This design comes from an exercise in tuning for small area on the open sky130 flow, not from production work. At most, simulation tests tie the RTL to the original design; equivalence was not proved. The series may have gaps, and a smaller design here may also do less where the tests do not look. Function not checked in run 5: the RTL went through the layout flow alone. No driver is modelled on the clock port, so clocking that relies on it looks cheaper here than on a real chip. Power is estimated from default activity; no workload was simulated.

File: design/flow/config.mk
export PLATFORM = sky130hd
export DESIGN_NAME = SelectionOfAvatar
export DESIGN_NICKNAME = SelectionOfAvatar
export VERILOG_FILES = /design/flow/design.v
export SDC_FILE = /design/flow/constraint.sdc
export NUM_CORES = 4
export LEC_CHECK = 0
export CAP_MARGIN = 20
export CORE_MARGIN = 2
export CORE_UTILIZATION = 40
export SLEW_MARGIN = 20
File: design/flow/constraint.sdc
create_clock -name core_clock -period 6.0 [get_ports {CLK}]
set_input_delay 1.2000 -clock core_clock [delete_from_list [all_inputs] [get_ports {CLK}]]
set_output_delay 1.2000 -clock core_clock [all_outputs]
set_load 0.01 [all_outputs]
File: design/flow/design.v
`timescale 1ns / 1ps
module SelectionOfAvatar(
	input [1:0] mode,
	input [5:0] userID,
	input [1:0] candidate,  
	input CLK,
	input rst,  
	output reg [1:0] ballotBoxId,
	output reg [5:0] numberOfRegisteredVoters,
	output reg [5:0] numberOfVotesWinner,  
	output reg [1:0] WinnerId,
	output reg AlreadyRegistered,
	output reg AlreadyVoted,
	output reg NotRegistered,
	output reg VotingHasNotStarted,
	output reg RegistrationHasEnded
	);
    reg [5:0] registered [0:63];
    reg [5:0] voted [0:63];
    integer i, clock, registeredNum, votedNum;
    integer airV, fireV, waterV, earthV;
	always @(posedge CLK)
	begin
	if (rst) begin
        clock = 0;
		registeredNum = 0;
		votedNum = 0;
		airV = 0;
		fireV = 0;
		waterV = 0;
		earthV = 0;
		for(i=0; i<64; i = i+1) begin
            registered[i]=6'b000000;
            voted[i]=6'b000000;
        end
        ballotBoxId =0;
        numberOfRegisteredVoters=0;
        numberOfVotesWinner=0;
        WinnerId=0;
        AlreadyRegistered=0;
        AlreadyVoted=0;
        NotRegistered=0;
        VotingHasNotStarted=0;
        RegistrationHasEnded=0;
	end
	else begin
		clock=clock+1;
        ballotBoxId =0;
        numberOfRegisteredVoters=0;
        numberOfVotesWinner=0;
        WinnerId=0;
        AlreadyRegistered=0;
        AlreadyVoted=0;
        NotRegistered=0;
        VotingHasNotStarted=0;
        RegistrationHasEnded=0;
        if(clock<=100) begin
            ballotBoxId=userID[5:4];
            if(mode==1) begin
                VotingHasNotStarted=1;
            end
            if(mode==0) begin
                if(registered[userID]==0) begin
                    registered[userID]=1;
                    ballotBoxId=userID[5:4];
                    registeredNum=registeredNum+1;
                end
                else begin 
                    AlreadyRegistered=1;
                    ballotBoxId=userID[5:4];
                end
            end
            numberOfRegisteredVoters=registeredNum;
        end
        else if(clock<=200) begin
            ballotBoxId=userID[5:4];
            numberOfRegisteredVoters=registeredNum;
            if(mode==0) begin
                RegistrationHasEnded=1;
            end
            if(mode==1) begin
                if(registered[userID]==1) begin
                    if(voted[userID]==0)begin
                        voted[userID]=1;
                        if(candidate==0)begin
                            airV=airV+1;
                        end
                        if(candidate==1)begin
                            fireV=fireV+1;
                        end
                        if(candidate==2)begin
                            waterV=waterV+1;
                        end
                        if(candidate==3)begin
                            earthV=earthV+1;
                        end
                    end 
                    else begin
                        AlreadyVoted=1;
                    end   
                end
                else begin
                    NotRegistered=1;
                end
            end    
        end
        else if(clock>200) begin
            numberOfRegisteredVoters=registeredNum;
            numberOfVotesWinner=airV;
            WinnerId=2'b0;
            if (fireV > numberOfVotesWinner) begin
				numberOfVotesWinner = fireV;
				WinnerId = 2'b01;
			end
			if (waterV > numberOfVotesWinner) begin
				numberOfVotesWinner = waterV;
				WinnerId = 2'b10;
			end
			if (earthV> numberOfVotesWinner) begin
				numberOfVotesWinner = earthV;
				WinnerId = 2'b11;
			end
        end
	end
	end
endmodule
File: design/flow/run.sh
#!/bin/bash
# synth_recipe.tcl (not shown) runs the flow's synth.tcl, then flattens the netlist and writes it again
# the make line also repeats each setting of config.mk as NAME=value (left out here)
make -C /OpenROAD-flow-scripts/flow DESIGN_CONFIG=/design/flow/config.mk WORK_HOME=/design/flow/orfs CLKGATE_MAP_FILE= SYNTH_SCRIPT=/design/flow/synth_recipe.tcl finish
run_1/gates.png
Scale bar: 50 microns.
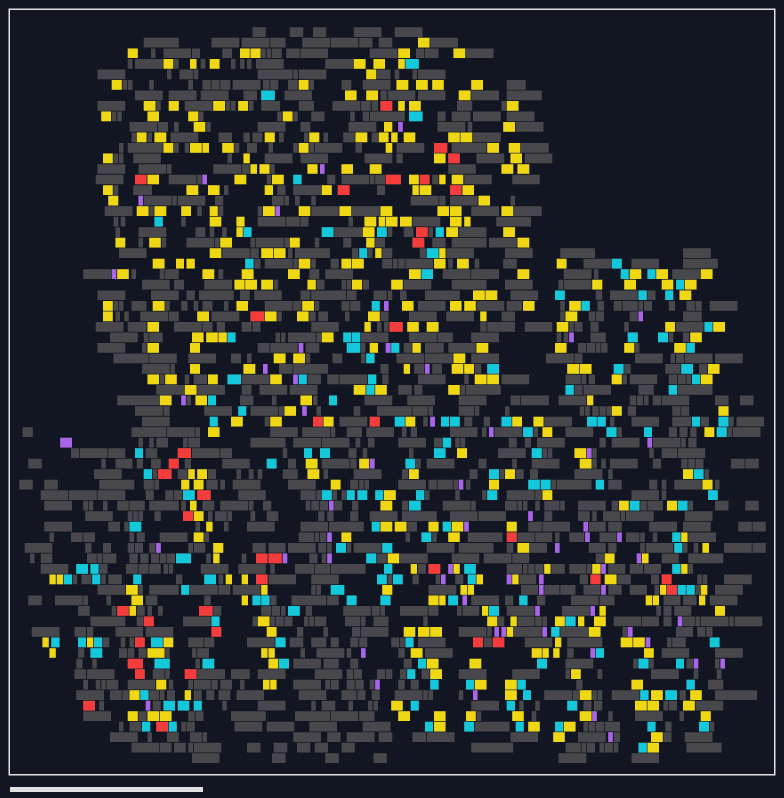
colour	family	cells
cyan	and/or cells	160
red	non-inverting ao/oa cells	39
yellow	aoi and oai cells	354
purple	inv cells	60
fraction of area in multi-input gates: 49.7%
final std cells w/o fill: 2209

run_1/class_map.png
Scale bar: 50 microns.
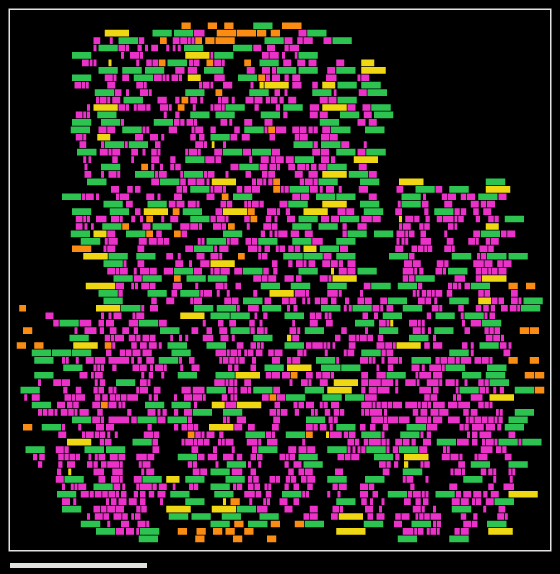
colour	class	cells
magenta	remaining logic cells	1324
green	registers	289
yellow	clock drivers and dummy loads	61
orange	remaining buffers and delay cells	67
placeable core area: 36800 sq um
post-route standard cell area excluding fillers: 16800 sq um

run_1/layers.png
Two of the layers only.
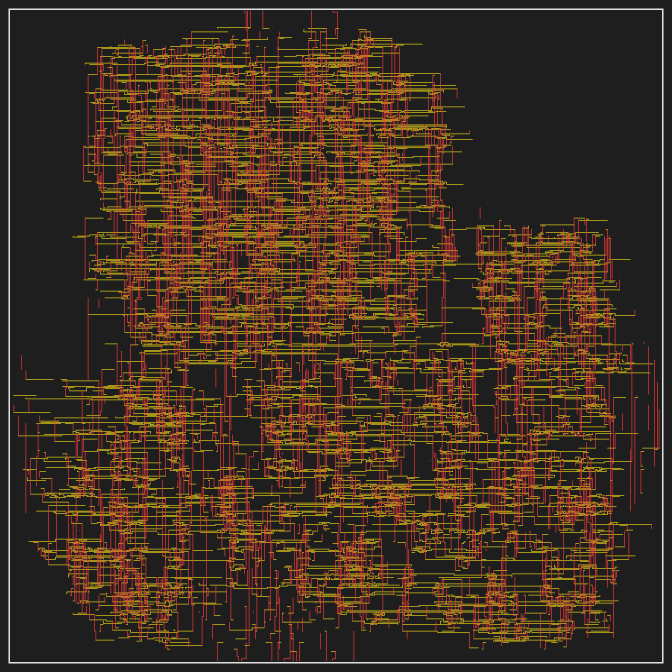
colour	layer	wire length
yellow	M1	19300 microns
red	M2	18300 microns
mean routed wirelength per cell: 18.4 microns
detailed-route via count: 13400
final wirelength: 40.7 mm
overall routing resource usage: 20.8%

==> run notes, run 1 <==
----------------------------------------------------
[Floorplan]
  Tapcell Cnt ... 468
  Placement Rows ... 70
  Number of I/O pins ... 33
  Overall die height ... 198 microns

[Pwr]
  Sequential fraction of design power ... 44.4%
  Net Sw Power ... about 990 uW
  Power density normalized to cell area ... 259 nW/um^2
  Clock network fraction of design power ... about half
  Power consumption ... around 4300 uW
  Net switching share of the total power ... between 20% and 30%
  P_seq ... a little under 2000 uW

[Synthesis]
  Dominant synthesized flop cell ... sky130_fd_sc_hd__dfxtp_1
  Simple logic cell fraction of the synthesized area ... a little over a quarter
  Largest cells by area after synthesis ... sky130_fd_sc_hd__dfxtp_1, sky130_fd_sc_hd__nand2_1, sky130_fd_sc_hd__o2bb2ai_1
  Post-Syn Area ... 15000 sq um
  Fraction of synthesized cell area taken by the top area cell type ... about two fifths
  Sequential cell area fraction in the yosys report ... between 30% and 40%
  Post-synth top area cell ... sky130_fd_sc_hd__dfxtp_1
  Synthesized-area fraction occupied by ao, oa, aoi and oai cells ... about a fifth
  Fraction of synthesized area in multiplexers ... under 10%
  Synthesized netlist cell count ... between 1500 and 2000
  Post-synthesis share of cell area spent on xor and xnor gates ... roughly 1.9%
  Synthesized Nets ... between 1500 and 2000

[Layout]
  Ant diodes ... 0
  Non-clock buffer area fraction after layout ... between 3 and 4%
  Number of flip-flops and latches ... 289
  Share of final-layout standard cells stronger than drive strength 1 ... between 10% and 20%
  Number of non-clock inverters ... 60
  Share of the final layout cell area in sequential cells ... between 30% and 40%
  Non-clock buffer count ... 67
  Nets ... ~1800

[Placed design]
  HPWL after DPL ... approximately 26 mm

[Setup path]
  Path depth of the worst reg2reg path ... 27
  Timing startpoint of the critical path ... airV[1]$_SDFFE_PP0P_
  Buf/Inv on CP ... 2
  Endpoint kind of the worst setup timing path ... register
  Worst Path Arrival ... roughly 6000 ps
  End of the worst register-to-register path ... numberOfVotesWinner[1]$_SDFF_PP0_
  Critical Path RT ... between 6000 and 7000 ps
  Critical path's largest stage delay ... between 400 and 500 ps
  Levels on crit path ... 27
  Setup slack on the worst flop-to-flop path ... ~430 ps
  Kind of critical path ... register to register

[Timing]
  Finish-stage setup viols ... 0
  Setup TNS after final layout ... 0 ps
  Actual transition at the worst max-transition pin ... approximately 1100 ps
  Hold_ws ... 449 ps
  Upper clock frequency limit ... 179 MHz

[Run status]
  Result of the run ... timing/DRC/antenna clean

[GRT]
  M1 GR Usage ... ~29%
  Via count of the first global-routing pass ... roughly 13000
  Maximum number of pins on one net before global-route repair ... about 120
  Met3 layer usage reported by global route ... 3.14%
  Wire length of the first global-routing pass ... between 60 and 70 mm
  Overflow left after global routing ... 0

[Min path]
  Hold Path Stages ... 2
  Beginning of the worst hold path ... voted[34][0]$_SDFFE_PP0P_

[Route]
  Final ANT Viol Nets ... 0
  Drt first-iter violations ... around 950

[Clock network]
  Sinks on Clock Net ... around 290

[Job]
  Maxcap violations ... 0

----------------------------------------------------
-- run 1: synth_stat cells, types with 24 or more instances --
master                      instances
sky130_fd_sc_hd__inv_1             59
sky130_fd_sc_hd__dfxtp_1          289
sky130_fd_sc_hd__nor4_1            47
sky130_fd_sc_hd__ha_1              25
sky130_fd_sc_hd__o2bb2ai_1         63
sky130_fd_sc_hd__o31ai_1           34
sky130_fd_sc_hd__o41ai_1           60
sky130_fd_sc_hd__and3_1            24
sky130_fd_sc_hd__a21oi_1           43
sky130_fd_sc_hd__or2_2             37
sky130_fd_sc_hd__mux2_2            30
sky130_fd_sc_hd__or4_1             46
sky130_fd_sc_hd__nand2_1          201
sky130_fd_sc_hd__nand4_1           44
sky130_fd_sc_hd__nand3_1           69
sky130_fd_sc_hd__clkbuf_1         122
sky130_fd_sc_hd__nor2_1           129
sky130_fd_sc_hd__mux2i_1           27
sky130_fd_sc_hd__nor2b_1           34
sky130_fd_sc_hd__o211ai_1          35
-- run 1: cells in the final DEF, fill, tap and decap left out, drive strengths merged, types with 7 or more instances in the layout --
| cell type | instances |
|---|---|
| nand3 | 69 |
| o21ai | 22 |
| nor2b | 34 |
| xnor2 | 19 |
| a21oi | 43 |
| or3 | 19 |
| nor2 | 129 |
| and2 | 7 |
| nand4 | 45 |
| o211ai | 35 |
| buf | 36 |
| and3 | 24 |
| o21a | 9 |
| or4 | 48 |
| a211oi | 8 |
| o2bb2ai | 63 |
| dfxtp | 289 |
| xor2 | 13 |
| o32ai | 10 |
| ha | 25 |
| clkbuf | 55 |
| and4 | 15 |
| nand2 | 202 |
| a221oi | 7 |
| nor4 | 49 |
| mux2 | 38 |
| o41ai | 60 |
| a31o | 7 |
| a31oi | 7 |
| nor3 | 22 |
| nor3b | 9 |
| a22oi | 10 |
| nand2b | 9 |
| or2 | 37 |
| o31ai | 34 |
| o311ai | 32 |
| mux2i | 27 |
| inv | 60 |
| clkdlybuf4s50 | 31 |
-- run 1: flip-flops by register name, indices dropped and copies added, names as in the netlist --
name,count
registered,64
voted,64
clock,32
earthV,32
fireV,32
waterV,32
airV,6
numberOfRegisteredVoters,6
numberOfVotesWinner,6
registeredNum,6
WinnerId,2
ballotBoxId,2
AlreadyRegistered,1
AlreadyVoted,1
NotRegistered,1
RegistrationHasEnded,1
VotingHasNotStarted,1
run_1/placed.png
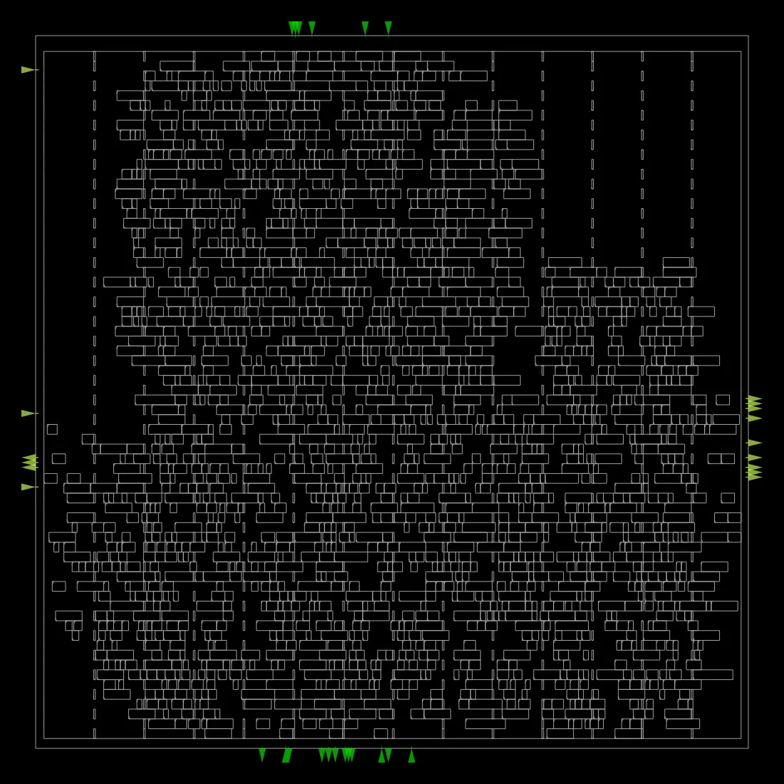

==> inputs of run 2 (changes only) <==
==> design/flow/design.v (replaced) <==
`timescale 1ns / 1ps
module SelectionOfAvatar(
	input [1:0] mode,
	input [5:0] userID,
	input [1:0] candidate,
	input CLK,
	input rst,  
	output reg [1:0] ballotBoxId,
	output reg [5:0] numberOfRegisteredVoters,
	output reg [5:0] numberOfVotesWinner,
	output reg [1:0] WinnerId,
	output reg AlreadyRegistered,
	output reg AlreadyVoted,
	output reg NotRegistered,
	output reg VotingHasNotStarted,
	output reg RegistrationHasEnded
	);
    reg [63:0] registered;
    reg [63:0] voted;
    reg [6:0] cnt;       
    reg [1:0] ph;        
    reg [6:0] v0, v1, v2, v3;
    wire last = (cnt == 7'd100);
    wire inReg  = (ph == 2'd0) & ~last;
    wire inVote = ((ph == 2'd0) & last) | ((ph == 2'd1) & ~last);
    wire inRes  = ~inReg & ~inVote;
    wire isReg = registered[userID];
    wire isVoted = voted[userID];
    wire doReg  = inReg & (mode == 2'd0) & ~isReg;
    wire doVote = inVote & (mode == 2'd1) & isReg & ~isVoted;
    wire        g01 = v1 > v0;
    wire [6:0]  m01 = g01 ? v1 : v0;
    wire        g23 = v3 > v2;
    wire [6:0]  m23 = g23 ? v3 : v2;
    wire        gf  = m23 > m01;
    wire [6:0]  wv  = gf ? m23 : m01;
    wire [1:0]  wid = gf ? {1'b1, g23} : {1'b0, g01};
    always @(posedge CLK) begin
        if (rst) begin
            registered <= 64'd0;
            voted <= 64'd0;
            cnt <= 7'd0;
            ph <= 2'd0;
            v0 <= 7'd0; v1 <= 7'd0; v2 <= 7'd0; v3 <= 7'd0;
            ballotBoxId <= 2'd0;
            numberOfRegisteredVoters <= 6'd0;
            numberOfVotesWinner <= 6'd0;
            WinnerId <= 2'd0;
            AlreadyRegistered <= 1'b0;
            AlreadyVoted <= 1'b0;
            NotRegistered <= 1'b0;
            VotingHasNotStarted <= 1'b0;
            RegistrationHasEnded <= 1'b0;
        end else begin
            cnt <= last ? 7'd1 : cnt + 7'd1;
            if (inVote) ph <= 2'd1;
            if (inRes) ph <= 2'd2;
            if (doReg) begin
                registered[userID] <= 1'b1;
                numberOfRegisteredVoters <= numberOfRegisteredVoters + 6'd1;
            end
            if (doVote) begin
                voted[userID] <= 1'b1;
                case (candidate)
                    2'd0: v0 <= v0 + 7'd1;
                    2'd1: v1 <= v1 + 7'd1;
                    2'd2: v2 <= v2 + 7'd1;
                    2'd3: v3 <= v3 + 7'd1;
                endcase
            end
            ballotBoxId <= inRes ? 2'd0 : userID[5:4];
            VotingHasNotStarted <= inReg & (mode == 2'd1);
            AlreadyRegistered <= inReg & (mode == 2'd0) & isReg;
            RegistrationHasEnded <= inVote & (mode == 2'd0);
            NotRegistered <= inVote & (mode == 2'd1) & ~isReg;
            AlreadyVoted <= inVote & (mode == 2'd1) & isReg & isVoted;
            numberOfVotesWinner <= inRes ? wv[5:0] : 6'd0;
            WinnerId <= inRes ? wid : 2'd0;
        end
    end
endmodule
run_2/placed.png
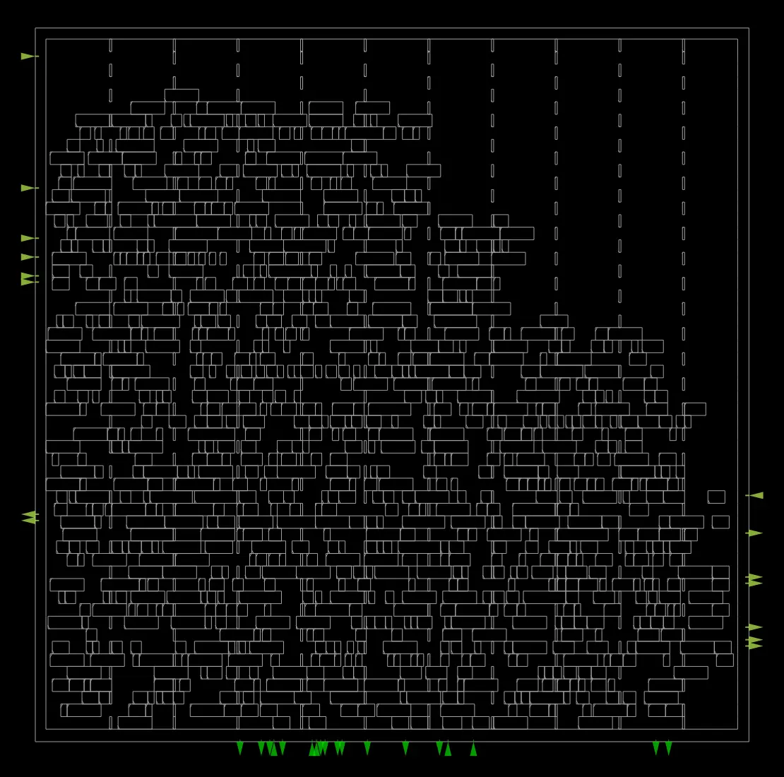
final std cells w/o fill: 1308
number of flip-flops and latches: 186
Placement Rows: 55

run_2/layers.png
Two of the layers only.
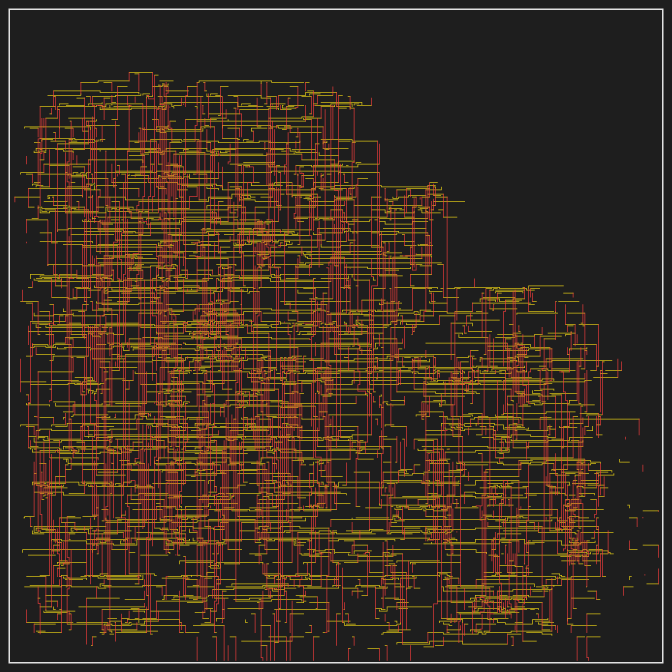
colour	layer	wire length
yellow	M1	11300 microns
red	M2	11200 microns
detailed-route via count: 7655
mean routed wirelength per cell: 18.8 microns

==> run 2 against run 1 <==
Critical endpoint is now voted[60]$_SDFFE_PP0P_; clock skew decreased by 14 ps; final area decreased by 39%; global-route usage increased by 0.19 points; worst hold slack improved by 6.2 ps; critical path type is now primary input to register.
==> run notes, run 2 <==
----------------------------------------------------
[GRT]
  Maximum number of pins on one net before global-route repair ... 80 (-32%)
  M1 GR Usage ... 28.8% (-0.15 points)
  Overall routing resource usage ... 20.9% (+0.19 points)
  Via count of the first global-routing pass ... 7181 (-44%)
  Met3 layer usage reported by global route ... 3.33% (+0.19 points)
  Overflow left after global routing ... 0 (unchanged)
  Wire length of the first global-routing pass ... 39.6 mm (-41%)

[Pwr]
  Combinational group share of total power ... around 6.9%
  Net switching share of the total power ... 26.5% (+3.8 points)
  Net Sw Power ... 683 uW (-31%)
  Sequential fraction of design power ... 48.3% (+3.9 points)
  Power density normalized to cell area ... 252 nW/um^2 (-2.5%)

[Layout]
  Nets ... 1054 (-40%)
  Most frequent cells in the layout ... sky130_fd_sc_hd__dfxtp_1, sky130_fd_sc_hd__inv_1, sky130_fd_sc_hd__nor2_1
  Ant diodes ... 0 (unchanged)
  Share of final-layout standard cells stronger than drive strength 1 ... 9.38% (-0.95 points)
  Most common library cell in the layout ignoring fill and taps ... sky130_fd_sc_hd__dfxtp_1

[Setup path]
  End of the worst register-to-register path ... WinnerId[0]$_SDFF_PP0_
  Kind of critical path ... primary input to register
  Critical Path RT ... 6330 ps (-110 ps)
  Buf/Inv on CP ... 2 (unchanged)
  Setup slack on the worst flop-to-flop path ... 2160 ps (+1730 ps)
  Critical path's largest stage delay ... 800 ps (+390 ps)
  Levels on crit path ... 9 (-67%)
  Dominant delay contributor by cell family on the critical path ... compound AO/OA/AOI/OAI gates
  Worst Path Arrival ... 5080 ps (-930 ps)
  Path depth of the worst reg2reg path ... 16 (-41%)
  Crit path max-delay cell type ... sky130_fd_sc_hd__clkdlybuf4s50_1
  Timing startpoint of the critical path ... userID[1]
  Endpoint kind of the worst setup timing path ... register

[Synthesis]
  Post-synthesis share of cell area spent on xor and xnor gates ... 1.16% (-0.71 points)
  Synthesized-area fraction occupied by ao, oa, aoi and oai cells ... 18.7% (-1.7 points)
  Most repeated cell in the gate-level netlist after synthesis ... sky130_fd_sc_hd__dfxtp_1
  Fraction of synthesized cell area taken by the top area cell type ... 41.0% (+2.4 points)
  Number of synthesized flops with an enable pin ... 0
  Fraction of synthesized area in multiplexers ... 10.1% (+5.5 points)
  Post-Syn Area ... 9080 sq um (-39%)
  Largest cells by area after synthesis ... sky130_fd_sc_hd__dfxtp_1, sky130_fd_sc_hd__mux4_2, sky130_fd_sc_hd__ha_1
  Post-synth top area cell ... sky130_fd_sc_hd__dfxtp_1
  Synthesized netlist cell count ... 1014 (-43%)
  Synthesized Nets ... 1058 (-41%)
  Sequential cell area fraction in the yosys report ... 41.0% (+2.4 points)
  Commonest cells post-synth ... sky130_fd_sc_hd__dfxtp_1, sky130_fd_sc_hd__inv_1, sky130_fd_sc_hd__nor2_1
  Dominant synthesized flop cell ... sky130_fd_sc_hd__dfxtp_1
  Simple logic cell fraction of the synthesized area ... 17.0% (-9.6 points)

[Route]
  Final ANT Viol Nets ... 0 (unchanged)
  Final wirelength ... 24.6 mm (-40%)
  Drt first-iter violations ... 495 (-48%)
  Met2 wire length ... 11.2 mm

[Floorplan]
  Die Wd ... 155 microns
  Overall die height ... 155 microns (-22%)
  Number of I/O pins ... 33 (unchanged)
  Placeable core area ... 22400 sq um (-39%)

[Timing]
  Hold_ws ... 456 ps (+6.15 ps)
  Max Clock Skew ... about 15 ps
  Final cycle utilization of the critical path ... about four fifths
  Setup TNS after final layout ... 0 ps (unchanged)
  Upper clock frequency limit ... 210 MHz (+17%)
  Actual transition at the worst max-transition pin ... 1070 ps (-25.4 ps)
  Finish-stage setup viols ... 0 (unchanged)

[Clock network]
  Clock slew at the register clock pins of the worst setup and hold paths ... 70 ps
  Sinks on Clock Net ... 186 (-36%)
  Worst-Skew Late Latency ... roughly 440 ps

[Placed design]
  Minimum setup slack after placement ... roughly 850 ps
  HPWL after DPL ... 16.9 mm (-35%)

[Run status]
  Result of the run ... timing/DRC/antenna clean

[Job]
  Maxcap violations ... 0 (unchanged)

[Min path]
  Path type of the worst min-delay path ... register to register

----------------------------------------------------
[run 2: changes by cell type in the layout (fill, tap and decap cells not counted), moves of 31 or more]
| cell | delta |
|---|---|
| sky130_fd_sc_hd__o22ai_1 | +52 |
| sky130_fd_sc_hd__inv_1 | +43 |
| sky130_fd_sc_hd__a31oi_1 | +47 |
| sky130_fd_sc_hd__or2_2 | -34 |
| sky130_fd_sc_hd__o2bb2ai_1 | -62 |
| sky130_fd_sc_hd__dfxtp_1 | -103 |
| sky130_fd_sc_hd__nand4_1 | -31 |
| sky130_fd_sc_hd__nor4_1 | -44 |
| sky130_fd_sc_hd__nand3_1 | -51 |
| sky130_fd_sc_hd__o41ai_1 | -58 |
| sky130_fd_sc_hd__o211ai_1 | -34 |
| sky130_fd_sc_hd__nand2_1 | -153 |
[run 2: metrics by stage]
step                      cell area, sq um  util [%]  power (uW)
after global routing                 10200      45.5        2650
final                                10200      45.5        2570
after CTS                            10200      45.5        2590
after floorplan                       9080         -        1390
after global placement                9590      42.8        1450
after detailed placement              9590      42.8        1450
[run 2: how the worst min path moves through the flow]
stage,slack (ps),endpoint,startpoint,cells past startpoint
finish,460,voted[47]$_SDFFE_PP0P_,voted[47]$_SDFFE_PP0P_,2
global route,470,voted[59]$_SDFFE_PP0P_,voted[59]$_SDFFE_PP0P_,2
CTS,450,voted[47]$_SDFFE_PP0P_,voted[47]$_SDFFE_PP0P_,2
detailed placement,440,voted[47]$_SDFFE_PP0P_,voted[47]$_SDFFE_PP0P_,2
global placement,440,voted[60]$_SDFFE_PP0P_,voted[60]$_SDFFE_PP0P_,2
floorplan,420,voted[44]$_SDFFE_PP0P_,voted[44]$_SDFFE_PP0P_,2
[run 2: power by group through the flow]
stage / Sequential, uW / Clock (uW) / Combinational [uW]
after floorplan: 1270 / 0 / 118
after global placement: 1270 / 0 / 176
after detailed placement: 1270 / 0 / 176
after CTS: 1240 / 1170 / 177
after global routing: 1240 / 1220 / 192
final: 1240 / 1150 / 178
[run 2: area by class of cell]
cell class	count	area share (%)
Sequential cell	186	36.5
Inverter	102	3.75
Tap cell	285	3.50
Clock inverter	14	1.74
Clock buffer	18	4.21
Timing Repair Buffer	52	4.58
Multi-Input combinational cell	651	45.7
[run 2: logic make-up after synthesis]
family | Yosys count
buffers and inverters | 177
muxes | 62
adders and majority gates | 32
AOI/OAI and AO/OA | 247
xor gates and xnor gates | 12
DFF | 186
and+or+nand+nor | 298
run_2/gates.png
Scale bar: 50 microns.
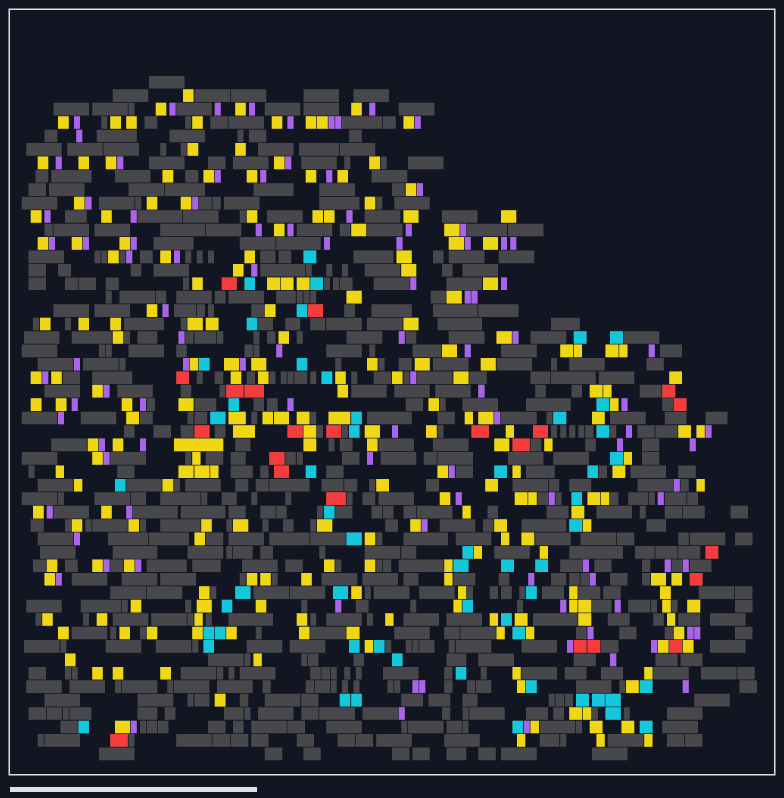

==> inputs of run 3 (changes only) <==
==> design/flow/design.v (replaced) <==
`timescale 1ns / 1ps
module SelectionOfAvatar(
	input [1:0] mode,
	input [5:0] userID,
	input [1:0] candidate,
	input CLK,
	input rst,  
	output reg [1:0] ballotBoxId,
	output reg [5:0] numberOfRegisteredVoters,
	output [5:0] numberOfVotesWinner,
	output [1:0] WinnerId,
	output reg AlreadyRegistered,
	output reg AlreadyVoted,
	output reg NotRegistered,
	output reg VotingHasNotStarted,
	output reg RegistrationHasEnded
	);
    reg [63:0] registered;
    reg [63:0] voted;
    reg [6:0] lfsr;
    reg pv, pr;
    reg [5:0] v0, v1, v2, v3;
    reg [1:0] lead;
    wire last = (lfsr == 7'd22);    
    wire inReg  = ~pv & ~last;
    wire inVote = (~pv & last) | (pv & ~pr & ~last);
    wire inRes  = pr | (pv & last);
    wire isReg = registered[userID];
    wire isVoted = voted[userID];
    wire doReg  = inReg & (mode == 2'd0) & ~isReg;
    wire doVote = inVote & (mode == 2'd1) & isReg & ~isVoted;
    reg [5:0] vsel, vlead;
    always @* case (candidate)
        2'd0: vsel = v0;
        2'd1: vsel = v1;
        2'd2: vsel = v2;
        default: vsel = v3;
    endcase
    always @* case (lead)
        2'd0: vlead = v0;
        2'd1: vlead = v1;
        2'd2: vlead = v2;
        default: vlead = v3;
    endcase
    wire [5:0] vinc = vsel + 6'd1;
    wire take = {vinc, candidate < lead} > {vlead, 1'b0};
    assign numberOfVotesWinner = pr ? vlead : 6'd0;
    assign WinnerId = pr ? lead : 2'd0;
    wire nrst = ~rst;
    wire [7:0] col = 8'd1 << userID[2:0];
    wire [7:0] row = 8'd1 << userID[5:3];
    wire setR = nrst & inReg & (mode == 2'd0);
    wire setV = nrst & inVote & (mode == 2'd1);
    wire [7:0] rowR = row & {8{setR}};
    wire [7:0] rowV = row & {8{setV}};
    genvar gi;
    generate for (gi = 0; gi < 64; gi = gi + 1) begin : tbl
        always @(posedge CLK) begin
            registered[gi] <= (registered[gi] & nrst) | (rowR[gi/8] & col[gi%8]);
            voted[gi] <= (voted[gi] & nrst) | (rowV[gi/8] & col[gi%8]);
        end
    end endgenerate
    always @(posedge CLK) begin
        if (rst) begin
            lfsr <= 7'd0;
            pv <= 1'b0;
            pr <= 1'b0;
            v0 <= 6'd0; v1 <= 6'd0; v2 <= 6'd0; v3 <= 6'd0;
            lead <= 2'd0;
            ballotBoxId <= 2'd0;
            numberOfRegisteredVoters <= 6'd0;
            AlreadyRegistered <= 1'b0;
            AlreadyVoted <= 1'b0;
            NotRegistered <= 1'b0;
            VotingHasNotStarted <= 1'b0;
            RegistrationHasEnded <= 1'b0;
        end else begin
            lfsr <= last ? 7'd1 : {lfsr[5:0], ~(lfsr[6] ^ lfsr[5])};
            if (last) pv <= 1'b1;
            if (inRes) pr <= 1'b1;
            if (doReg) begin
                numberOfRegisteredVoters <= numberOfRegisteredVoters + 6'd1;
            end
            if (doVote) begin
                if (take) lead <= candidate;
                case (candidate)
                    2'd0: v0 <= vinc;
                    2'd1: v1 <= vinc;
                    2'd2: v2 <= vinc;
                    2'd3: v3 <= vinc;
                endcase
            end
            ballotBoxId <= inRes ? 2'd0 : userID[5:4];
            VotingHasNotStarted <= inReg & (mode == 2'd1);
            AlreadyRegistered <= inReg & (mode == 2'd0) & isReg;
            RegistrationHasEnded <= inVote & (mode == 2'd0);
            NotRegistered <= inVote & (mode == 2'd1) & ~isReg;
            AlreadyVoted <= inVote & (mode == 2'd1) & isReg & isVoted;
        end
    end
endmodule
run_3/gates.png
Scale bar: 50 microns.
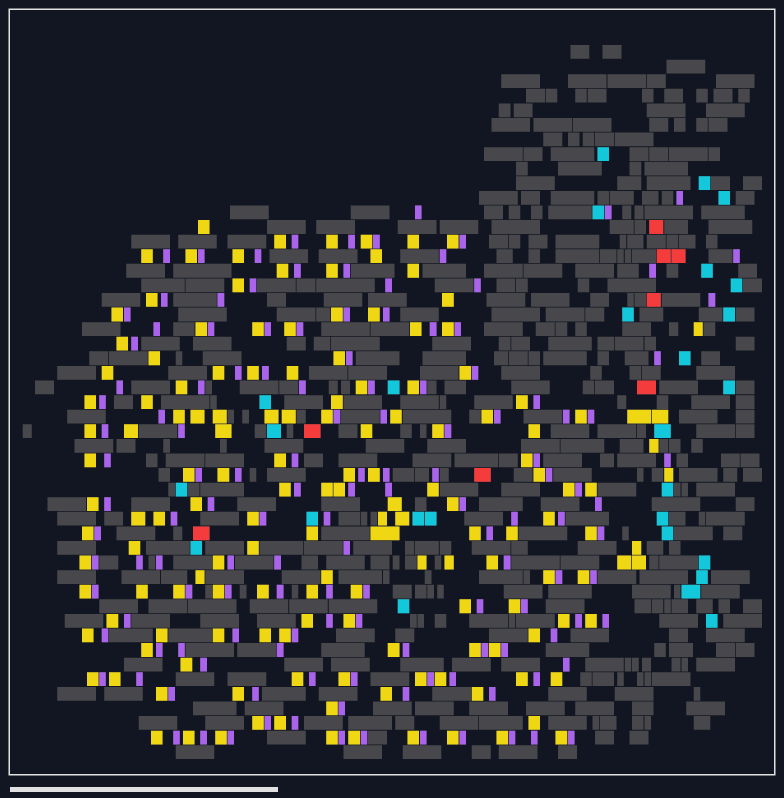
most common library cell in the layout ignoring fill and taps: sky130_fd_sc_hd__dfxtp_1
final std cells w/o fill: 1028
fraction of area in multi-input gates: 39.4%

==> run 3 against run 2 <==
Core utilization is 0.71 points higher; clock skew down 6.8 ps; worst hold slack got worse by 10 ps; critical path type unchanged; count of clock-buffer cells in the layout rose by 1; power is 5.9% lower; first-iteration DRC count is 8.1% lower; clock power about the same; non-clock buffer count down 17; still clean; combinational power is 33% lower; synthesized cell count down 23%; maximum frequency up 12%; die area down 15%.
==> run notes, run 3 <==
----------------------------------------------------
[Run status]
  Result of the run ... timing/DRC/antenna clean

[Timing]
  Max Clock Skew ... 8.36 ps (-6.85 ps)
  Final cycle utilization of the critical path ... 70.4% (-8.8 points)
  Finish-stage setup viols ... 0 (unchanged)
  Actual transition at the worst max-transition pin ... 1040 ps (-25.8 ps)
  Max-Slew Margin vs Limit ... just over 30%
  Final min period ... 4220 ps
  Upper clock frequency limit ... 237 MHz (+12%)
  Final max-slew violation count ... 0
  Setup TNS after final layout ... 0 ps (unchanged)
  Count of endpoints failing hold in the final timing report ... 0

[Placed design]
  HPWL after DPL ... 10.9 mm (-35%)
  Final Wtd Congestion ... 0.772

[Synthesis]
  Post-synth top area cell ... sky130_fd_sc_hd__dfxtp_1
  Dominant combinational cell family by area after synthesis ... multiplexers
  Simple logic cell fraction of the synthesized area ... 11.2% (-5.7 points)
  Fraction of the mapped netlist area in adder cells ... under 10%
  FF+latch count, synth ... about 180
  Fraction of synthesized area in multiplexers ... 17.2% (+7.1 points)
  Dominant synthesized flop cell ... sky130_fd_sc_hd__dfxtp_1
  Post-Syn Area ... 7670 sq um (-16%)
  Commonest cells post-synth ... sky130_fd_sc_hd__dfxtp_1, sky130_fd_sc_hd__inv_1, sky130_fd_sc_hd__o22ai_1
  Async S/R FF share, synth ... 0%
  Sequential cell area fraction in the yosys report ... 45.9% (+5.0 points)
  Average cell area after synthesis ... 9.84 sq um
  Synthesized-area fraction occupied by ao, oa, aoi and oai cells ... 13.6% (-5.1 points)
  Synthesized Nets ... 800 (-24%)
  Fraction of synthesized cell area taken by the top area cell type ... 45.9% (+5.0 points)
  Number of synthesized flops with an enable pin ... 0 (unchanged)
  Number of synthesis warnings ... 1
  Most repeated cell in the gate-level netlist after synthesis ... sky130_fd_sc_hd__dfxtp_1
  Post-synthesis share of cell area spent on xor and xnor gates ... 0.914% (-0.24 points)
  Largest cells by area after synthesis ... sky130_fd_sc_hd__dfxtp_1, sky130_fd_sc_hd__mux4_2, sky130_fd_sc_hd__o22ai_1
  Synthesized netlist cell count ... 779 (-23%)

[Clock network]
  Buffers inserted by post-CTS timing repair ... 0
  Number of hold buffers added after CTS ... 0
  Number of gates resized after cts ... 0
  H-tree Lvls ... 4
  Clock slew at the register clock pins of the worst setup and hold paths ... 70 ps (about the same)
  Worst-Skew Late Latency ... 430 ps (about the same)
  Sinks on Clock Net ... 176 (-5.4%)
  Clock tree buffer depth ... 2

[GRT]
  M1 GR Usage ... 26.0% (-2.9 points)
  Overflow left after global routing ... 0 (unchanged)
  Maximum number of pins on one net before global-route repair ... 105 (+31%)
  GR Layer Usage met2 ... between 20% and 30%
  Wire length of the first global-routing pass ... 29.1 mm (-27%)
  Most used routing layer ... met2
  Overall routing resource usage ... 18.5% (-2.4 points)
  Via count of the first global-routing pass ... 5336 (-26%)
  Met3 layer usage reported by global route ... 3.26% (-0.070 points)

[Min path]
  Path type of the worst min-delay path ... register to register

[Pwr]
  Reported leakage power ... approximately 0.003 uW
  Power density normalized to cell area ... 279 nW/um^2 (+11%)
  Worst-case vdd ir drop ... about 190 uV

[Layout]
  Nets ... 802 (-24%)
  Utilization after layout ... 46.2% (+0.71 points)
  Most frequent cells in the layout ... sky130_fd_sc_hd__dfxtp_1, sky130_fd_sc_hd__inv_1, sky130_fd_sc_hd__o22ai_1
  Share of final-layout standard cells stronger than drive strength 1 ... 11.1% (+1.7 points)
  Ant diodes ... 0 (unchanged)

[Job]
  Maxcap violations ... 0 (unchanged)

[Route]
  Final ANT Viol Nets ... 0 (unchanged)
  Drt first-iter violations ... 455 (-8.1%)
  TritonRoute pass-1 iters ... 5
  Drc violations ... 0
  Via count normalized by instance count ... about 5.4
  Final wirelength ... 17.9 mm (-27%)

[Setup path]
  Kind of critical path ... primary input to register
  Startpoint types ... primary input
  Worst Path Max Fanout ... 12
  Worst Path Arrival ... 4540 ps (-540 ps)
  Endpoint kind of the worst setup timing path ... register
  Critical Path RT ... 6320 ps (about the same)

[Floorplan]
  Placeable core area ... 18800 sq um (-16%)
  Die Wd ... 142 microns (-7.9%)
  Overall die area ... roughly 20000 sq um
  Number of I/O pins ... 33 (unchanged)
  Effective utilization at floorplan ... 40.9%
  Placement Rows ... 50 (-9.1%)
  Overall die height ... 142 microns (-7.9%)

----------------------------------------------------
run_3/layers.png
Two of the layers only.
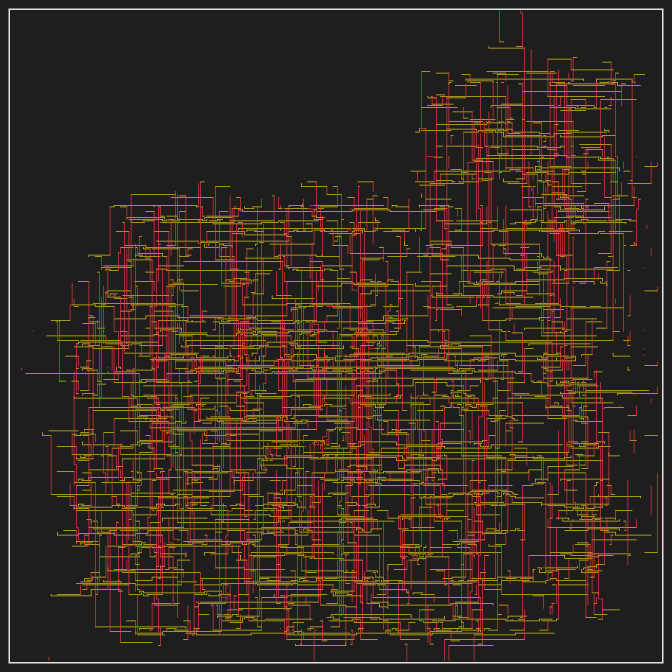
colour	layer	wire length
red	M2	8430 microns
yellow	M1	8550 microns
detailed-route via count: 5537
mean routed wirelength per cell: 17.4 microns

[run 3: cell count changes after synthesis, moves of 27 or more]
cell / delta
sky130_fd_sc_hd__nor2_1: -82
sky130_fd_sc_hd__o22ai_1: +70
sky130_fd_sc_hd__a31oi_1: -51
sky130_fd_sc_hd__inv_1: +34
sky130_fd_sc_hd__a21oi_1: -32
sky130_fd_sc_hd__nand2b_1: +27
[run 3: path summary, 6_finish.rpt]
check,cells after the start,to,slack [ps],from
hold / removal,1,lfsr[2]$_SDFF_PP0_,450,lfsr[1]$_SDFF_PP0_
setup reg to reg,10,lead[1]$_SDFFE_PP0P_,3200,lead[0]$_SDFFE_PP0P_
hold reg to reg,1,lfsr[2]$_SDFF_PP0_,450,lfsr[1]$_SDFF_PP0_
setup / recovery,11,lead[1]$_SDFFE_PP0P_,1780,candidate[0]
[run 3: power breakdown]
group	switching, uW	internal [uW]	leakage (uW)	total, uW
clock network	490	635	0.000293	1130
logic	80.5	39.2	0.00131	120
registers	2.55	1170	0.00142	1180
total	573	1850	0.00302	2420
[run 3: area by class of cell]
type,count,area (sq um)
inverter,136,510
clock buffer,19,443
timing repair buffer,35,330
multi-input combinational,415,3410
tap,234,293
clock inverter,13,153
sequential,176,3520
fill,1839,10100
[run 3: through the flow]
step	total power, uW	cell area [sq um]	worst slack [ps]	cells	hold slack [ps]
after detailed placement	1320	8070	1320	996	437
after global placement	1320	8070	1330	996	429
after global routing	2500	8670	1580	1028	475
final	2420	8670	1780	1028	446
after CTS	2440	8660	1750	1028	448
after floorplan	1280	7670	2060	779	421
[run 3: layer usage]
metal | share of wire, % | vias up
met2 | 47 | 130
met5 | 0 | -
met4 | 0.88 | 0
li1 | - | 2736
met3 | 4.2 | 14
met1 | 48 | 2657
[run 3: critical path: stages]
cell,delay [ps]
sky130_fd_sc_hd__clkdlybuf4s50_1,890
sky130_fd_sc_hd__mux4_2,640
sky130_fd_sc_hd__ha_1,340
sky130_fd_sc_hd__ha_1,310
sky130_fd_sc_hd__nor2b_1,130
sky130_fd_sc_hd__o21a_1,170
sky130_fd_sc_hd__o21a_1,160
sky130_fd_sc_hd__o21a_1,160
sky130_fd_sc_hd__o21a_1,170
sky130_fd_sc_hd__o211a_1,240
sky130_fd_sc_hd__mux2i_1,130
run_3/pinout.png
Pins as bars across the die edge, other pins in grey.
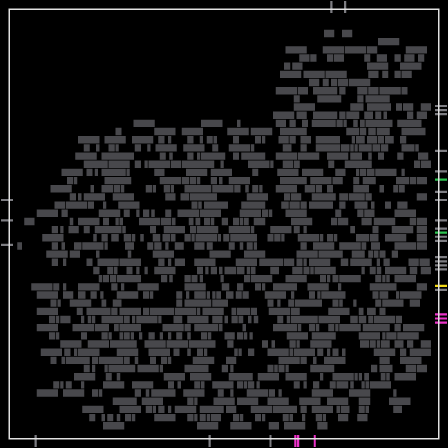

==> inputs of run 4 (changes only) <==
--- a/design/flow/design.v
+++ b/design/flow/design.v
@@ -17,4 +17,4 @@
 	);
-    reg [63:0] registered;
-    reg [63:0] voted;
+    reg [63:0] nregistered;
+    reg [63:0] nvoted;
     reg [6:0] lfsr;
@@ -27,4 +27,4 @@
     wire inRes  = pr | (pv & last);
-    wire isReg = registered[userID];
-    wire isVoted = voted[userID];
+    wire isReg = ~nregistered[userID];
+    wire isVoted = ~nvoted[userID];
     wire doReg  = inReg & (mode == 2'd0) & ~isReg;
@@ -58,4 +58,4 @@
         always @(posedge CLK) begin
-            registered[gi] <= (registered[gi] & nrst) | (rowR[gi/8] & col[gi%8]);
-            voted[gi] <= (voted[gi] & nrst) | (rowV[gi/8] & col[gi%8]);
+            nregistered[gi] <= (nregistered[gi] | rst) & ~(rowR[gi/8] & col[gi%8]);
+            nvoted[gi] <= (nvoted[gi] | rst) & ~(rowV[gi/8] & col[gi%8]);
         end
==> design/flow/flow/run.sh (new file) <==
#!/bin/bash
# Layout flow: the standard ORFS flow (standard.sh) with changes that only
# affect cell area:
#  - synthesis maps the logic with an area-oriented ABC script (flow/abc.script)
#    instead of ORFS's delay-oriented one; everything else in synthesis,
#    including the registers, is the standard synthesis;
#  - the port buffers are buf_1 cells;
#  - clock tree synthesis uses clkbuf_8 buffers and no dummy loads.
# Each tool's output is in standard.log and in ORFS's own logs under orfs/logs.
set -euo pipefail
W=$(pwd)
rm -rf "$W/scripts_abc"
cp -r "$FLOW_HOME/scripts" "$W/scripts_abc"
cp "$W/flow/abc.script" "$W/scripts_abc/abc_speed.script"
bash "$W/standard.sh" \
  "SCRIPTS_DIR=$W/scripts_abc" \
  "BUFFER_PORTS_ARGS=-buffer_cell sky130_fd_sc_hd__buf_1" \
  "CTS_ARGS=-sink_clustering_enable -repair_clock_nets -dont_use_dummy_load -buf_list sky130_fd_sc_hd__clkbuf_8" \
  finish > "$W/standard.log" 2>&1
==> design/flow/flow/abc.script (new file) <==
&get -n
&st
&deepsyn -T 60
&dch -f
&nf -R 1000
&put
==> design/flow/standard.sh (new file) <==
#!/bin/bash
# synth_recipe.tcl (not shown) runs the flow's synth.tcl, then flattens the netlist and writes it again
# the make line also repeats each setting of config.mk as NAME=value (left out here)
make -C /OpenROAD-flow-scripts/flow DESIGN_CONFIG=/design/flow/config.mk WORK_HOME=/design/flow/orfs CLKGATE_MAP_FILE= SYNTH_SCRIPT=/design/flow/synth_recipe.tcl "${@:-finish}"
removed: design/flow/run.sh
run_4/pinout.png
Pins as bars across the die edge, other pins in grey.
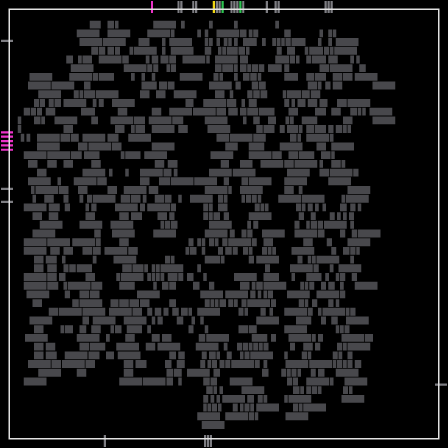
colour	port	pins	direction	edge
magenta	numberOfRegisteredVoters	6	output	5 left, 1 top
yellow	AlreadyRegistered	1	output	top
green	WinnerId	2	output	top
all pins by edge	20 top, 8 left, 4 bottom, 1 right
Die Wd: 134 microns
number of input and output port buffers inserted: 32
overall die height: 134 microns

run_4/placed.png
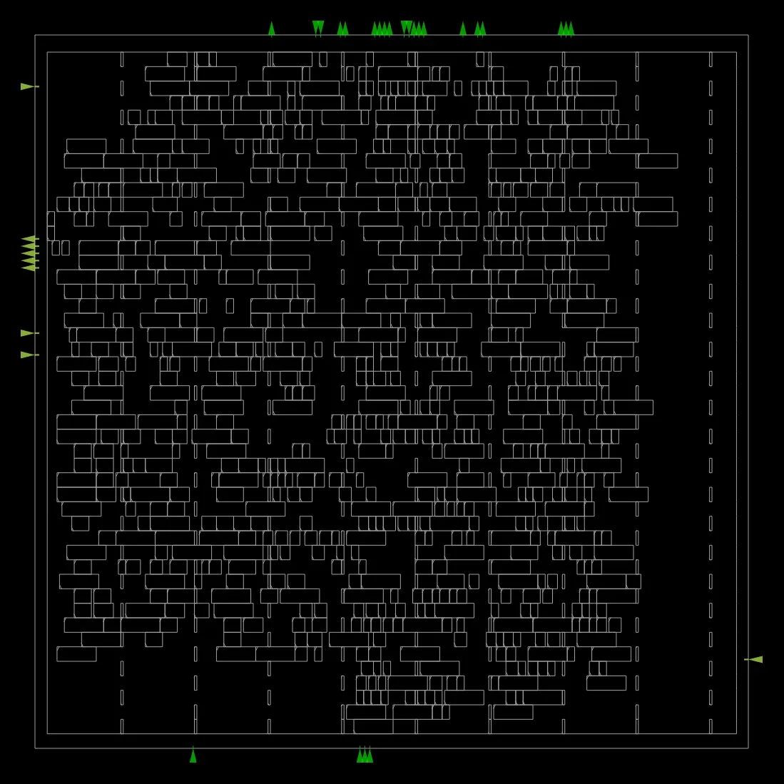
share of the final layout cell area in sequential cells: 47.4%
placeable core area: 16500 sq um

==> run 4 against run 3 <==
Worst setup slack got worse by 280 ps; clock skew rose by 19 ps; still clean on timing, DRC and antenna; largest cell class unchanged; sequential share of layout area up 6.8 points; critical endpoint is now numberOfRegisteredVoters[5]$_SDFFE_PP0P_; clock power is 46% lower; final area down 14%; register-to-register slack got worse by 800 ps; core utilization fell by 1.2 points.
==> run notes, run 4 <==
----------------------------------------------------
[Run status]
  Result of the run ... timing/DRC/antenna clean

[Min path]
  Hold Path Stages ... 1 (unchanged)
  Sink of the worst hold path ... lfsr[2]$_SDFF_PP0_
  Path type of the worst min-delay path ... register to register
  Beginning of the worst hold path ... lfsr[1]$_SDFF_PP0_

[Pwr]
  Power consumption ... 1920 uW (-21%)
  Sequential fraction of design power ... 61.3% (+13 points)
  Net Sw Power ... 461 uW (-20%)
  Worst-case vdd ir drop ... 130 uV (-32%)
  Combinational group share of total power ... 6.7% (+1.8 points)
  Internal power ... 1460 uW (-21%)
  P_seq ... 1180 uW (about the same)
  Power density normalized to cell area ... 258 nW/um^2 (-7.6%)
  Reported combinational group power ... 128 uW (+7%)
  Clock network fraction of design power ... 32.0% (-15 points)
  Reported leakage power ... 0.00255 uW (-16%)
  Net switching share of the total power ... 24.0% (+0.35 points)
  Largest Pwr Group ... sequential cells
  Clock group total power ... 615 uW (-46%)

[Timing]
  Actual transition at the worst max-transition pin ... 1070 ps (+29.8 ps)
  Upper clock frequency limit ... 222 MHz (-6.2%)
  Final max-slew violation count ... 0 (unchanged)
  Final cycle utilization of the critical path ... 75.1% (+4.6 points)
  Max-Slew Margin vs Limit ... 27.9% (-2.5 points)
  Minimum setup slack in the final design ... 1500 ps (-279 ps)
  Setup TNS after final layout ... 0 ps (unchanged)
  Hold_ws ... 473 ps (+27.4 ps)
  Count of endpoints failing hold in the final timing report ... 0 (unchanged)
  Finish-stage setup viols ... 0 (unchanged)
  Max Clock Skew ... 27.5 ps (+19.2 ps)
  Final min period ... 4500 ps (+279 ps)

[Route]
  Detailed-route via count ... 5917 (+6.9%)
  Via count normalized by instance count ... 5.97 (+11%)
  TritonRoute pass-1 iters ... 7 (+2)
  Drc violations ... 0 (unchanged)
  Final wirelength ... 18.6 mm (+3.9%)
  Mean routed wirelength per cell ... 18.8 microns (+7.8%)
  Drt first-iter violations ... 665 (+46%)
  Final ANT Viol Nets ... 0 (unchanged)

[Synthesis]
  Sequential cell area fraction in the yosys report ... 52.3% (+6.4 points)
  Largest cells by area after synthesis ... sky130_fd_sc_hd__dfxtp_1, sky130_fd_sc_hd__o22a_1, sky130_fd_sc_hd__nor2_1
  Average cell area after synthesis ... 9.43 sq um (-4.2%)
  FF+latch count, synth ... 176 (unchanged)
  Fraction of the mapped netlist area in adder cells ... 1.67% (+0.20 points)
  Most repeated cell in the gate-level netlist after synthesis ... sky130_fd_sc_hd__dfxtp_1
  Number of synthesis warnings ... 1 (unchanged)
  Dominant combinational cell family by area after synthesis ... compound AO/OA/AOI/OAI gates
  Fraction of synthesized area in multiplexers ... 1.11% (-16 points)
  Post-synth top area cell ... sky130_fd_sc_hd__dfxtp_1
  Async S/R FF share, synth ... 0% (unchanged)
  Synthesized-area fraction occupied by ao, oa, aoi and oai cells ... 26.9% (+13 points)
  Number of synthesized flops with an enable pin ... 0 (unchanged)
  Synthesized Nets ... 735 (-8.1%)
  Post-synthesis share of cell area spent on xor and xnor gates ... 0.650% (-0.26 points)
  Simple logic cell fraction of the synthesized area ... 16.9% (+5.7 points)
  Dominant synthesized flop cell ... sky130_fd_sc_hd__dfxtp_1
  Post-Syn Area ... 6740 sq um (-12%)
  Commonest cells post-synth ... sky130_fd_sc_hd__dfxtp_1, sky130_fd_sc_hd__nor2_1, sky130_fd_sc_hd__a21oi_1
  Fraction of synthesized cell area taken by the top area cell type ... 52.3% (+6.4 points)
  Synthesized netlist cell count ... 714 (-8.3%)

[Floorplan]
  Number of I/O pins ... 33 (unchanged)
  Effective utilization at floorplan ... 40.8% (-0.094 points)
  Overall die area ... 17900 sq um (-12%)
  Placement Rows ... 47 (-6.0%)

[Layout]
  Area growth from synthesis to layout ... 10.3%
  Final std cells w/o fill ... 991 (-3.6%)
  Nets ... 794 (-1.0%)
  Most frequent cells in the layout ... sky130_fd_sc_hd__dfxtp_1, sky130_fd_sc_hd__nor2_1, sky130_fd_sc_hd__a21oi_1
  # fillers ... 1603 (-13%)
  Post-route standard cell area excluding fillers ... 7430 sq um (-14%)
  Ant diodes ... 0 (unchanged)
  Share of final-layout standard cells stronger than drive strength 1 ... 3.37% (-7.7 points)
  Utilization after layout ... 45.0% (-1.2 points)
  Most common library cell in the layout ignoring fill and taps ... sky130_fd_sc_hd__dfxtp_1

[GRT]
  Overall routing resource usage ... 21.0% (+2.5 points)
  Wire length of the first global-routing pass ... 29.7 mm (+2.3%)
  Via count of the first global-routing pass ... 5773 (+8.2%)
  GR Layer Usage met2 ... 34.8% (+5.5 points)
  M1 GR Usage ... 26.6% (+0.67 points)
  Met3 layer usage reported by global route ... 4.46% (+1.2 points)
  Overflow left after global routing ... 0 (unchanged)
  Antenna violations before repair ... 0
  Most used routing layer ... met2
  Maximum number of pins on one net before global-route repair ... 78 (-26%)

[Setup path]
  Critical Path RT ... 6330 ps (about the same)
  R2r startpoint ... v1[0]$_SDFFE_PP0P_
  End of the worst register-to-register path ... lead[1]$_SDFFE_PP0P_
  Kind of critical path ... primary input to register
  Setup slack on the worst flop-to-flop path ... 2400 ps (-800 ps)
  Path depth of the worst reg2reg path ... 15 (+5)
  Worst Path Arrival ... 4830 ps (+290 ps)
  Startpoint types ... primary input
  Endpoint kind of the worst setup timing path ... register
  Worst Path Max Fanout ... 10 (-2)

[Clock network]
  H-tree Lvls ... 4 (unchanged)
  Buffers inserted by post-CTS timing repair ... 0 (unchanged)
  Clock slew at the register clock pins of the worst setup and hold paths ... 90 ps (+20 ps)
  Clock root buffer master ... sky130_fd_sc_hd__clkbuf_8
  Sinks on Clock Net ... 176 (unchanged)
  Number of gates resized after cts ... 0 (unchanged)
  TritonCTS clock tree ... done
  Worst-Skew Late Latency ... 460 ps (+30 ps)
  Number of hold buffers added after CTS ... 0 (unchanged)
  Clock tree buffer depth ... 2 (unchanged)

[Placed design]
  HPWL after DPL ... 12.3 mm (+13%)
  Placement Cell Area ... 7200 sq um (-11%)
  Post-placement cell count ... 974 (-2.2%)
  Final Wtd Congestion ... 0.876 (+14%)
  Minimum setup slack after placement ... 1060 ps (-264 ps)

[Job]
  Maxcap violations ... 0 (unchanged)

----------------------------------------------------
-- run 4: cell types whose count changed after synthesis, sizes merged, moves of 16 or more --
| cell | delta |
|---|---|
| mux4 | -37 |
| clkbuf | -36 |
| inv | -136 |
| a222oi | +20 |
| mux2i | -40 |
| o21ai | +27 |
| a22o | +19 |
| nor3 | +19 |
| o22a | +63 |
| buf | -16 |
| nor2 | +102 |
| a21oi | +81 |
| o22ai | -105 |
| nand2b | -29 |
-- run 4: worst max path at each step --
stage,from,to,slack (ps),cells after the start
floorplan,candidate[0],lead[0]$_SDFFE_PP0P_,1700,16
global placement,userID[1],numberOfRegisteredVoters[5]$_SDFFE_PP0P_,1110,14
detailed placement,userID[0],numberOfRegisteredVoters[5]$_SDFFE_PP0P_,1060,16
CTS,userID[0],numberOfRegisteredVoters[5]$_SDFFE_PP0P_,1560,16
global route,userID[3],numberOfRegisteredVoters[5]$_SDFFE_PP0P_,1190,16
finish,userID[1],numberOfRegisteredVoters[5]$_SDFFE_PP0P_,1500,14
-- run 4: routing by layer --
| metal | wire length, microns | share of wire (%) |
|---|---|---|
| met1 | 8200 | 44 |
| met2 | 9070 | 49 |
| met3 | 970 | 5.2 |
| met4 | 346 | 1.9 |
| met5 | 0 | 0 |
-- run 4: critical path: stages --
cell and delay [ps]:
sky130_fd_sc_hd__buf_1 260, sky130_fd_sc_hd__nor2b_1 840, sky130_fd_sc_hd__buf_4 290, sky130_fd_sc_hd__a222oi_1 90
sky130_fd_sc_hd__and3_1 260, sky130_fd_sc_hd__a21oi_1 110, sky130_fd_sc_hd__nand4_1 140, sky130_fd_sc_hd__a31oi_1 340
sky130_fd_sc_hd__buf_4 210, sky130_fd_sc_hd__nor2b_1 350, sky130_fd_sc_hd__and2_0 250, sky130_fd_sc_hd__and4_1 250
sky130_fd_sc_hd__and3_1 170, sky130_fd_sc_hd__nor3_1 50
-- run 4: layout make-up --
type                    instances  area (sq um)  area share (%)
multi-input cells             530          3180            42.8
clock buffers                  17           234            3.15
flip-flops and latches        176          3520            47.4
inverters                       8          30.0           0.404
well taps                     220           275            3.70
repair buffers                 40           184            2.48
-- run 4: kinds of logic (layout without fill, tap and decap cells) --
logic type / Yosys count / after routing
DFF: 176 / 176
AOI/OAI and AO/OA: 263 / 263
adders and majority gates: 9 / 9
and+or+nand+nor: 246 / 246
muxes: 7 / 7
xor gates and xnor gates: 5 / 5
buffers and inverters: 8 / 65
run_4/gates.png
Scale bar: 50 microns.
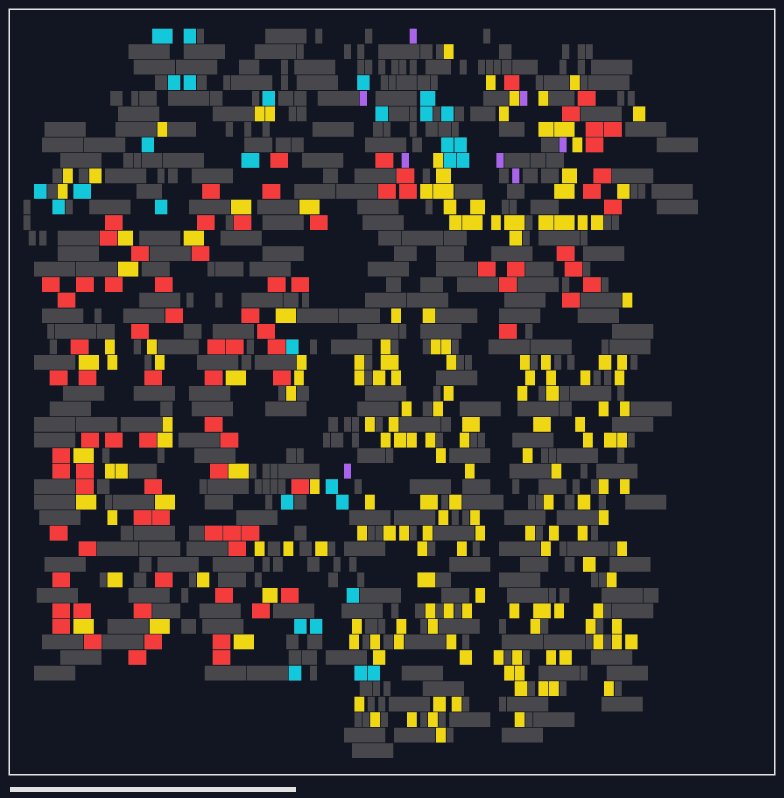

==> inputs of run 5 (changes only) <==
--- a/design/flow/design.v
+++ b/design/flow/design.v
@@ -27,4 +27,12 @@
     wire inRes  = pr | (pv & last);
-    wire isReg = ~nregistered[userID];
-    wire isVoted = ~nvoted[userID];
+    wire [7:0] colr = 8'd1 << userID[2:0];
+    wire [7:0] rowr = 8'd1 << userID[5:3];
+    wire [7:0] rr, vr;
+    genvar gr;
+    generate for (gr = 0; gr < 8; gr = gr + 1) begin : rd
+        assign rr[gr] = |(~nregistered[gr*8 +: 8] & colr);
+        assign vr[gr] = |(~nvoted[gr*8 +: 8] & colr);
+    end endgenerate
+    wire isReg = |(rr & rowr);
+    wire isVoted = |(vr & rowr);
     wire doReg  = inReg & (mode == 2'd0) & ~isReg;
run_5/gates.png
Scale bar: 50 microns.
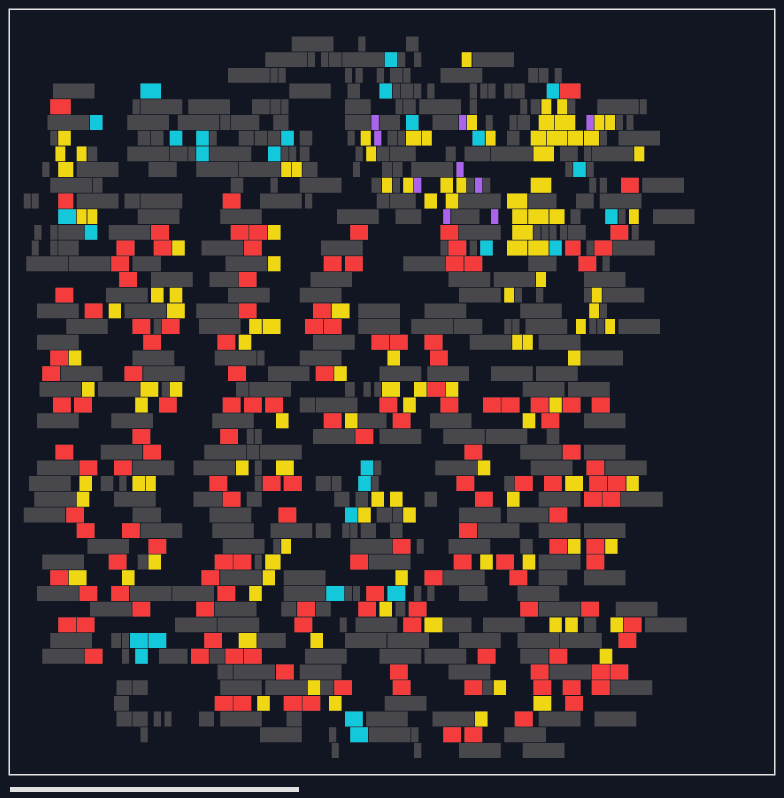
fraction of area in multi-input gates: 41.5%
final std cells w/o fill: 902

==> run 5 against run 4 <==
Still clean on timing, DRC and antenna; count of clock-buffer cells in the layout unchanged; sequential cell count unchanged; sequential power about the same; via count fell by 7.3%; first-iteration DRC count fell by 19%; global-route usage decreased by 2.2 points.
==> run notes, run 5 <==
----------------------------------------------------
[Synthesis]
  Most repeated cell in the gate-level netlist after synthesis ... sky130_fd_sc_hd__dfxtp_1
  Dominant synthesized flop cell ... sky130_fd_sc_hd__dfxtp_1
  Number of synthesized flops with an enable pin ... 0 (unchanged)
  Number of synthesis warnings ... 1 (unchanged)
  Yosys cell types ... 42
  FF+latch count, synth ... 176 (unchanged)
  Largest cells by area after synthesis ... sky130_fd_sc_hd__dfxtp_1, sky130_fd_sc_hd__o22a_1, sky130_fd_sc_hd__o22ai_1
  Synthesized Nets ... 644 (-12%)
  Post-Syn Area ... 6590 sq um (-2.2%)
  Commonest cells post-synth ... sky130_fd_sc_hd__dfxtp_1, sky130_fd_sc_hd__o22a_1, sky130_fd_sc_hd__o22ai_1
  Post-synth top area cell ... sky130_fd_sc_hd__dfxtp_1
  Average cell area after synthesis ... 10.6 sq um (+12%)
  Sequential cell area fraction in the yosys report ... 53.5% (+1.2 points)
  Synthesized netlist cell count ... 624 (-13%)
  Fraction of synthesized cell area taken by the top area cell type ... 53.5% (+1.2 points)
  Async S/R FF share, synth ... 0% (unchanged)

[Setup path]
  Startpoint types ... primary input
  R2r startpoint ... v2[1]$_SDFFE_PP0P_
  Buf/Inv on CP ... 3 (unchanged)
  Worst Path Arrival ... 4910 ps (+80 ps)
  Worst path cell trace ... buf_1, or3b_1, buf_4, o22ai_1, nor4_1, o22ai_1, or3_1, nand3_1, clkinv_1, and2_0, nor2_1, nand2_1, o21ai_0
  Worst path most repeated cell ... sky130_fd_sc_hd__o22ai_1
  Kind of critical path ... primary input to register
  Crit path max-delay cell type ... sky130_fd_sc_hd__or3b_1
  Critical path's largest stage delay ... 700 ps (-140 ps)
  Endpoint kind of the worst setup timing path ... register
  Worst Path Max Fanout ... 19 (+9)
  Critical Path RT ... 6370 ps (+40 ps)
  Setup slack on the worst flop-to-flop path ... 2720 ps (+320 ps)
  Path depth of the worst reg2reg path ... 14 (-1)
  End of the worst register-to-register path ... lead[0]$_SDFFE_PP0P_
  Dominant delay contributor by cell family on the critical path ... simple AND/OR/NAND/NOR gates

[Clock network]
  Clock tree buffer depth ... 2 (unchanged)
  Sinks on Clock Net ... 176 (unchanged)
  TritonCTS clock tree ... done
  Number of hold buffers added after CTS ... 0 (unchanged)
  Buffers inserted by post-CTS timing repair ... 0 (unchanged)
  Worst-Skew Late Latency ... 460 ps (about the same)
  Clock root buffer master ... sky130_fd_sc_hd__clkbuf_8
  Clock slew at the register clock pins of the worst setup and hold paths ... 80 ps (about the same)
  Number of gates resized after cts ... 0 (unchanged)
  H-tree Lvls ... 4 (unchanged)
  Number of CTS-inserted buffers ... 17

[Placed design]
  Minimum setup slack after placement ... 990 ps (-68.4 ps)
  Number of input and output port buffers inserted ... 32 (unchanged)
  HPWL after DPL ... 10.6 mm (-14%)
  Final Wtd Congestion ... 0.896 (+2.2%)
  Placement Cell Area ... 7080 sq um (-1.6%)

[Layout]
  Area growth from synthesis to layout ... 11.0%
  Nets ... 708 (-11%)
  Ant diodes ... 0 (unchanged)
  Utilization after layout ... 45.7% (+0.77 points)
  Most frequent cells in the layout ... sky130_fd_sc_hd__dfxtp_1, sky130_fd_sc_hd__o22a_1, sky130_fd_sc_hd__o22ai_1
  Share of final-layout standard cells stronger than drive strength 1 ... 4.52% (+1.1 points)
  Most common library cell in the layout ignoring fill and taps ... sky130_fd_sc_hd__dfxtp_1
  Post-route standard cell area excluding fillers ... 7320 sq um (-1.5%)

[Timing]
  Minimum setup slack in the final design ... 1460 ps (-36.9 ps)
  Max-Slew Margin vs Limit ... 37.9% (+10 points)
  Setup TNS after final layout ... 0 ps (unchanged)
  Count of endpoints failing hold in the final timing report ... 0 (unchanged)
  Final min period ... 4540 ps (+36.9 ps)
  Actual transition at the worst max-transition pin ... 932 ps (-142 ps)
  Finish-stage setup viols ... 0 (unchanged)
  Final max-slew violation count ... 0 (unchanged)
  Final cycle utilization of the critical path ... 75.7% (+0.61 points)
  Upper clock frequency limit ... 220 MHz (-0.81%)
  Unrepaired setup endpoints after global routing ... no
  Max Clock Skew ... 24.8 ps (-2.73 ps)

[Floorplan]
  Placeable core area ... 16000 sq um (-3.2%)
  Effective utilization at floorplan ... 41.2% (+0.43 points)
  Number of I/O pins ... 33 (unchanged)
  Overall die area ... 17500 sq um (-2.1%)
  Placement Rows ... 46 (-2.1%)

[Route]
  Drc violations ... 0 (unchanged)
  Drt first-iter violations ... 536 (-19%)
  Via count normalized by instance count ... 6.08 (+1.9%)
  TritonRoute pass-1 iters ... 9 (+2)
  Detailed-route via count ... 5486 (-7.3%)
  Final wirelength ... 16.1 mm (-13%)
  Final ANT Viol Nets ... 0 (unchanged)
  Mean routed wirelength per cell ... 17.9 microns (-4.8%)

[GRT]
  Met3 layer usage reported by global route ... 4.34% (-0.12 points)
  Antenna violations before repair ... 0 (unchanged)
  GR Layer Usage met2 ... 30.0% (-4.7 points)
  Overall routing resource usage ... 18.8% (-2.2 points)
  M1 GR Usage ... 24.8% (-1.9 points)
  Wire length of the first global-routing pass ... 26.3 mm (-11%)
  Via count of the first global-routing pass ... 5051 (-13%)
  Maximum number of pins on one net before global-route repair ... 72 (-7.7%)
  Most used routing layer ... met2
  Overflow left after global routing ... 0 (unchanged)

[Min path]
  Beginning of the worst hold path ... lfsr[2]$_SDFF_PP0_
  Sink of the worst hold path ... lfsr[3]$_SDFF_PP0_
  Hold Path Stages ... 1 (unchanged)
  Path type of the worst min-delay path ... register to register

[Pwr]
  Reported leakage power ... 0.00235 uW (-7.8%)
  Worst-case vdd ir drop ... 151 uV (+16%)
  Power density normalized to cell area ... 255 nW/um^2 (-1.4%)
  Power consumption ... 1860 uW (-2.9%)

[Run status]
  Result of the run ... timing/DRC/antenna clean

[Job]
  Maxcap violations ... 0 (unchanged)

----------------------------------------------------
run_5/pinout.png
Pins as bars across the die edge, other pins in grey.
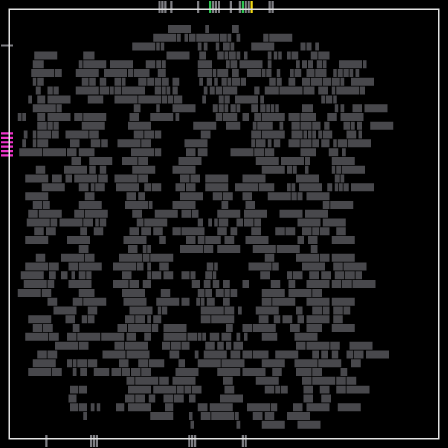
colour	port	pins	direction	edge
magenta	numberOfRegisteredVoters	6	output	left
yellow	AlreadyRegistered	1	output	top
green	WinnerId	2	output	top
Die Wd: 132 microns
overall die height: 132 microns

==> run 5: cell count changes in the layout (fill, tap and decap cells not counted), moves of 6 or more <==
cell / delta
sky130_fd_sc_hd__nand2_1: +15
sky130_fd_sc_hd__a222oi_1: -11
sky130_fd_sc_hd__o22ai_1: +30
sky130_fd_sc_hd__o22a_1: +70
sky130_fd_sc_hd__nor3_1: -9
sky130_fd_sc_hd__a22o_1: -11
sky130_fd_sc_hd__a21oi_1: -75
sky130_fd_sc_hd__nand2b_1: -9
sky130_fd_sc_hd__nor4_1: +10
sky130_fd_sc_hd__o21ai_0: -10
sky130_fd_sc_hd__and3_1: -7
sky130_fd_sc_hd__nor2_1: -97
sky130_fd_sc_hd__nand3_1: +6
==> run 5: cell families (layout without fill, tap and decap cells) <==
logic type                 Yosys count  count (layout)  share of synthesized area (%)
AOI/OAI and AO/OA                  264             264                           31.2
xor gates and xnor gates             4               4                          0.532
adders and majority gates            8               8                           1.52
buffers and inverters                9              71                          0.512
DFF                                176             176                           53.5
muxes                                2               2                          0.304
and+or+nand+nor                    161             161                           12.5
==> run 5: layout make-up <==
type                            count  area [sq um]
Clock buffer                       17           234
Fill cell                        1579          8680
Inverter                            9          33.8
Multi-Input combinational cell    439          3030
Sequential cell                   176          3520
Tap cell                          216           270
Timing Repair Buffer               45           221
==> run 5: worst max path at each step <==
stage                   start                                        to  slack, ps  cells after the start
detailed placement  userID[1]                        v0[4]$_SDFFE_PP0P_        990                     12
floorplan           userID[1]  numberOfRegisteredVoters[5]$_SDFFE_PP0P_       1980                      9
finish              userID[2]                        v3[1]$_SDFFE_PP0P_       1460                     13
CTS                 userID[1]                        v0[4]$_SDFFE_PP0P_       1450                     12
global placement    userID[1]                        v0[5]$_SDFFE_PP0P_       1050                     12
global route        userID[1]                        v0[1]$_SDFFE_PP0P_       1100                     13
==> run 5: metrics by stage <==
step	hold slack (ps)	instances
global placement	434	885
detailed placement	449	885
global route	494	902
floorplan	422	624
finish	457	902
CTS	460	902
==> run 5: power by group <==
group / total [uW] / switching [uW] / internal [uW]
Sequential: 1170 / 2.59 / 1170
Clock: 605 / 354 / 250
Combinational: 83.3 / 62.6 / 20.7
==> run 5: metal layers <==
metal,vias to the layer above,share of wire [%]
met5,-,0
li1,2629,-
met4,0,2.1
met3,26,4.3
met1,2682,46
met2,149,47
run_5/layers.png
Two of the layers only.
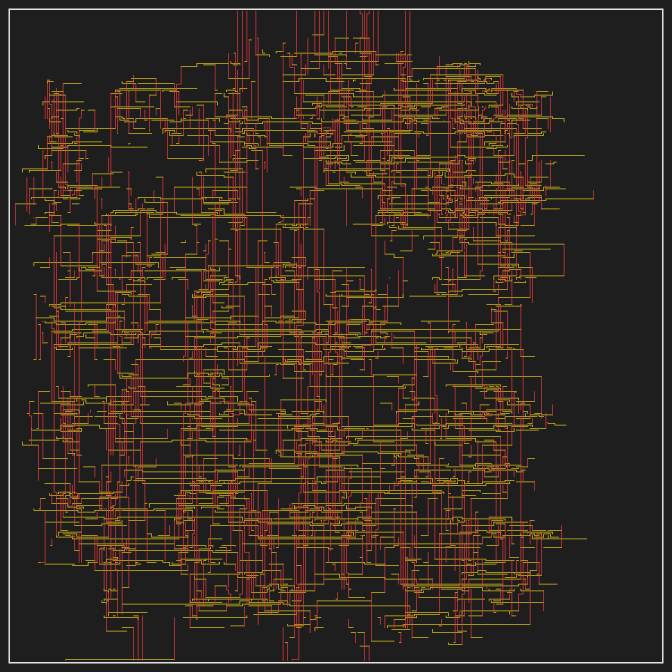

==> inputs of run 6 (changes only) <==
==> design/flow/design.v (replaced) <==
`timescale 1ns / 1ps
module SelectionOfAvatar(
	input [1:0] mode,
	input [5:0] userID,
	input [1:0] candidate,  
	input CLK,
	input rst,  
	output reg [1:0] ballotBoxId,
	output reg [5:0] numberOfRegisteredVoters,
	output [5:0] numberOfVotesWinner,  
	output [1:0] WinnerId,
	output reg AlreadyRegistered,
	output reg AlreadyVoted,
	output reg NotRegistered,
	output reg VotingHasNotStarted,
	output reg RegistrationHasEnded
	);
    wire nrst = ~rst;
    reg [6:0] lfsr;
    reg pv, pr;
    wire last = (lfsr == 7'd22);
    wire inReg  = ~pv & ~last;
    wire inVote = (~pv & last) | (pv & ~pr & ~last);
    wire inRes  = pr | (pv & last);
    wire [6:0] lfsr_step = {lfsr[5:0], ~(lfsr[6] ^ lfsr[5])};
    always @(posedge CLK) begin
        lfsr <= {7{nrst}} & (last ? 7'd1 : lfsr_step);
        pv <= nrst & (pv | last);
        pr <= nrst & inRes;
    end
    reg [63:0] nregistered;
    reg [63:0] nvoted;
    wire [7:0] col = 8'd1 << userID[2:0];
    wire [7:0] row = 8'd1 << userID[5:3];
    wire [7:0] rr, vr;
    genvar gr;
    generate for (gr = 0; gr < 8; gr = gr + 1) begin : rd
        assign rr[gr] = |(~nregistered[gr*8 +: 8] & col);
        assign vr[gr] = |(~nvoted[gr*8 +: 8] & col);
    end endgenerate
    wire isReg = |(rr & row);
    wire isVoted = |(vr & row);
    wire m0 = (mode == 2'd0);
    wire m1 = (mode == 2'd1);
    wire doReg  = inReg & m0 & ~isReg;
    wire doVote = inVote & m1 & isReg & ~isVoted;
    wire [7:0] rowR = row & {8{nrst & inReg & m0}};
    wire [7:0] rowV = row & {8{nrst & inVote & m1}};
    genvar gi;
    generate for (gi = 0; gi < 64; gi = gi + 1) begin : tbl
        always @(posedge CLK) begin
            nregistered[gi] <= (nregistered[gi] | rst) & ~(rowR[gi/8] & col[gi%8]);
            nvoted[gi] <= (nvoted[gi] | rst) & ~(rowV[gi/8] & col[gi%8]);
        end
    end endgenerate
    wire [5:0] rt = {rt[4:0] & numberOfRegisteredVoters[4:0], doReg};
    always @(posedge CLK)
        numberOfRegisteredVoters <= {6{nrst}} & (numberOfRegisteredVoters ^ rt);
    reg [5:0] v0, v1, v2, v3;
    reg [1:0] lead;
    wire [3:0] ch = 4'd1 << candidate;
    wire [3:0] lh = 4'd1 << lead;
    wire [5:0] vsel = ({6{ch[0]}} & v0) | ({6{ch[1]}} & v1) | ({6{ch[2]}} & v2) | ({6{ch[3]}} & v3);
    wire [5:0] vlead = ({6{lh[0]}} & v0) | ({6{lh[1]}} & v1) | ({6{lh[2]}} & v2) | ({6{lh[3]}} & v3);
    wire [5:0] vc = {vc[4:0] & vsel[4:0], 1'b1};
    wire [5:0] vinc = vsel ^ vc;
    wire take = {vinc, candidate < lead} > {vlead, 1'b0};
    wire [3:0] vwe = {4{nrst & doVote}} & ch;
    wire [3:0] vkeep = {4{nrst}} & ~vwe;
    wire lwe = nrst & doVote & take;
    wire lkeep = nrst & ~lwe;
    always @(posedge CLK) begin
        v0 <= (v0 & {6{vkeep[0]}}) | (vinc & {6{vwe[0]}});
        v1 <= (v1 & {6{vkeep[1]}}) | (vinc & {6{vwe[1]}});
        v2 <= (v2 & {6{vkeep[2]}}) | (vinc & {6{vwe[2]}});
        v3 <= (v3 & {6{vkeep[3]}}) | (vinc & {6{vwe[3]}});
        lead <= (lead & {2{lkeep}}) | (candidate & {2{lwe}});
    end
    assign numberOfVotesWinner = {6{pr}} & vlead;
    assign WinnerId = {2{pr}} & lead;
    always @(posedge CLK) begin
        ballotBoxId <= {2{nrst & ~inRes}} & userID[5:4];
        VotingHasNotStarted <= nrst & inReg & m1;
        AlreadyRegistered <= nrst & inReg & m0 & isReg;
        RegistrationHasEnded <= nrst & inVote & m0;
        NotRegistered <= nrst & inVote & m1 & ~isReg;
        AlreadyVoted <= nrst & inVote & m1 & isReg & isVoted;
    end
endmodule
==> design/flow/flow/abc.script (replaced) <==
&get -n
&st
&dch -f
&nf -R 1000
&put
run_6/layers.png
Two of the layers only.
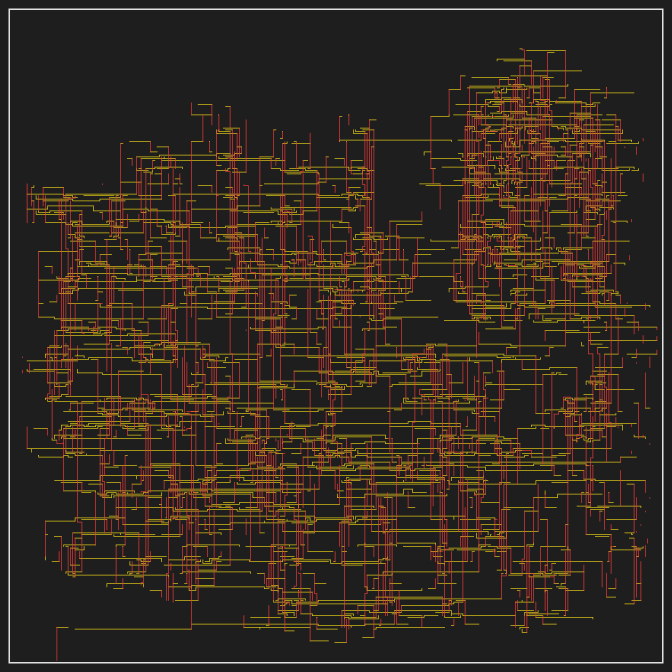
final wirelength: 15.5 mm
mean routed wirelength per cell: 17.8 microns
detailed-route via count: 5277
overall routing resource usage: 18.3%

run_6/gates.png
Scale bar: 50 microns.
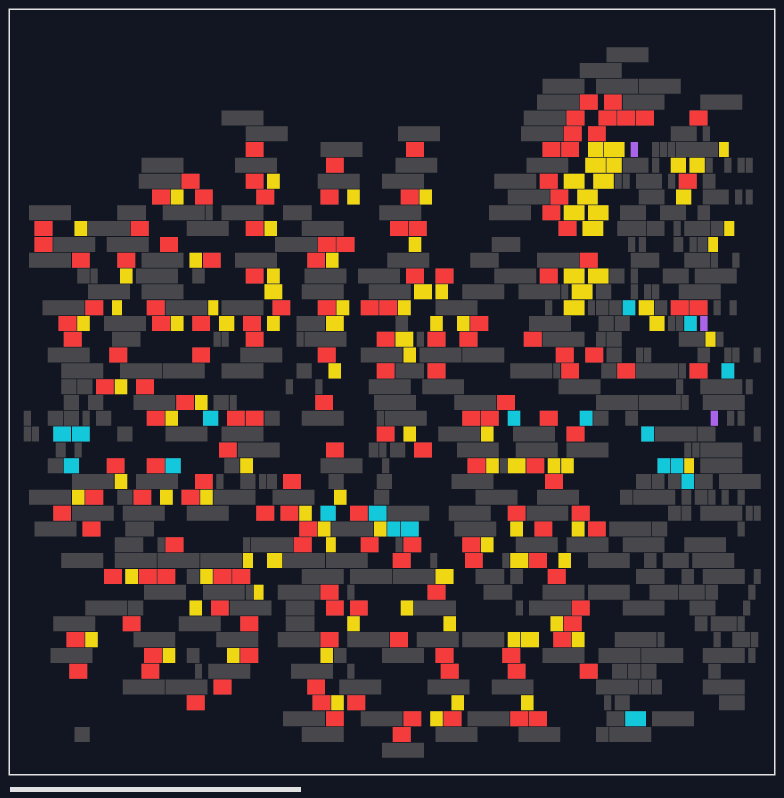
colour	family	cells
cyan	and/or cells	19
purple	inv cells	3
red	non-inverting ao/oa cells	156
yellow	aoi and oai cells	98
final std cells w/o fill: 869
fraction of area in multi-input gates: 40.7%

==> run 6 against run 5 <==
Cell count fell by 3.7%; sequential share of layout area rose by 0.22 points; via count fell by 3.8%; critical path depth rose by 3; non-clock buffer count rose by 8; first-iteration DRC count fell by 7.5%; die area fell by 1.4%; worst hold slack improved by 8.5 ps; area after synthesis fell by 1.4%; maximum frequency fell by 4.8%; sequential cell count did not move; critical endpoint is now lead[0]$_DFF_P_; largest cell class unchanged; largest power group unchanged.
==> run notes, run 6 <==
----------------------------------------------------
[Clock network]
  Buffers inserted by post-CTS timing repair ... 0 (unchanged)
  Worst-Skew Late Latency ... 450 ps (about the same)
  H-tree Lvls ... 4 (unchanged)
  Number of hold buffers added after CTS ... 0 (unchanged)
  Number of CTS-inserted buffers ... 17 (unchanged)
  Clock root buffer master ... sky130_fd_sc_hd__clkbuf_8
  Sinks on Clock Net ... 176 (unchanged)
  TritonCTS clock tree ... done
  Number of gates resized after cts ... 0 (unchanged)
  Clock tree buffer depth ... 2 (unchanged)
  Clock slew at the register clock pins of the worst setup and hold paths ... 70 ps (about the same)

[Timing]
  Max-Slew Margin vs Limit ... 51.8% (+14 points)
  Count of endpoints failing hold in the final timing report ... 0 (unchanged)
  Upper clock frequency limit ... 210 MHz (-4.8%)
  Final max-slew violation count ... 0 (unchanged)
  Setup TNS after final layout ... 0 ps (unchanged)
  Max Clock Skew ... 20.7 ps (-4.11 ps)
  Finish-stage setup viols ... 0 (unchanged)
  Actual transition at the worst max-transition pin ... 722 ps (-210 ps)
  Final cycle utilization of the critical path ... 79.5% (+3.8 points)
  Final min period ... 4770 ps (+230 ps)
  Unrepaired setup endpoints after global routing ... no

[Synthesis]
  Simple logic cell fraction of the synthesized area ... 10.7% (-1.9 points)
  Yosys cell types ... 34 (-19%)
  Dominant combinational cell family by area after synthesis ... compound AO/OA/AOI/OAI gates
  Fraction of synthesized area in multiplexers ... 0% (-0.30 points)
  Synthesized-area fraction occupied by ao, oa, aoi and oai cells ... 31.4% (+0.30 points)
  Dominant synthesized flop cell ... sky130_fd_sc_hd__dfxtp_1
  Async S/R FF share, synth ... 0% (unchanged)
  Synthesized netlist cell count ... 583 (-6.6%)
  Number of synthesized flops with an enable pin ... 0 (unchanged)
  Commonest cells post-synth ... sky130_fd_sc_hd__dfxtp_1, sky130_fd_sc_hd__o22a_1, sky130_fd_sc_hd__o22ai_1
  Synthesized Nets ... 611 (-5.1%)
  Most repeated cell in the gate-level netlist after synthesis ... sky130_fd_sc_hd__dfxtp_1
  Sequential cell area fraction in the yosys report ... 54.2% (+0.77 points)
  Fraction of synthesized cell area taken by the top area cell type ... 54.2% (+0.77 points)
  Post-synthesis share of cell area spent on xor and xnor gates ... 0.404% (-0.13 points)
  Post-synth top area cell ... sky130_fd_sc_hd__dfxtp_1
  Fraction of the mapped netlist area in adder cells ... 3.08% (+1.6 points)
  FF+latch count, synth ... 176 (unchanged)
  Average cell area after synthesis ... 11.1 sq um (+5.5%)
  Post-Syn Area ... 6500 sq um (-1.4%)
  Number of synthesis warnings ... 1 (unchanged)
  Largest cells by area after synthesis ... sky130_fd_sc_hd__dfxtp_1, sky130_fd_sc_hd__o22a_1, sky130_fd_sc_hd__o22ai_1

[Pwr]
  Net Sw Power ... 417 uW (-0.49%)
  Worst-case vdd ir drop ... 146 uV (-3.6%)
  Combinational group share of total power ... 4.5% (about the same)
  Net switching share of the total power ... 22.4% (-0.11 points)
  Power density normalized to cell area ... 256 nW/um^2 (+0.42%)
  Clock network fraction of design power ... 32.4% (about the same)
  Internal power ... 1440 uW (+0.11%)
  Reported leakage power ... 0.00241 uW (+2.5%)
  Sequential fraction of design power ... 63.1% (about the same)

[Placed design]
  Number of input and output port buffers inserted ... 32 (unchanged)
  Final Wtd Congestion ... 0.909 (+1.5%)
  Post-placement cell count ... 852 (-3.7%)
  HPWL after DPL ... 10.4 mm (-2.6%)

[Setup path]
  Worst path most repeated cell ... sky130_fd_sc_hd__ha_1
  Dominant delay contributor by cell family on the critical path ... adder cells
  Worst path cell trace ... buf_1, nor2_1, a222oi_1, a21boi_0, clkinv_1, ha_1, ha_1, ha_1, ha_1, xor2_1, ha_1, nand2_1, nor3_1, nor3_1, nor2_1, a22o_1
  Critical Path RT ... 6320 ps (-50 ps)
  R2r startpoint ... v0[0]$_DFF_P_
  Crit path max-delay cell type ... sky130_fd_sc_hd__a21boi_0
  End of the worst register-to-register path ... lead[0]$_DFF_P_
  Timing startpoint of the critical path ... candidate[1]
  Critical path's largest stage delay ... 520 ps (-180 ps)
  Endpoint kind of the worst setup timing path ... register
  Worst Path Arrival ... 5090 ps (+180 ps)
  End of the critical path ... lead[0]$_DFF_P_
  Worst Path Max Fanout ... 10 (-9)
  Kind of critical path ... primary input to register
  Startpoint types ... primary input
  Path depth of the worst reg2reg path ... 14 (unchanged)
  Levels on crit path ... 16 (+3)
  Setup slack on the worst flop-to-flop path ... 2220 ps (-500 ps)
  Buf/Inv on CP ... 2 (-1)

[Job]
  Maxcap violations ... 0 (unchanged)

[Floorplan]
  Placement Rows ... 46 (unchanged)
  Number of I/O pins ... 33 (unchanged)
  Die Wd ... 131 microns (-0.69%)
  Overall die height ... 131 microns (-0.69%)
  Overall die area ... 17300 sq um (-1.4%)
  Placeable core area ... 15900 sq um (-0.72%)
  Effective utilization at floorplan ... 40.9% (-0.29 points)

[Layout]
  Total area of sequential cells ... 3520 sq um (unchanged)
  Nets ... 683 (-3.5%)
  Ant diodes ... 0 (unchanged)
  Most common library cell in the layout ignoring fill and taps ... sky130_fd_sc_hd__dfxtp_1
  Area growth from synthesis to layout ... 12.1%
  Share of final-layout standard cells stronger than drive strength 1 ... 6.13% (+1.6 points)
  Most frequent cells in the layout ... sky130_fd_sc_hd__dfxtp_1, sky130_fd_sc_hd__o22a_1, sky130_fd_sc_hd__o22ai_1
  Multi-input gate area in the final layout ... 2960 sq um (-2.3%)
  # fillers ... 1530 (-3.1%)

[Route]
  Drt first-iter violations ... 496 (-7.5%)
  Via count normalized by instance count ... 6.07 (-0.16%)
  Drc violations ... 0 (unchanged)
  TritonRoute pass-1 iters ... 8 (-1)
  Final ANT Viol Nets ... 0 (unchanged)

[GRT]
  Overflow left after global routing ... 0 (unchanged)
  Antenna violations before repair ... 0 (unchanged)
  Wire length of the first global-routing pass ... 25.6 mm (-2.9%)
  Maximum number of pins on one net before global-route repair ... 67 (-6.9%)
  Via count of the first global-routing pass ... 5057 (+0.12%)

[Min path]
  Path type of the worst min-delay path ... register to register

[Run status]
  Result of the run ... timing/DRC/antenna clean

----------------------------------------------------
==> run 6: through the flow <==
step | total power, uW | hold WS, ps | utilization (%) | setup slack (ps) | cell area, sq um
5_1_grt | 1940 | 486 | 45.9 | 952 | 7280
6_report | 1860 | 466 | 45.9 | 1230 | 7280
3_3_place_gp | 1280 | 444 | 44.4 | 979 | 7050
2_1_floorplan | 1240 | 430 | - | 1740 | 6500
4_1_cts | 1880 | 469 | 45.9 | 1310 | 7280
3_5_place_dp | 1280 | 457 | 44.4 | 842 | 7050
==> run 6: per-layer routing <==
metal  track usage [%]  part of all wire, %  up-vias  wire, microns
li1                  -                    -     2511              -
met1              24.3                   47     2591           7320
met2              29.1                   46      159           7140
met3              4.55                  5.1       16            788
met4              5.86                  1.4        0            214
met5                 0                    0        -              0
==> run 6: power by group through the flow <==
stage          Combinational (uW)  Sequential (uW)  Clock [uW]
5_1_grt                      91.1             1180         677
2_1_floorplan                34.6             1200           0
6_report                     83.6             1170         604
3_5_place_dp                 83.0             1200           0
3_3_place_gp                 80.9             1200           0
4_1_cts                      83.1             1170         627
==> run 6: cell type report <==
| class | count | area share (%) |
|---|---|---|
| Inverter | 3 | 0.155 |
| Tap cell | 216 | 3.71 |
| Multi-Input combinational cell | 404 | 40.7 |
| Timing Repair Buffer | 53 | 3.86 |
| Sequential cell | 176 | 48.4 |
| Clock buffer | 17 | 3.21 |
==> run 6: kinds of logic (layout without fill, tap and decap cells) <==
| logic type | count (synthesis) | count (layout) |
|---|---|---|
| XOR/XNOR | 3 | 3 |
| AND/OR/NAND/NOR | 131 | 131 |
| adder cells (fa/ha/maj) | 16 | 16 |
| buffers and inverters | 3 | 73 |
| flip-flops | 176 | 176 |
| AO/OA/AOI/OAI | 254 | 254 |
==> run 6: worst min path at each step <==
stage                                  startpoint                      end  slack, ps  cells after the start
after floorplan                   lfsr[0]$_DFF_P_          lfsr[1]$_DFF_P_        430                      1
after global placement            lfsr[0]$_DFF_P_          lfsr[1]$_DFF_P_        440                      1
after detailed placement  nregistered[29]$_DFF_P_  nregistered[29]$_DFF_P_        460                      1
after CTS                         lfsr[0]$_DFF_P_          lfsr[1]$_DFF_P_        470                      1
after global routing      nregistered[41]$_DFF_P_  nregistered[41]$_DFF_P_        490                      1
final                             lfsr[0]$_DFF_P_          lfsr[1]$_DFF_P_        470                      1
run_6/pinout.png
Pins as bars across the die edge, other pins in grey.
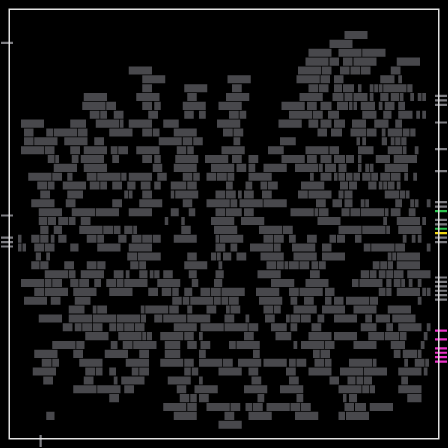

==> inputs of run 7 (changes only) <==
==> design/flow/flow/run.sh (replaced) <==
#!/bin/bash
# Layout flow: the standard ORFS flow (standard.sh) with changes that only
# affect cell area:
#  - synthesis maps the logic with an area-oriented ABC script (flow/abc.script)
#    instead of ORFS's delay-oriented one; everything else in synthesis,
#    including the registers, is the standard synthesis;
#  - the port buffers are buf_1 cells;
#  - clock tree synthesis uses clkbuf_4 buffers and no dummy loads; after it,
#    flow/cts_fix.tcl upsizes to clkbuf_8 the buffers whose flip-flops would
#    see a slow clock edge.
# Each tool's output is in standard_cts.log, cts_fix.log and standard.log, and
# in ORFS's own logs under orfs/logs.
set -euo pipefail
W=$(pwd)
rm -rf "$W/scripts_abc"
cp -r "$FLOW_HOME/scripts" "$W/scripts_abc"
cp "$W/flow/abc.script" "$W/scripts_abc/abc_speed.script"
ARGS=(
  "SCRIPTS_DIR=$W/scripts_abc"
  "BUFFER_PORTS_ARGS=-buffer_cell sky130_fd_sc_hd__buf_1"
  "CTS_ARGS=-sink_clustering_enable -repair_clock_nets -dont_use_dummy_load -buf_list sky130_fd_sc_hd__clkbuf_4"
)
bash "$W/standard.sh" "${ARGS[@]}" cts > "$W/standard_cts.log" 2>&1
RESULTS="$W/orfs/results/sky130hd/SelectionOfAvatar/base" openroad -no_init -exit "$W/flow/cts_fix.tcl" > "$W/cts_fix.log" 2>&1
bash "$W/standard.sh" "${ARGS[@]}" finish > "$W/standard.log" 2>&1
==> design/flow/flow/cts_fix.tcl (new file) <==
# Upsize the clock-tree buffers (clkbuf_4) whose flip-flop clock pins see an
# edge slower than the threshold to clkbuf_8, then legalize the placement.
set plat $::env(FLOW_HOME)/platforms/sky130hd
set res $::env(RESULTS)
read_liberty $plat/lib/sky130_fd_sc_hd__tt_025C_1v80.lib
read_db $res/4_cts.odb
read_sdc $res/4_cts.sdc
source $plat/setRC.tcl
estimate_parasitics -placement

proc worst_clk_slew {} {
  set worst 0
  foreach pin [get_pins -hierarchical */CLK] {
    set s [get_property $pin slew_max]
    if {$s > $worst} { set worst $s }
  }
  return $worst
}
puts "worst flip-flop clock slew before: [worst_clk_slew]"
set n 0
foreach inst [get_cells -hierarchical *] {
  if {![string match "*__clkbuf_4" [get_property $inst ref_name]]} continue
  set out [get_pins -of_objects $inst -filter "direction==output"]
  set w 0
  foreach p [get_pins -of_objects [get_nets -of_objects $out] -filter "direction==input"] {
    if {[string match "*/CLK" [get_full_name $p]]} {
      set s [get_property $p slew_max]
      if {$s > $w} { set w $s }
    }
  }
  if {$w > 0.11} {
    replace_cell $inst sky130_fd_sc_hd__clkbuf_8
    incr n
  }
}
puts "upsized $n clock buffers"
detailed_placement
check_placement
estimate_parasitics -placement
puts "worst flip-flop clock slew after: [worst_clk_slew]"
write_db $res/4_cts.odb
run_7/pinout.png
Pins as bars across the die edge, other pins in grey.
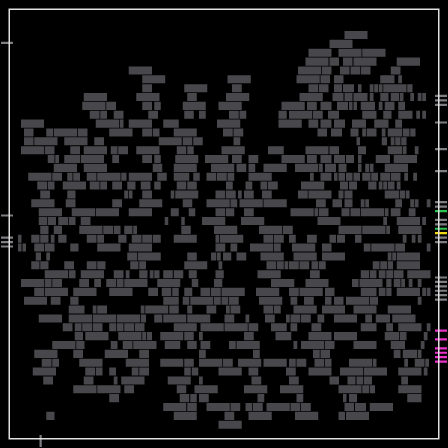
colour	port	pins	direction	edge
magenta	numberOfRegisteredVoters	6	output	right
green	WinnerId	2	output	right
yellow	AlreadyRegistered	1	output	right
all pins by edge	27 right, 5 left, 1 bottom
overall die height: 131 microns
Die Wd: 131 microns

run_7/placed.png
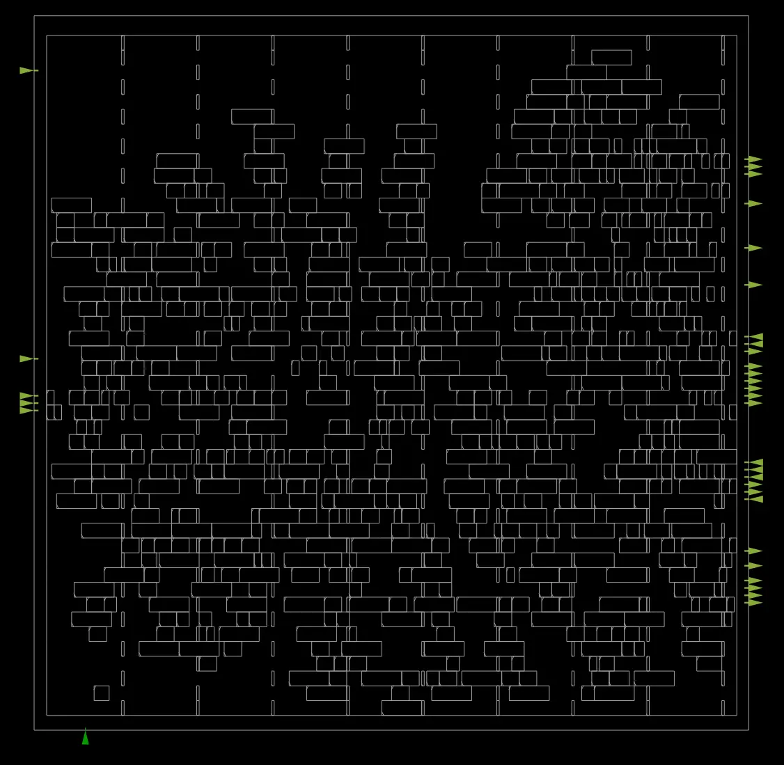
Placement Rows: 46
final std cells w/o fill: 870

==> run 7 against run 6 <==
Still clean on timing, DRC and antenna; clock power shrank 8.4%; sequential power is essentially flat; non-clock buffer count did not move; combinational power hardly changed; critical path depth is the same; first-iteration DRC count down 6.7%; via count is 0.53% lower; synthesized cell count did not move; die area unchanged; worst hold slack about the same; area after synthesis is the same; power shrank 2.7%; largest power group unchanged; highest routed layer unchanged.
==> run notes, run 7 <==
----------------------------------------------------
[Run status]
  Result of the run ... timing/DRC/antenna clean

[Setup path]
  Worst Path Arrival ... 5100 ps (about the same)
  Startpoint types ... primary input
  Worst Path Max Fanout ... 10 (unchanged)
  Kind of critical path ... primary input to register
  Critical Path RT ... 6480 ps (+160 ps)
  Endpoint kind of the worst setup timing path ... register

[Clock network]
  Sinks on Clock Net ... 176 (unchanged)
  Buffers inserted by post-CTS timing repair ... 0 (unchanged)
  Number of hold buffers added after CTS ... 0 (unchanged)
  Clock tree buffer depth ... 2 (unchanged)
  Worst-Skew Late Latency ... 590 ps (+140 ps)
  Clock slew at the register clock pins of the worst setup and hold paths ... 90 ps (+20 ps)
  TritonCTS clock tree ... done
  H-tree Lvls ... 4 (unchanged)
  Number of CTS-inserted buffers ... 17 (unchanged)
  Clock root buffer master ... sky130_fd_sc_hd__clkbuf_4
  Number of gates resized after cts ... 0 (unchanged)

[Timing]
  Actual transition at the worst max-transition pin ... 724 ps (+1.70 ps)
  Hold_ws ... 466 ps (+0.439 ps)
  Max-Slew Margin vs Limit ... 51.7% (about the same)
  Max Clock Skew ... 37.2 ps (+16.5 ps)
  Final max-slew violation count ... 0 (unchanged)
  Upper clock frequency limit ... 217 MHz (+3.4%)
  Setup TNS after final layout ... 0 ps (unchanged)
  Count of endpoints failing hold in the final timing report ... 0 (unchanged)
  Unrepaired setup endpoints after global routing ... no
  Final cycle utilization of the critical path ... 76.9% (-2.6 points)
  Finish-stage setup viols ... 0 (unchanged)
  Final min period ... 4610 ps (-156 ps)
  Minimum setup slack in the final design ... 1390 ps (+156 ps)

[Synthesis]
  Dominant synthesized flop cell ... sky130_fd_sc_hd__dfxtp_1
  Largest cells by area after synthesis ... sky130_fd_sc_hd__dfxtp_1, sky130_fd_sc_hd__o22a_1, sky130_fd_sc_hd__o22ai_1
  Post-synth top area cell ... sky130_fd_sc_hd__dfxtp_1
  FF+latch count, synth ... 176 (unchanged)
  Yosys cell types ... 34 (unchanged)
  Most repeated cell in the gate-level netlist after synthesis ... sky130_fd_sc_hd__dfxtp_1
  Fraction of synthesized cell area taken by the top area cell type ... 54.2% (unchanged)
  Post-Syn Area ... 6500 sq um (unchanged)
  Number of synthesized flops with an enable pin ... 0 (unchanged)
  Commonest cells post-synth ... sky130_fd_sc_hd__dfxtp_1, sky130_fd_sc_hd__o22a_1, sky130_fd_sc_hd__o22ai_1
  Synthesized Nets ... 611 (unchanged)
  Sequential cell area fraction in the yosys report ... 54.2% (unchanged)
  Synthesized netlist cell count ... 583 (unchanged)
  Number of synthesis warnings ... 1 (unchanged)
  Average cell area after synthesis ... 11.1 sq um (unchanged)
  Async S/R FF share, synth ... 0% (unchanged)

[Pwr]
  Reported leakage power ... 0.00239 uW (-0.64%)
  Power density normalized to cell area ... 250 nW/um^2 (-2.3%)
  Power consumption ... 1810 uW (-2.7%)
  Worst-case vdd ir drop ... 136 uV (-7.0%)

[Route]
  Mean routed wirelength per cell ... 17.9 microns (+0.43%)
  Drt first-iter violations ... 463 (-6.7%)
  Final wirelength ... 15.5 mm (+0.54%)
  Detailed-route via count ... 5249 (-0.53%)
  Final ANT Viol Nets ... 0 (unchanged)
  Via count normalized by instance count ... 6.03 (-0.64%)
  Drc violations ... 0 (unchanged)
  TritonRoute pass-1 iters ... 9 (+1)

[Layout]
  Utilization after layout ... 45.6% (-0.22 points)
  Most frequent cells in the layout ... sky130_fd_sc_hd__dfxtp_1, sky130_fd_sc_hd__o22a_1, sky130_fd_sc_hd__o22ai_1
  Area growth from synthesis to layout ... 11.6%
  Share of final-layout standard cells stronger than drive strength 1 ... 6.13% (unchanged)
  Nets ... 683 (unchanged)
  Multi-input gate area in the final layout ... 2960 sq um (unchanged)
  Most common library cell in the layout ignoring fill and taps ... sky130_fd_sc_hd__dfxtp_1
  Post-route standard cell area excluding fillers ... 7250 sq um (-0.48%)
  # fillers ... 1534 (+0.26%)
  Total area of sequential cells ... 3520 sq um (unchanged)

[GRT]
  Overflow left after global routing ... 0 (unchanged)
  Antenna violations before repair ... 1 (+1)
  Via count of the first global-routing pass ... 5091 (+0.67%)
  Overall routing resource usage ... 18.4% (+0.11 points)
  Maximum number of pins on one net before global-route repair ... 67 (unchanged)
  Wire length of the first global-routing pass ... 25.7 mm (+0.38%)

[Placed design]
  Final Wtd Congestion ... 0.909 (unchanged)
  Number of input and output port buffers inserted ... 32 (unchanged)
  Placement Cell Area ... 7050 sq um (unchanged)
  Post-placement cell count ... 852 (unchanged)
  HPWL after DPL ... 10.4 mm (unchanged)
  Minimum setup slack after placement ... 842 ps (unchanged)

[Floorplan]
  Number of I/O pins ... 33 (unchanged)
  Placeable core area ... 15900 sq um (unchanged)
  Overall die area ... 17300 sq um (unchanged)
  Effective utilization at floorplan ... 40.9% (unchanged)

[Min path]
  Path type of the worst min-delay path ... register to register

[Job]
  Maxcap violations ... 0 (unchanged)

----------------------------------------------------
run 7: cell counts after synthesis:
Identical to the previous run, type by type.
run 7: final cells by class:
type	count	share of cell area (%)
Antenna cell	1	0.0345
Inverter	3	0.155
Tap cell	216	3.73
Clock buffer	17	2.71
Timing Repair Buffer	53	3.88
Sequential cell	176	48.6
Multi-Input combinational cell	404	40.9
run 7: worst paths after layout:
path	start	to	slack, ps	cells after the start
worst max-delay path	candidate[1]	lead[0]$_DFF_P_	1390	16
worst min-delay path	lfsr[0]$_DFF_P_	lfsr[1]$_DFF_P_	470	1
worst max register to register	v0[0]$_DFF_P_	lead[0]$_DFF_P_	2190	14
worst min register to register	lfsr[0]$_DFF_P_	lfsr[1]$_DFF_P_	470	1
run 7: cell families (layout without fill, tap and decap cells):
logic type,Yosys count,in the layout,share of synthesized area [%]
AND/OR/NAND/NOR,131,131,10.7
other,0,1,0
adder cells (fa/ha/maj),16,16,3.08
buffers and inverters,3,73,0.173
AO/OA/AOI/OAI,254,254,31.4
flip-flops,176,176,54.2
XOR/XNOR,3,3,0.404
run 7: critical path, stage by stage:
cell and delay (ps):
sky130_fd_sc_hd__buf_1 300, sky130_fd_sc_hd__nor2_1 190, sky130_fd_sc_hd__a222oi_1 360, sky130_fd_sc_hd__a21boi_0 530
sky130_fd_sc_hd__clkinv_1 240, sky130_fd_sc_hd__ha_1 240, sky130_fd_sc_hd__ha_1 180, sky130_fd_sc_hd__ha_1 180
sky130_fd_sc_hd__ha_1 190, sky130_fd_sc_hd__xor2_1 390, sky130_fd_sc_hd__ha_1 340, sky130_fd_sc_hd__nand2_1 100
sky130_fd_sc_hd__nor3_1 50, sky130_fd_sc_hd__nor3_1 330, sky130_fd_sc_hd__nor2_1 100, sky130_fd_sc_hd__a22o_1 190
run 7: power by group:
group	internal, uW	switching [uW]	leakage, uW
Clock	206	347	0.000107
Sequential	1170	2.27	0.00142
Combinational	21.9	61.6	0.000861
Total	1400	411	0.00239
run 7: layer usage:
metal  vias up  wire length, microns  track usage [%]  share of wire (%)
met5         -                     0                0                  0
met4         0                   218             6.10                1.4
met2       143                  7140             29.2                 46
li1       2515                     -                -                  -
met3        27                   728             4.67                4.7
met1      2564                  7460             24.4                 48
run_7/class_map.png
Scale bar: 50 microns.
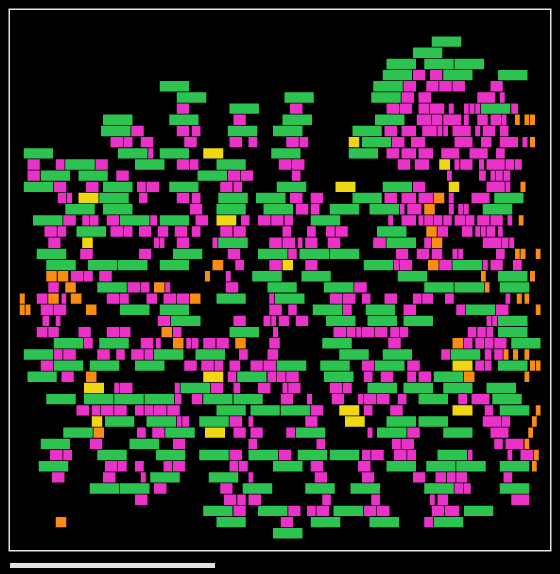

==> inputs of run 8 (changes only) <==
--- a/design/flow/design.v
+++ b/design/flow/design.v
@@ -46,4 +46,4 @@
     wire doVote = inVote & m1 & isReg & ~isVoted;
-    wire [7:0] rowR = row & {8{nrst & inReg & m0}};
-    wire [7:0] rowV = row & {8{nrst & inVote & m1}};
+    wire [7:0] colR = col & {8{nrst & inReg & m0}};
+    wire [7:0] colV = col & {8{nrst & inVote & m1}};
     genvar gi;
@@ -51,4 +51,4 @@
         always @(posedge CLK) begin
-            nregistered[gi] <= (nregistered[gi] | rst) & ~(rowR[gi/8] & col[gi%8]);
-            nvoted[gi] <= (nvoted[gi] | rst) & ~(rowV[gi/8] & col[gi%8]);
+            nregistered[gi] <= (nregistered[gi] | rst) & ~(row[gi/8] & colR[gi%8]);
+            nvoted[gi] <= (nvoted[gi] | rst) & ~(row[gi/8] & colV[gi%8]);
         end
--- a/design/flow/config.mk
+++ b/design/flow/config.mk
@@ -7,5 +7,5 @@
 export LEC_CHECK = 0
-export CAP_MARGIN = 20
+export CAP_MARGIN = 0
 export CORE_MARGIN = 2
 export CORE_UTILIZATION = 40
-export SLEW_MARGIN = 20
+export SLEW_MARGIN = 0
run_8/class_map.png
Scale bar: 50 microns.
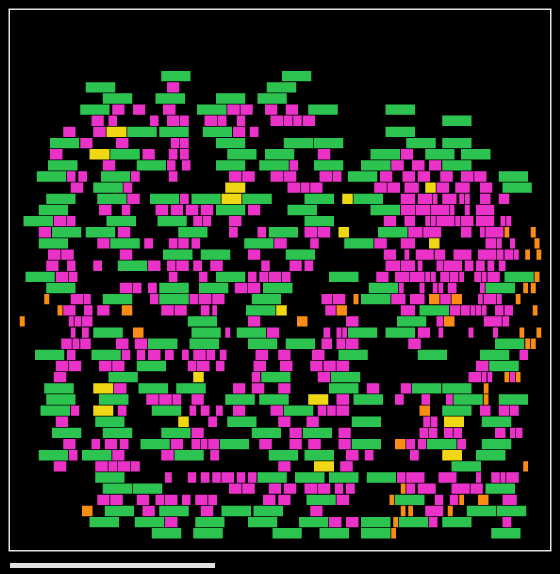
colour	class	cells
magenta	remaining logic cells	404
yellow	clock-net drivers	17
orange	remaining buffers and delay cells	42
green	registers	176
utilization after layout: 45.1%
share of the final layout cell area in sequential cells: 49.0%
placeable core area: 15900 sq um
post-route standard cell area excluding fillers: 7190 sq um

==> run 8 against run 7 <==
Critical endpoint is now v3[0]$_DFF_P_; worst setup slack gained 120 ps; cell count shrank 1.6%; die area grew 0.45%; critical path type unchanged; largest power group unchanged; maximum frequency grew 2.7%; sequential share of layout area grew 0.41 points; still clean on timing, DRC and antenna.
==> run notes, run 8 <==
----------------------------------------------------
[Timing]
  Finish-stage setup viols ... 0 (unchanged)
  Upper clock frequency limit ... 223 MHz (+2.7%)
  Max Clock Skew ... 35.2 ps (-2.01 ps)
  Actual transition at the worst max-transition pin ... 914 ps (+191 ps)
  Count of endpoints failing hold in the final timing report ... 0 (unchanged)
  Final max-slew violation count ... 0 (unchanged)
  Unrepaired setup endpoints after global routing ... no
  Final min period ... 4490 ps (-121 ps)
  Setup TNS after final layout ... 0 ps (unchanged)
  Max-Slew Margin vs Limit ... 39.0% (-13 points)

[Synthesis]
  Synthesized Nets ... 608 (-0.49%)
  Synthesized netlist cell count ... 580 (-0.51%)
  Average cell area after synthesis ... 11.3 sq um (+0.98%)
  Async S/R FF share, synth ... 0% (unchanged)
  Largest cells by area after synthesis ... sky130_fd_sc_hd__dfxtp_1, sky130_fd_sc_hd__o22a_1, sky130_fd_sc_hd__o22ai_1
  Yosys cell types ... 33 (-2.9%)
  Most repeated cell in the gate-level netlist after synthesis ... sky130_fd_sc_hd__dfxtp_1
  Dominant synthesized flop cell ... sky130_fd_sc_hd__dfxtp_1
  Commonest cells post-synth ... sky130_fd_sc_hd__dfxtp_1, sky130_fd_sc_hd__o22a_1, sky130_fd_sc_hd__o22ai_1
  Number of synthesized flops with an enable pin ... 0 (unchanged)
  Number of synthesis warnings ... 1 (unchanged)
  Fraction of synthesized cell area taken by the top area cell type ... 54.0% (-0.25 points)
  Post-synth top area cell ... sky130_fd_sc_hd__dfxtp_1
  Sequential cell area fraction in the yosys report ... 54.0% (-0.25 points)
  Post-Syn Area ... 6530 sq um (+0.46%)
  FF+latch count, synth ... 176 (unchanged)

[Setup path]
  Kind of critical path ... primary input to register
  Path depth of the worst reg2reg path ... 13 (-1)
  End of the critical path ... v3[0]$_DFF_P_
  R2r startpoint ... v0[0]$_DFF_P_
  Endpoint kind of the worst setup timing path ... register
  Worst Path Arrival ... 4980 ps (-120 ps)
  Startpoint types ... primary input
  Setup slack on the worst flop-to-flop path ... 2510 ps (+320 ps)
  Worst Path Max Fanout ... 18 (+8)
  End of the worst register-to-register path ... lead[1]$_DFF_P_
  Critical Path RT ... 6490 ps (about the same)

[Floorplan]
  Overall die height ... 132 microns (+0.22%)
  Overall die area ... 17400 sq um (+0.45%)
  Number of I/O pins ... 33 (unchanged)
  Die Wd ... 132 microns (+0.22%)
  Effective utilization at floorplan ... 40.9% (about the same)

[Route]
  Final ANT Viol Nets ... 0 (unchanged)
  TritonRoute pass-1 iters ... 8 (-1)
  Via count normalized by instance count ... 6.26 (+3.8%)
  Drt first-iter violations ... 693 (+50%)

[GRT]
  Wire length of the first global-routing pass ... 27.0 mm (+5.1%)
  Via count of the first global-routing pass ... 4989 (-2.0%)
  Antenna violations before repair ... 1 (unchanged)
  Maximum number of pins on one net before global-route repair ... 93 (+39%)
  Overflow left after global routing ... 0 (unchanged)

[Placed design]
  Number of input and output port buffers inserted ... 32 (unchanged)
  Final Wtd Congestion ... 0.906 (-0.37%)

[Min path]
  Path type of the worst min-delay path ... register to register
  Sink of the worst hold path ... lfsr[1]$_DFF_P_
  Hold Path Stages ... 1 (unchanged)
  Beginning of the worst hold path ... lfsr[0]$_DFF_P_

[Pwr]
  Net Sw Power ... 421 uW (+2.4%)
  Clock network fraction of design power ... 30.7% (about the same)
  Power density normalized to cell area ... 252 nW/um^2 (+0.85%)
  Internal power ... 1390 uW (-0.70%)
  Combinational group share of total power ... 4.5% (about the same)
  Reported leakage power ... 0.00231 uW (-3.3%)
  Worst-case vdd ir drop ... 136 uV (about the same)

[Clock network]
  Number of gates resized after cts ... 0 (unchanged)
  Clock tree buffer depth ... 2 (unchanged)
  Number of hold buffers added after CTS ... 0 (unchanged)
  H-tree Lvls ... 4 (unchanged)
  Clock slew at the register clock pins of the worst setup and hold paths ... 110 ps (+20 ps)
  Clock root buffer master ... sky130_fd_sc_hd__clkbuf_4
  Number of CTS-inserted buffers ... 17 (unchanged)
  Buffers inserted by post-CTS timing repair ... 0 (unchanged)
  Worst-Skew Late Latency ... 590 ps (about the same)
  Sinks on Clock Net ... 176 (unchanged)
  TritonCTS clock tree ... done

[Layout]
  # fillers ... 1528 (-0.39%)
  Most frequent cells in the layout ... sky130_fd_sc_hd__dfxtp_1, sky130_fd_sc_hd__o22a_1, sky130_fd_sc_hd__o22ai_1
  Nets ... 669 (-2.0%)
  Area growth from synthesis to layout ... 10.1%
  Share of final-layout standard cells stronger than drive strength 1 ... 4.38% (-1.7 points)

[Run status]
  Result of the run ... timing/DRC/antenna clean

[Job]
  Maxcap violations ... 0 (unchanged)

----------------------------------------------------
run_8/layers.png
Two of the layers only.
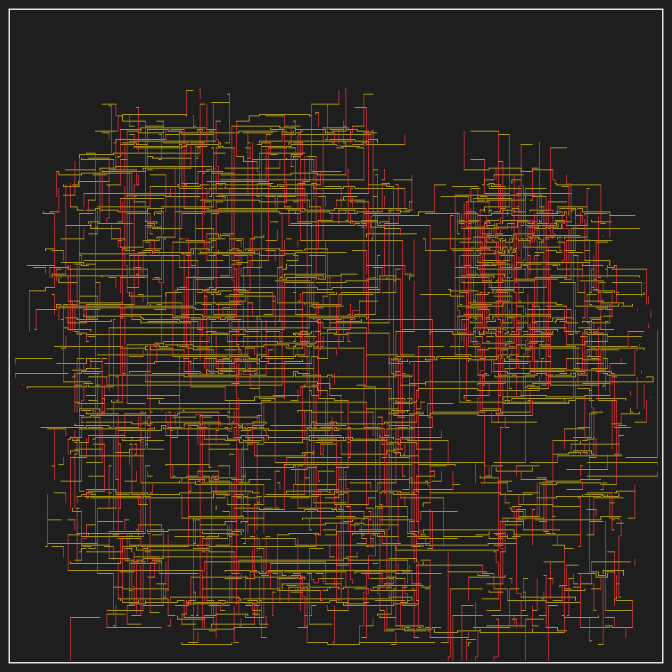
final wirelength: 16.7 mm
detailed-route via count: 5361
mean routed wirelength per cell: 19.5 microns
overall routing resource usage: 19.4%

[run 8: cell count changes after synthesis, sizes merged, moves of 4 or more]
| cell | delta |
|---|---|
| o221ai | +6 |
| nand2 | -12 |
| o22a | +6 |
| o21ai | -5 |
| o41ai | -8 |
| nor2 | -6 |
| nor3 | +6 |
| nand2b | +12 |
| a22o | -6 |
| a32o | +4 |
| nor4 | +5 |
[run 8: final cells by class]
class	instances	area, sq um	share of cell area (%)
sequential	176	3520	49.0
multi-input combinational	402	3000	41.7
tap	216	270	3.76
timing repair buffer	42	199	2.77
clock buffer	17	190	2.65
inverter	2	7.51	0.104
antenna	1	2.50	0.0348
[run 8: routing by layer]
layer | track usage, % | share of wire [%]
met5 | 0 | 0
met4 | 4.77 | 1.1
met3 | 4.73 | 6.4
met2 | 29.8 | 45
met1 | 27.4 | 48
[run 8: metrics by stage]
step / cell area (sq um) / hold slack [ps] / power, uW / setup slack, ps / cells
after floorplan: 6530 / 430 / 1240 / 1970 / 580
after global placement: 7000 / 447 / 1280 / 1000 / 838
after detailed placement: 7000 / 461 / 1280 / 970 / 838
after CTS: 7120 / 479 / 1750 / 1570 / 855
after global routing: 7190 / 492 / 1880 / 1360 / 856
final: 7190 / 469 / 1810 / 1510 / 856
[run 8: critical path: stages]
cell and delay (ps):
sky130_fd_sc_hd__buf_1 270, sky130_fd_sc_hd__nand3b_1 690, sky130_fd_sc_hd__o22ai_1 260, sky130_fd_sc_hd__nor4_1 340
sky130_fd_sc_hd__o22ai_1 120, sky130_fd_sc_hd__or4_1 670, sky130_fd_sc_hd__nand3b_1 330, sky130_fd_sc_hd__nor2_1 530
sky130_fd_sc_hd__nor2_1 280, sky130_fd_sc_hd__a32o_1 290
[run 8: cell families after synthesis]
logic type      count (synthesis)  share of synthesized area, %
xor+xnor                        3                         0.403
fa+ha+maj                      16                          3.07
flops                         176                          54.0
compound gates                249                          31.0
buf+inv                         2                         0.115
simple gates                  134                          11.4
[run 8: power groups by stage]
stage                     Sequential (uW)  Combinational (uW)  Clock, uW
final                                1170                81.0        556
after CTS                            1180                80.3        493
after detailed placement             1200                80.0          0
after floorplan                      1200                35.2          0
after global placement               1200                78.6          0
after global routing                 1180                87.8        621
run_8/placed.png
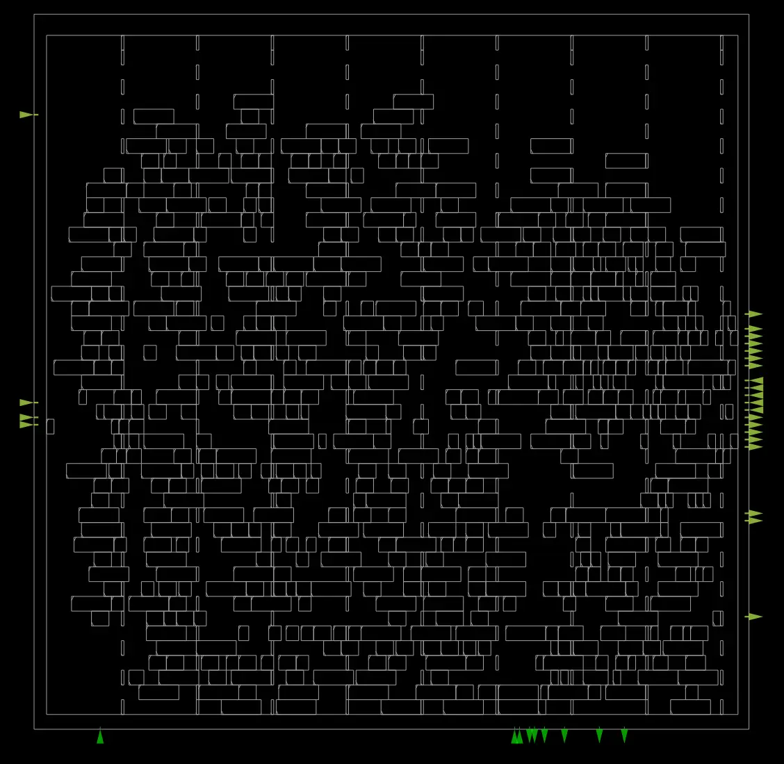

==> inputs of run 9 (changes only) <==
--- a/design/flow/config.mk
+++ b/design/flow/config.mk
@@ -10,2 +10,3 @@
 export CORE_UTILIZATION = 40
+export GPL_TIMING_DRIVEN = 0
 export SLEW_MARGIN = 0
run_9/placed.png
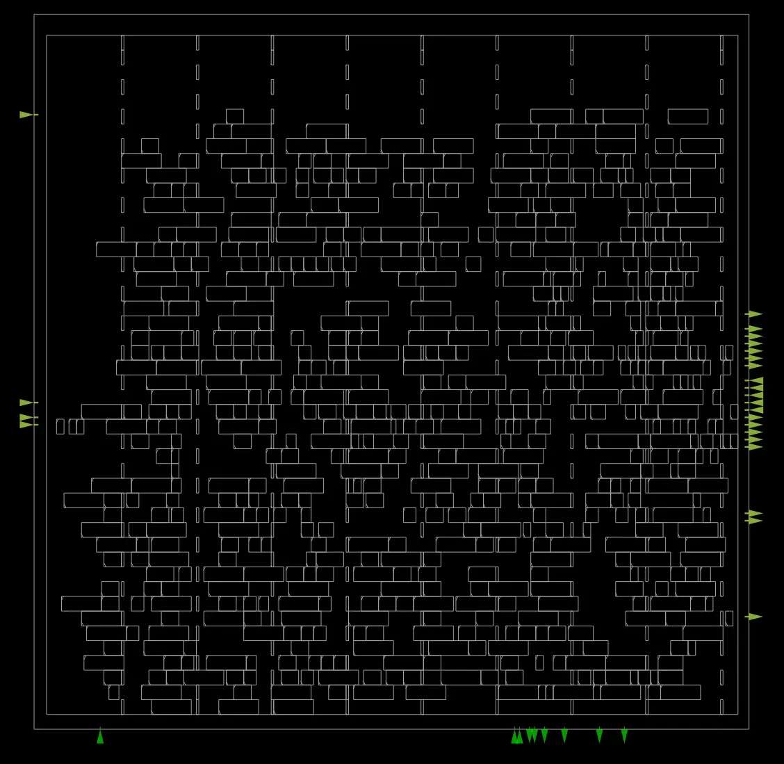
Tapcell Cnt: 216
utilization after layout: 45.0%
number of flip-flops and latches: 176

run_9/pinout.png
Pins as bars across the die edge, other pins in grey.
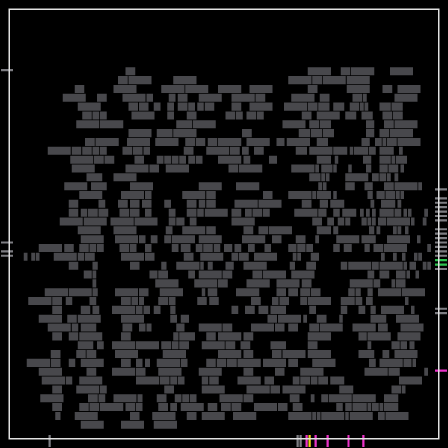
Die Wd: 132 microns
overall die height: 132 microns

==> run 9 against run 8 <==
Area after synthesis is the same; critical path depth is the same; clock skew grew 12 ps; count of clock-buffer cells in the layout is the same; core utilization shrank 0.14 points; clock power is essentially flat; first-iteration DRC count shrank 34%; maximum frequency shrank 4.6%; largest power group unchanged; final area shrank 0.31%; critical endpoint is now v2[0]$_DFF_P_; still clean on timing, DRC and antenna; die area is the same.
==> run notes, run 9 <==
----------------------------------------------------
[Floorplan]
  Number of I/O pins ... 33 (unchanged)
  Placement Rows ... 46
  Effective utilization at floorplan ... 40.9% (unchanged)
  Overall die area ... 17400 sq um (unchanged)
  Placeable core area ... 15900 sq um (unchanged)

[Min path]
  Hold Path Stages ... 1 (unchanged)
  Path type of the worst min-delay path ... register to register

[Setup path]
  Crit path max-delay cell type ... sky130_fd_sc_hd__nor3b_1
  Worst path cell trace ... buf_1, nand3b_1, o22ai_1, nor4_1, o22ai_1, or4_1, nand3b_1, nor3b_1, nor2_1, a32o_1
  Endpoint kind of the worst setup timing path ... register
  Startpoint types ... primary input
  Critical path's largest stage delay ... 860 ps (+170 ps)
  Path depth of the worst reg2reg path ... 9 (-4)
  Kind of critical path ... primary input to register
  Worst Path Max Fanout ... 18 (unchanged)
  Worst Path Arrival ... 5190 ps (+210 ps)
  Critical Path RT ... 6480 ps (about the same)

[Clock network]
  Clock root buffer master ... sky130_fd_sc_hd__clkbuf_4
  Clock tree buffer depth ... 2 (unchanged)
  Number of hold buffers added after CTS ... 0 (unchanged)
  Number of gates resized after cts ... 0 (unchanged)
  Clock slew at the register clock pins of the worst setup and hold paths ... 100 ps (about the same)
  Worst-Skew Late Latency ... 590 ps (about the same)
  Number of CTS-inserted buffers ... 17 (unchanged)
  Sinks on Clock Net ... 176 (unchanged)
  TritonCTS clock tree ... done
  H-tree Lvls ... 4 (unchanged)
  Buffers inserted by post-CTS timing repair ... 0 (unchanged)

[Route]
  Via count normalized by instance count ... 6.14 (-2.0%)
  Final ANT Viol Nets ... 0 (unchanged)
  Drt first-iter violations ... 454 (-34%)
  Drc violations ... 0
  Final wirelength ... 15.8 mm (-5.5%)
  Detailed-route via count ... 5211 (-2.8%)
  Mean routed wirelength per cell ... 18.6 microns (-4.7%)
  TritonRoute pass-1 iters ... 8 (unchanged)

[Run status]
  Result of the run ... timing/DRC/antenna clean

[GRT]
  Antenna violations before repair ... 1 (unchanged)
  Maximum number of pins on one net before global-route repair ... 59 (-37%)
  Overall routing resource usage ... 18.3% (-1.1 points)
  Wire length of the first global-routing pass ... 25.7 mm (-4.8%)
  Overflow left after global routing ... 0 (unchanged)
  Via count of the first global-routing pass ... 4934 (-1.1%)

[Synthesis]
  Yosys cell types ... 33 (unchanged)
  Fraction of synthesized cell area taken by the top area cell type ... 54.0% (unchanged)
  Most repeated cell in the gate-level netlist after synthesis ... sky130_fd_sc_hd__dfxtp_1
  Commonest cells post-synth ... sky130_fd_sc_hd__dfxtp_1, sky130_fd_sc_hd__o22a_1, sky130_fd_sc_hd__o22ai_1
  Number of synthesis warnings ... 1 (unchanged)
  Synthesized netlist cell count ... 580 (unchanged)
  Synthesized Nets ... 608 (unchanged)
  Largest cells by area after synthesis ... sky130_fd_sc_hd__dfxtp_1, sky130_fd_sc_hd__o22a_1, sky130_fd_sc_hd__o22ai_1
  Async S/R FF share, synth ... 0% (unchanged)
  Sequential cell area fraction in the yosys report ... 54.0% (unchanged)
  Number of synthesized flops with an enable pin ... 0 (unchanged)
  FF+latch count, synth ... 176 (unchanged)
  Post-Syn Area ... 6530 sq um (unchanged)
  Average cell area after synthesis ... 11.3 sq um (unchanged)
  Dominant synthesized flop cell ... sky130_fd_sc_hd__dfxtp_1
  Post-synth top area cell ... sky130_fd_sc_hd__dfxtp_1

[Placed design]
  HPWL after DPL ... roughly 11 mm
  Number of input and output port buffers inserted ... 32 (unchanged)
  Final Wtd Congestion ... 0.810 (-11%)

[Layout]
  Area growth from synthesis to layout ... 9.79%
  Most frequent cells in the layout ... sky130_fd_sc_hd__dfxtp_1, sky130_fd_sc_hd__o22a_1, sky130_fd_sc_hd__o22ai_1
  Share of final-layout standard cells stronger than drive strength 1 ... 3.33% (-1.1 points)
  Most common library cell in the layout ignoring fill and taps ... sky130_fd_sc_hd__dfxtp_1
  Nets ... 661 (-1.2%)

[Pwr]
  Power consumption ... 1810 uW (about the same)
  Reported leakage power ... 0.00229 uW (-1.2%)
  Power density normalized to cell area ... 253 nW/um^2 (+0.26%)
  Worst-case vdd ir drop ... 113 uV (-17%)

[Timing]
  Count of endpoints failing hold in the final timing report ... 0 (unchanged)
  Unrepaired setup endpoints after global routing ... no
  Hold_ws ... 473 ps (+3.85 ps)
  Actual transition at the worst max-transition pin ... 1360 ps (+448 ps)
  Final max-slew violation count ... 0 (unchanged)
  Final cycle utilization of the critical path ... 78.5%
  Max-Slew Margin vs Limit ... 8.47% (-31 points)
  Max Clock Skew ... 47.5 ps (+12.3 ps)
  Finish-stage setup viols ... 0 (unchanged)
  Upper clock frequency limit ... 212 MHz (-4.6%)
  Final min period ... 4710 ps (+216 ps)

[Job]
  Maxcap violations ... 0 (unchanged)

----------------------------------------------------
-- run 9: area by class of cell --
| cell class | instances | area [sq um] |
|---|---|---|
| Fill cell | 1534 | 8780 |
| Tap cell | 216 | 270 |
| Inverter | 2 | 7.51 |
| Sequential cell | 176 | 3520 |
| Multi-Input combinational cell | 402 | 3000 |
| Antenna cell | 2 | 5.00 |
| Timing Repair Buffer | 34 | 161 |
| Clock buffer | 17 | 196 |
-- run 9: worst paths after layout --
kind,start,end,slack (ps)
worst max register to register,lfsr[5]$_DFF_P_,v2[0]$_DFF_P_,1410
worst max-delay path,userID[2],v2[0]$_DFF_P_,1290
worst min register to register,lfsr[3]$_DFF_P_,lfsr[4]$_DFF_P_,470
worst min-delay path,lfsr[3]$_DFF_P_,lfsr[4]$_DFF_P_,470
-- run 9: critical path, delay by kind of cell --
family | cells | cell delay, ps
buffers and inverters | 1 | 350
AO/OA/AOI/OAI | 3 | 630
AND/OR/NAND/NOR | 6 | 3000
-- run 9: metal layers --
layer / vias up / track usage (%) / routed length [microns]
met5: - / 0 / 0
met4: 0 / 4.53 / 141
met3: 10 / 4.61 / 767
met2: 131 / 27.8 / 7060
met1: 2588 / 26.0 / 7810
li1: 2482 / - / -
-- run 9: power by group --
group	switching (uW)	internal, uW	leakage (uW)
Clock	350	206	0.000107
Combinational	60.2	19.6	0.000755
Sequential	2.43	1170	0.00142
Total	413	1400	0.00229
-- run 9: logic make-up after synthesis --
group | share of synthesized area (%)
flip-flops | 54.0
AO/OA/AOI/OAI | 31.0
AND/OR/NAND/NOR | 11.4
adder cells (fa/ha/maj) | 3.07
XOR/XNOR | 0.403
buffers and inverters | 0.115
-- run 9: through the flow --
step,utilization [%],TNS [ps],instances,worst slack [ps],instance area (sq um)
detailed placement,43.7,0,830,651,6970
finish,45.0,0,849,1290,7170
global placement,43.4,-291100,828,-2440,6920
floorplan,-,0,580,1970,6530
global route,45.0,0,849,965,7170
CTS,44.5,0,847,1230,7090

afterwards: timing with drivers on the ports:
Ports are ideal in the flow. The routed layouts listed here were re-timed in OpenROAD.
Step 1 sets driving cells, clkbuf_16 on the clock port and buf_2 on the other inputs (assumed; they add their load-dependent delay and slew).
Step 2 moves the port delays by t, midway between the first and last clock arrival at a register: inputs arrive t later, outputs are due t later. That takes back most of the time a late clock gives input paths.
Three values: ideal ports, drivers, drivers and shift; two values: the first two.
| run | t, ns | setup WS [ns] | slew at the worst register clock pin (ns) |
|---|---|---|---|
| run 1 | 0.561 | 0.426 / 0.426 / 0.426 | 0.06 / 0.06 |
| run 2 | 0.475 | 1.248 / 1.271 / 0.796 | 0.08 / 0.08 |
| run 3 | 0.473 | 1.775 / 1.795 / 1.323 | 0.07 / 0.07 |
| run 4 | 0.485 | 1.497 / 1.509 / 1.024 | 0.09 / 0.09 |
| run 5 | 0.485 | 1.460 / 1.470 / 0.984 | 0.09 / 0.09 |
| run 6 | 0.471 | 1.230 / 1.240 / 0.769 | 0.09 / 0.09 |
| run 7 | 0.609 | 1.386 / 1.396 / 0.788 | 0.10 / 0.10 |
| run 8 | 0.603 | 1.508 / 1.519 / 0.915 | 0.11 / 0.11 |
| run 9 | 0.607 | 1.292 / 1.304 / 0.696 | 0.12 / 0.12 |
After both steps setup and hold are still met in every run listed. For run 7, which loses most, drivers alone change the setup slack by +0.010 ns; drivers and shift together by -0.598 ns.
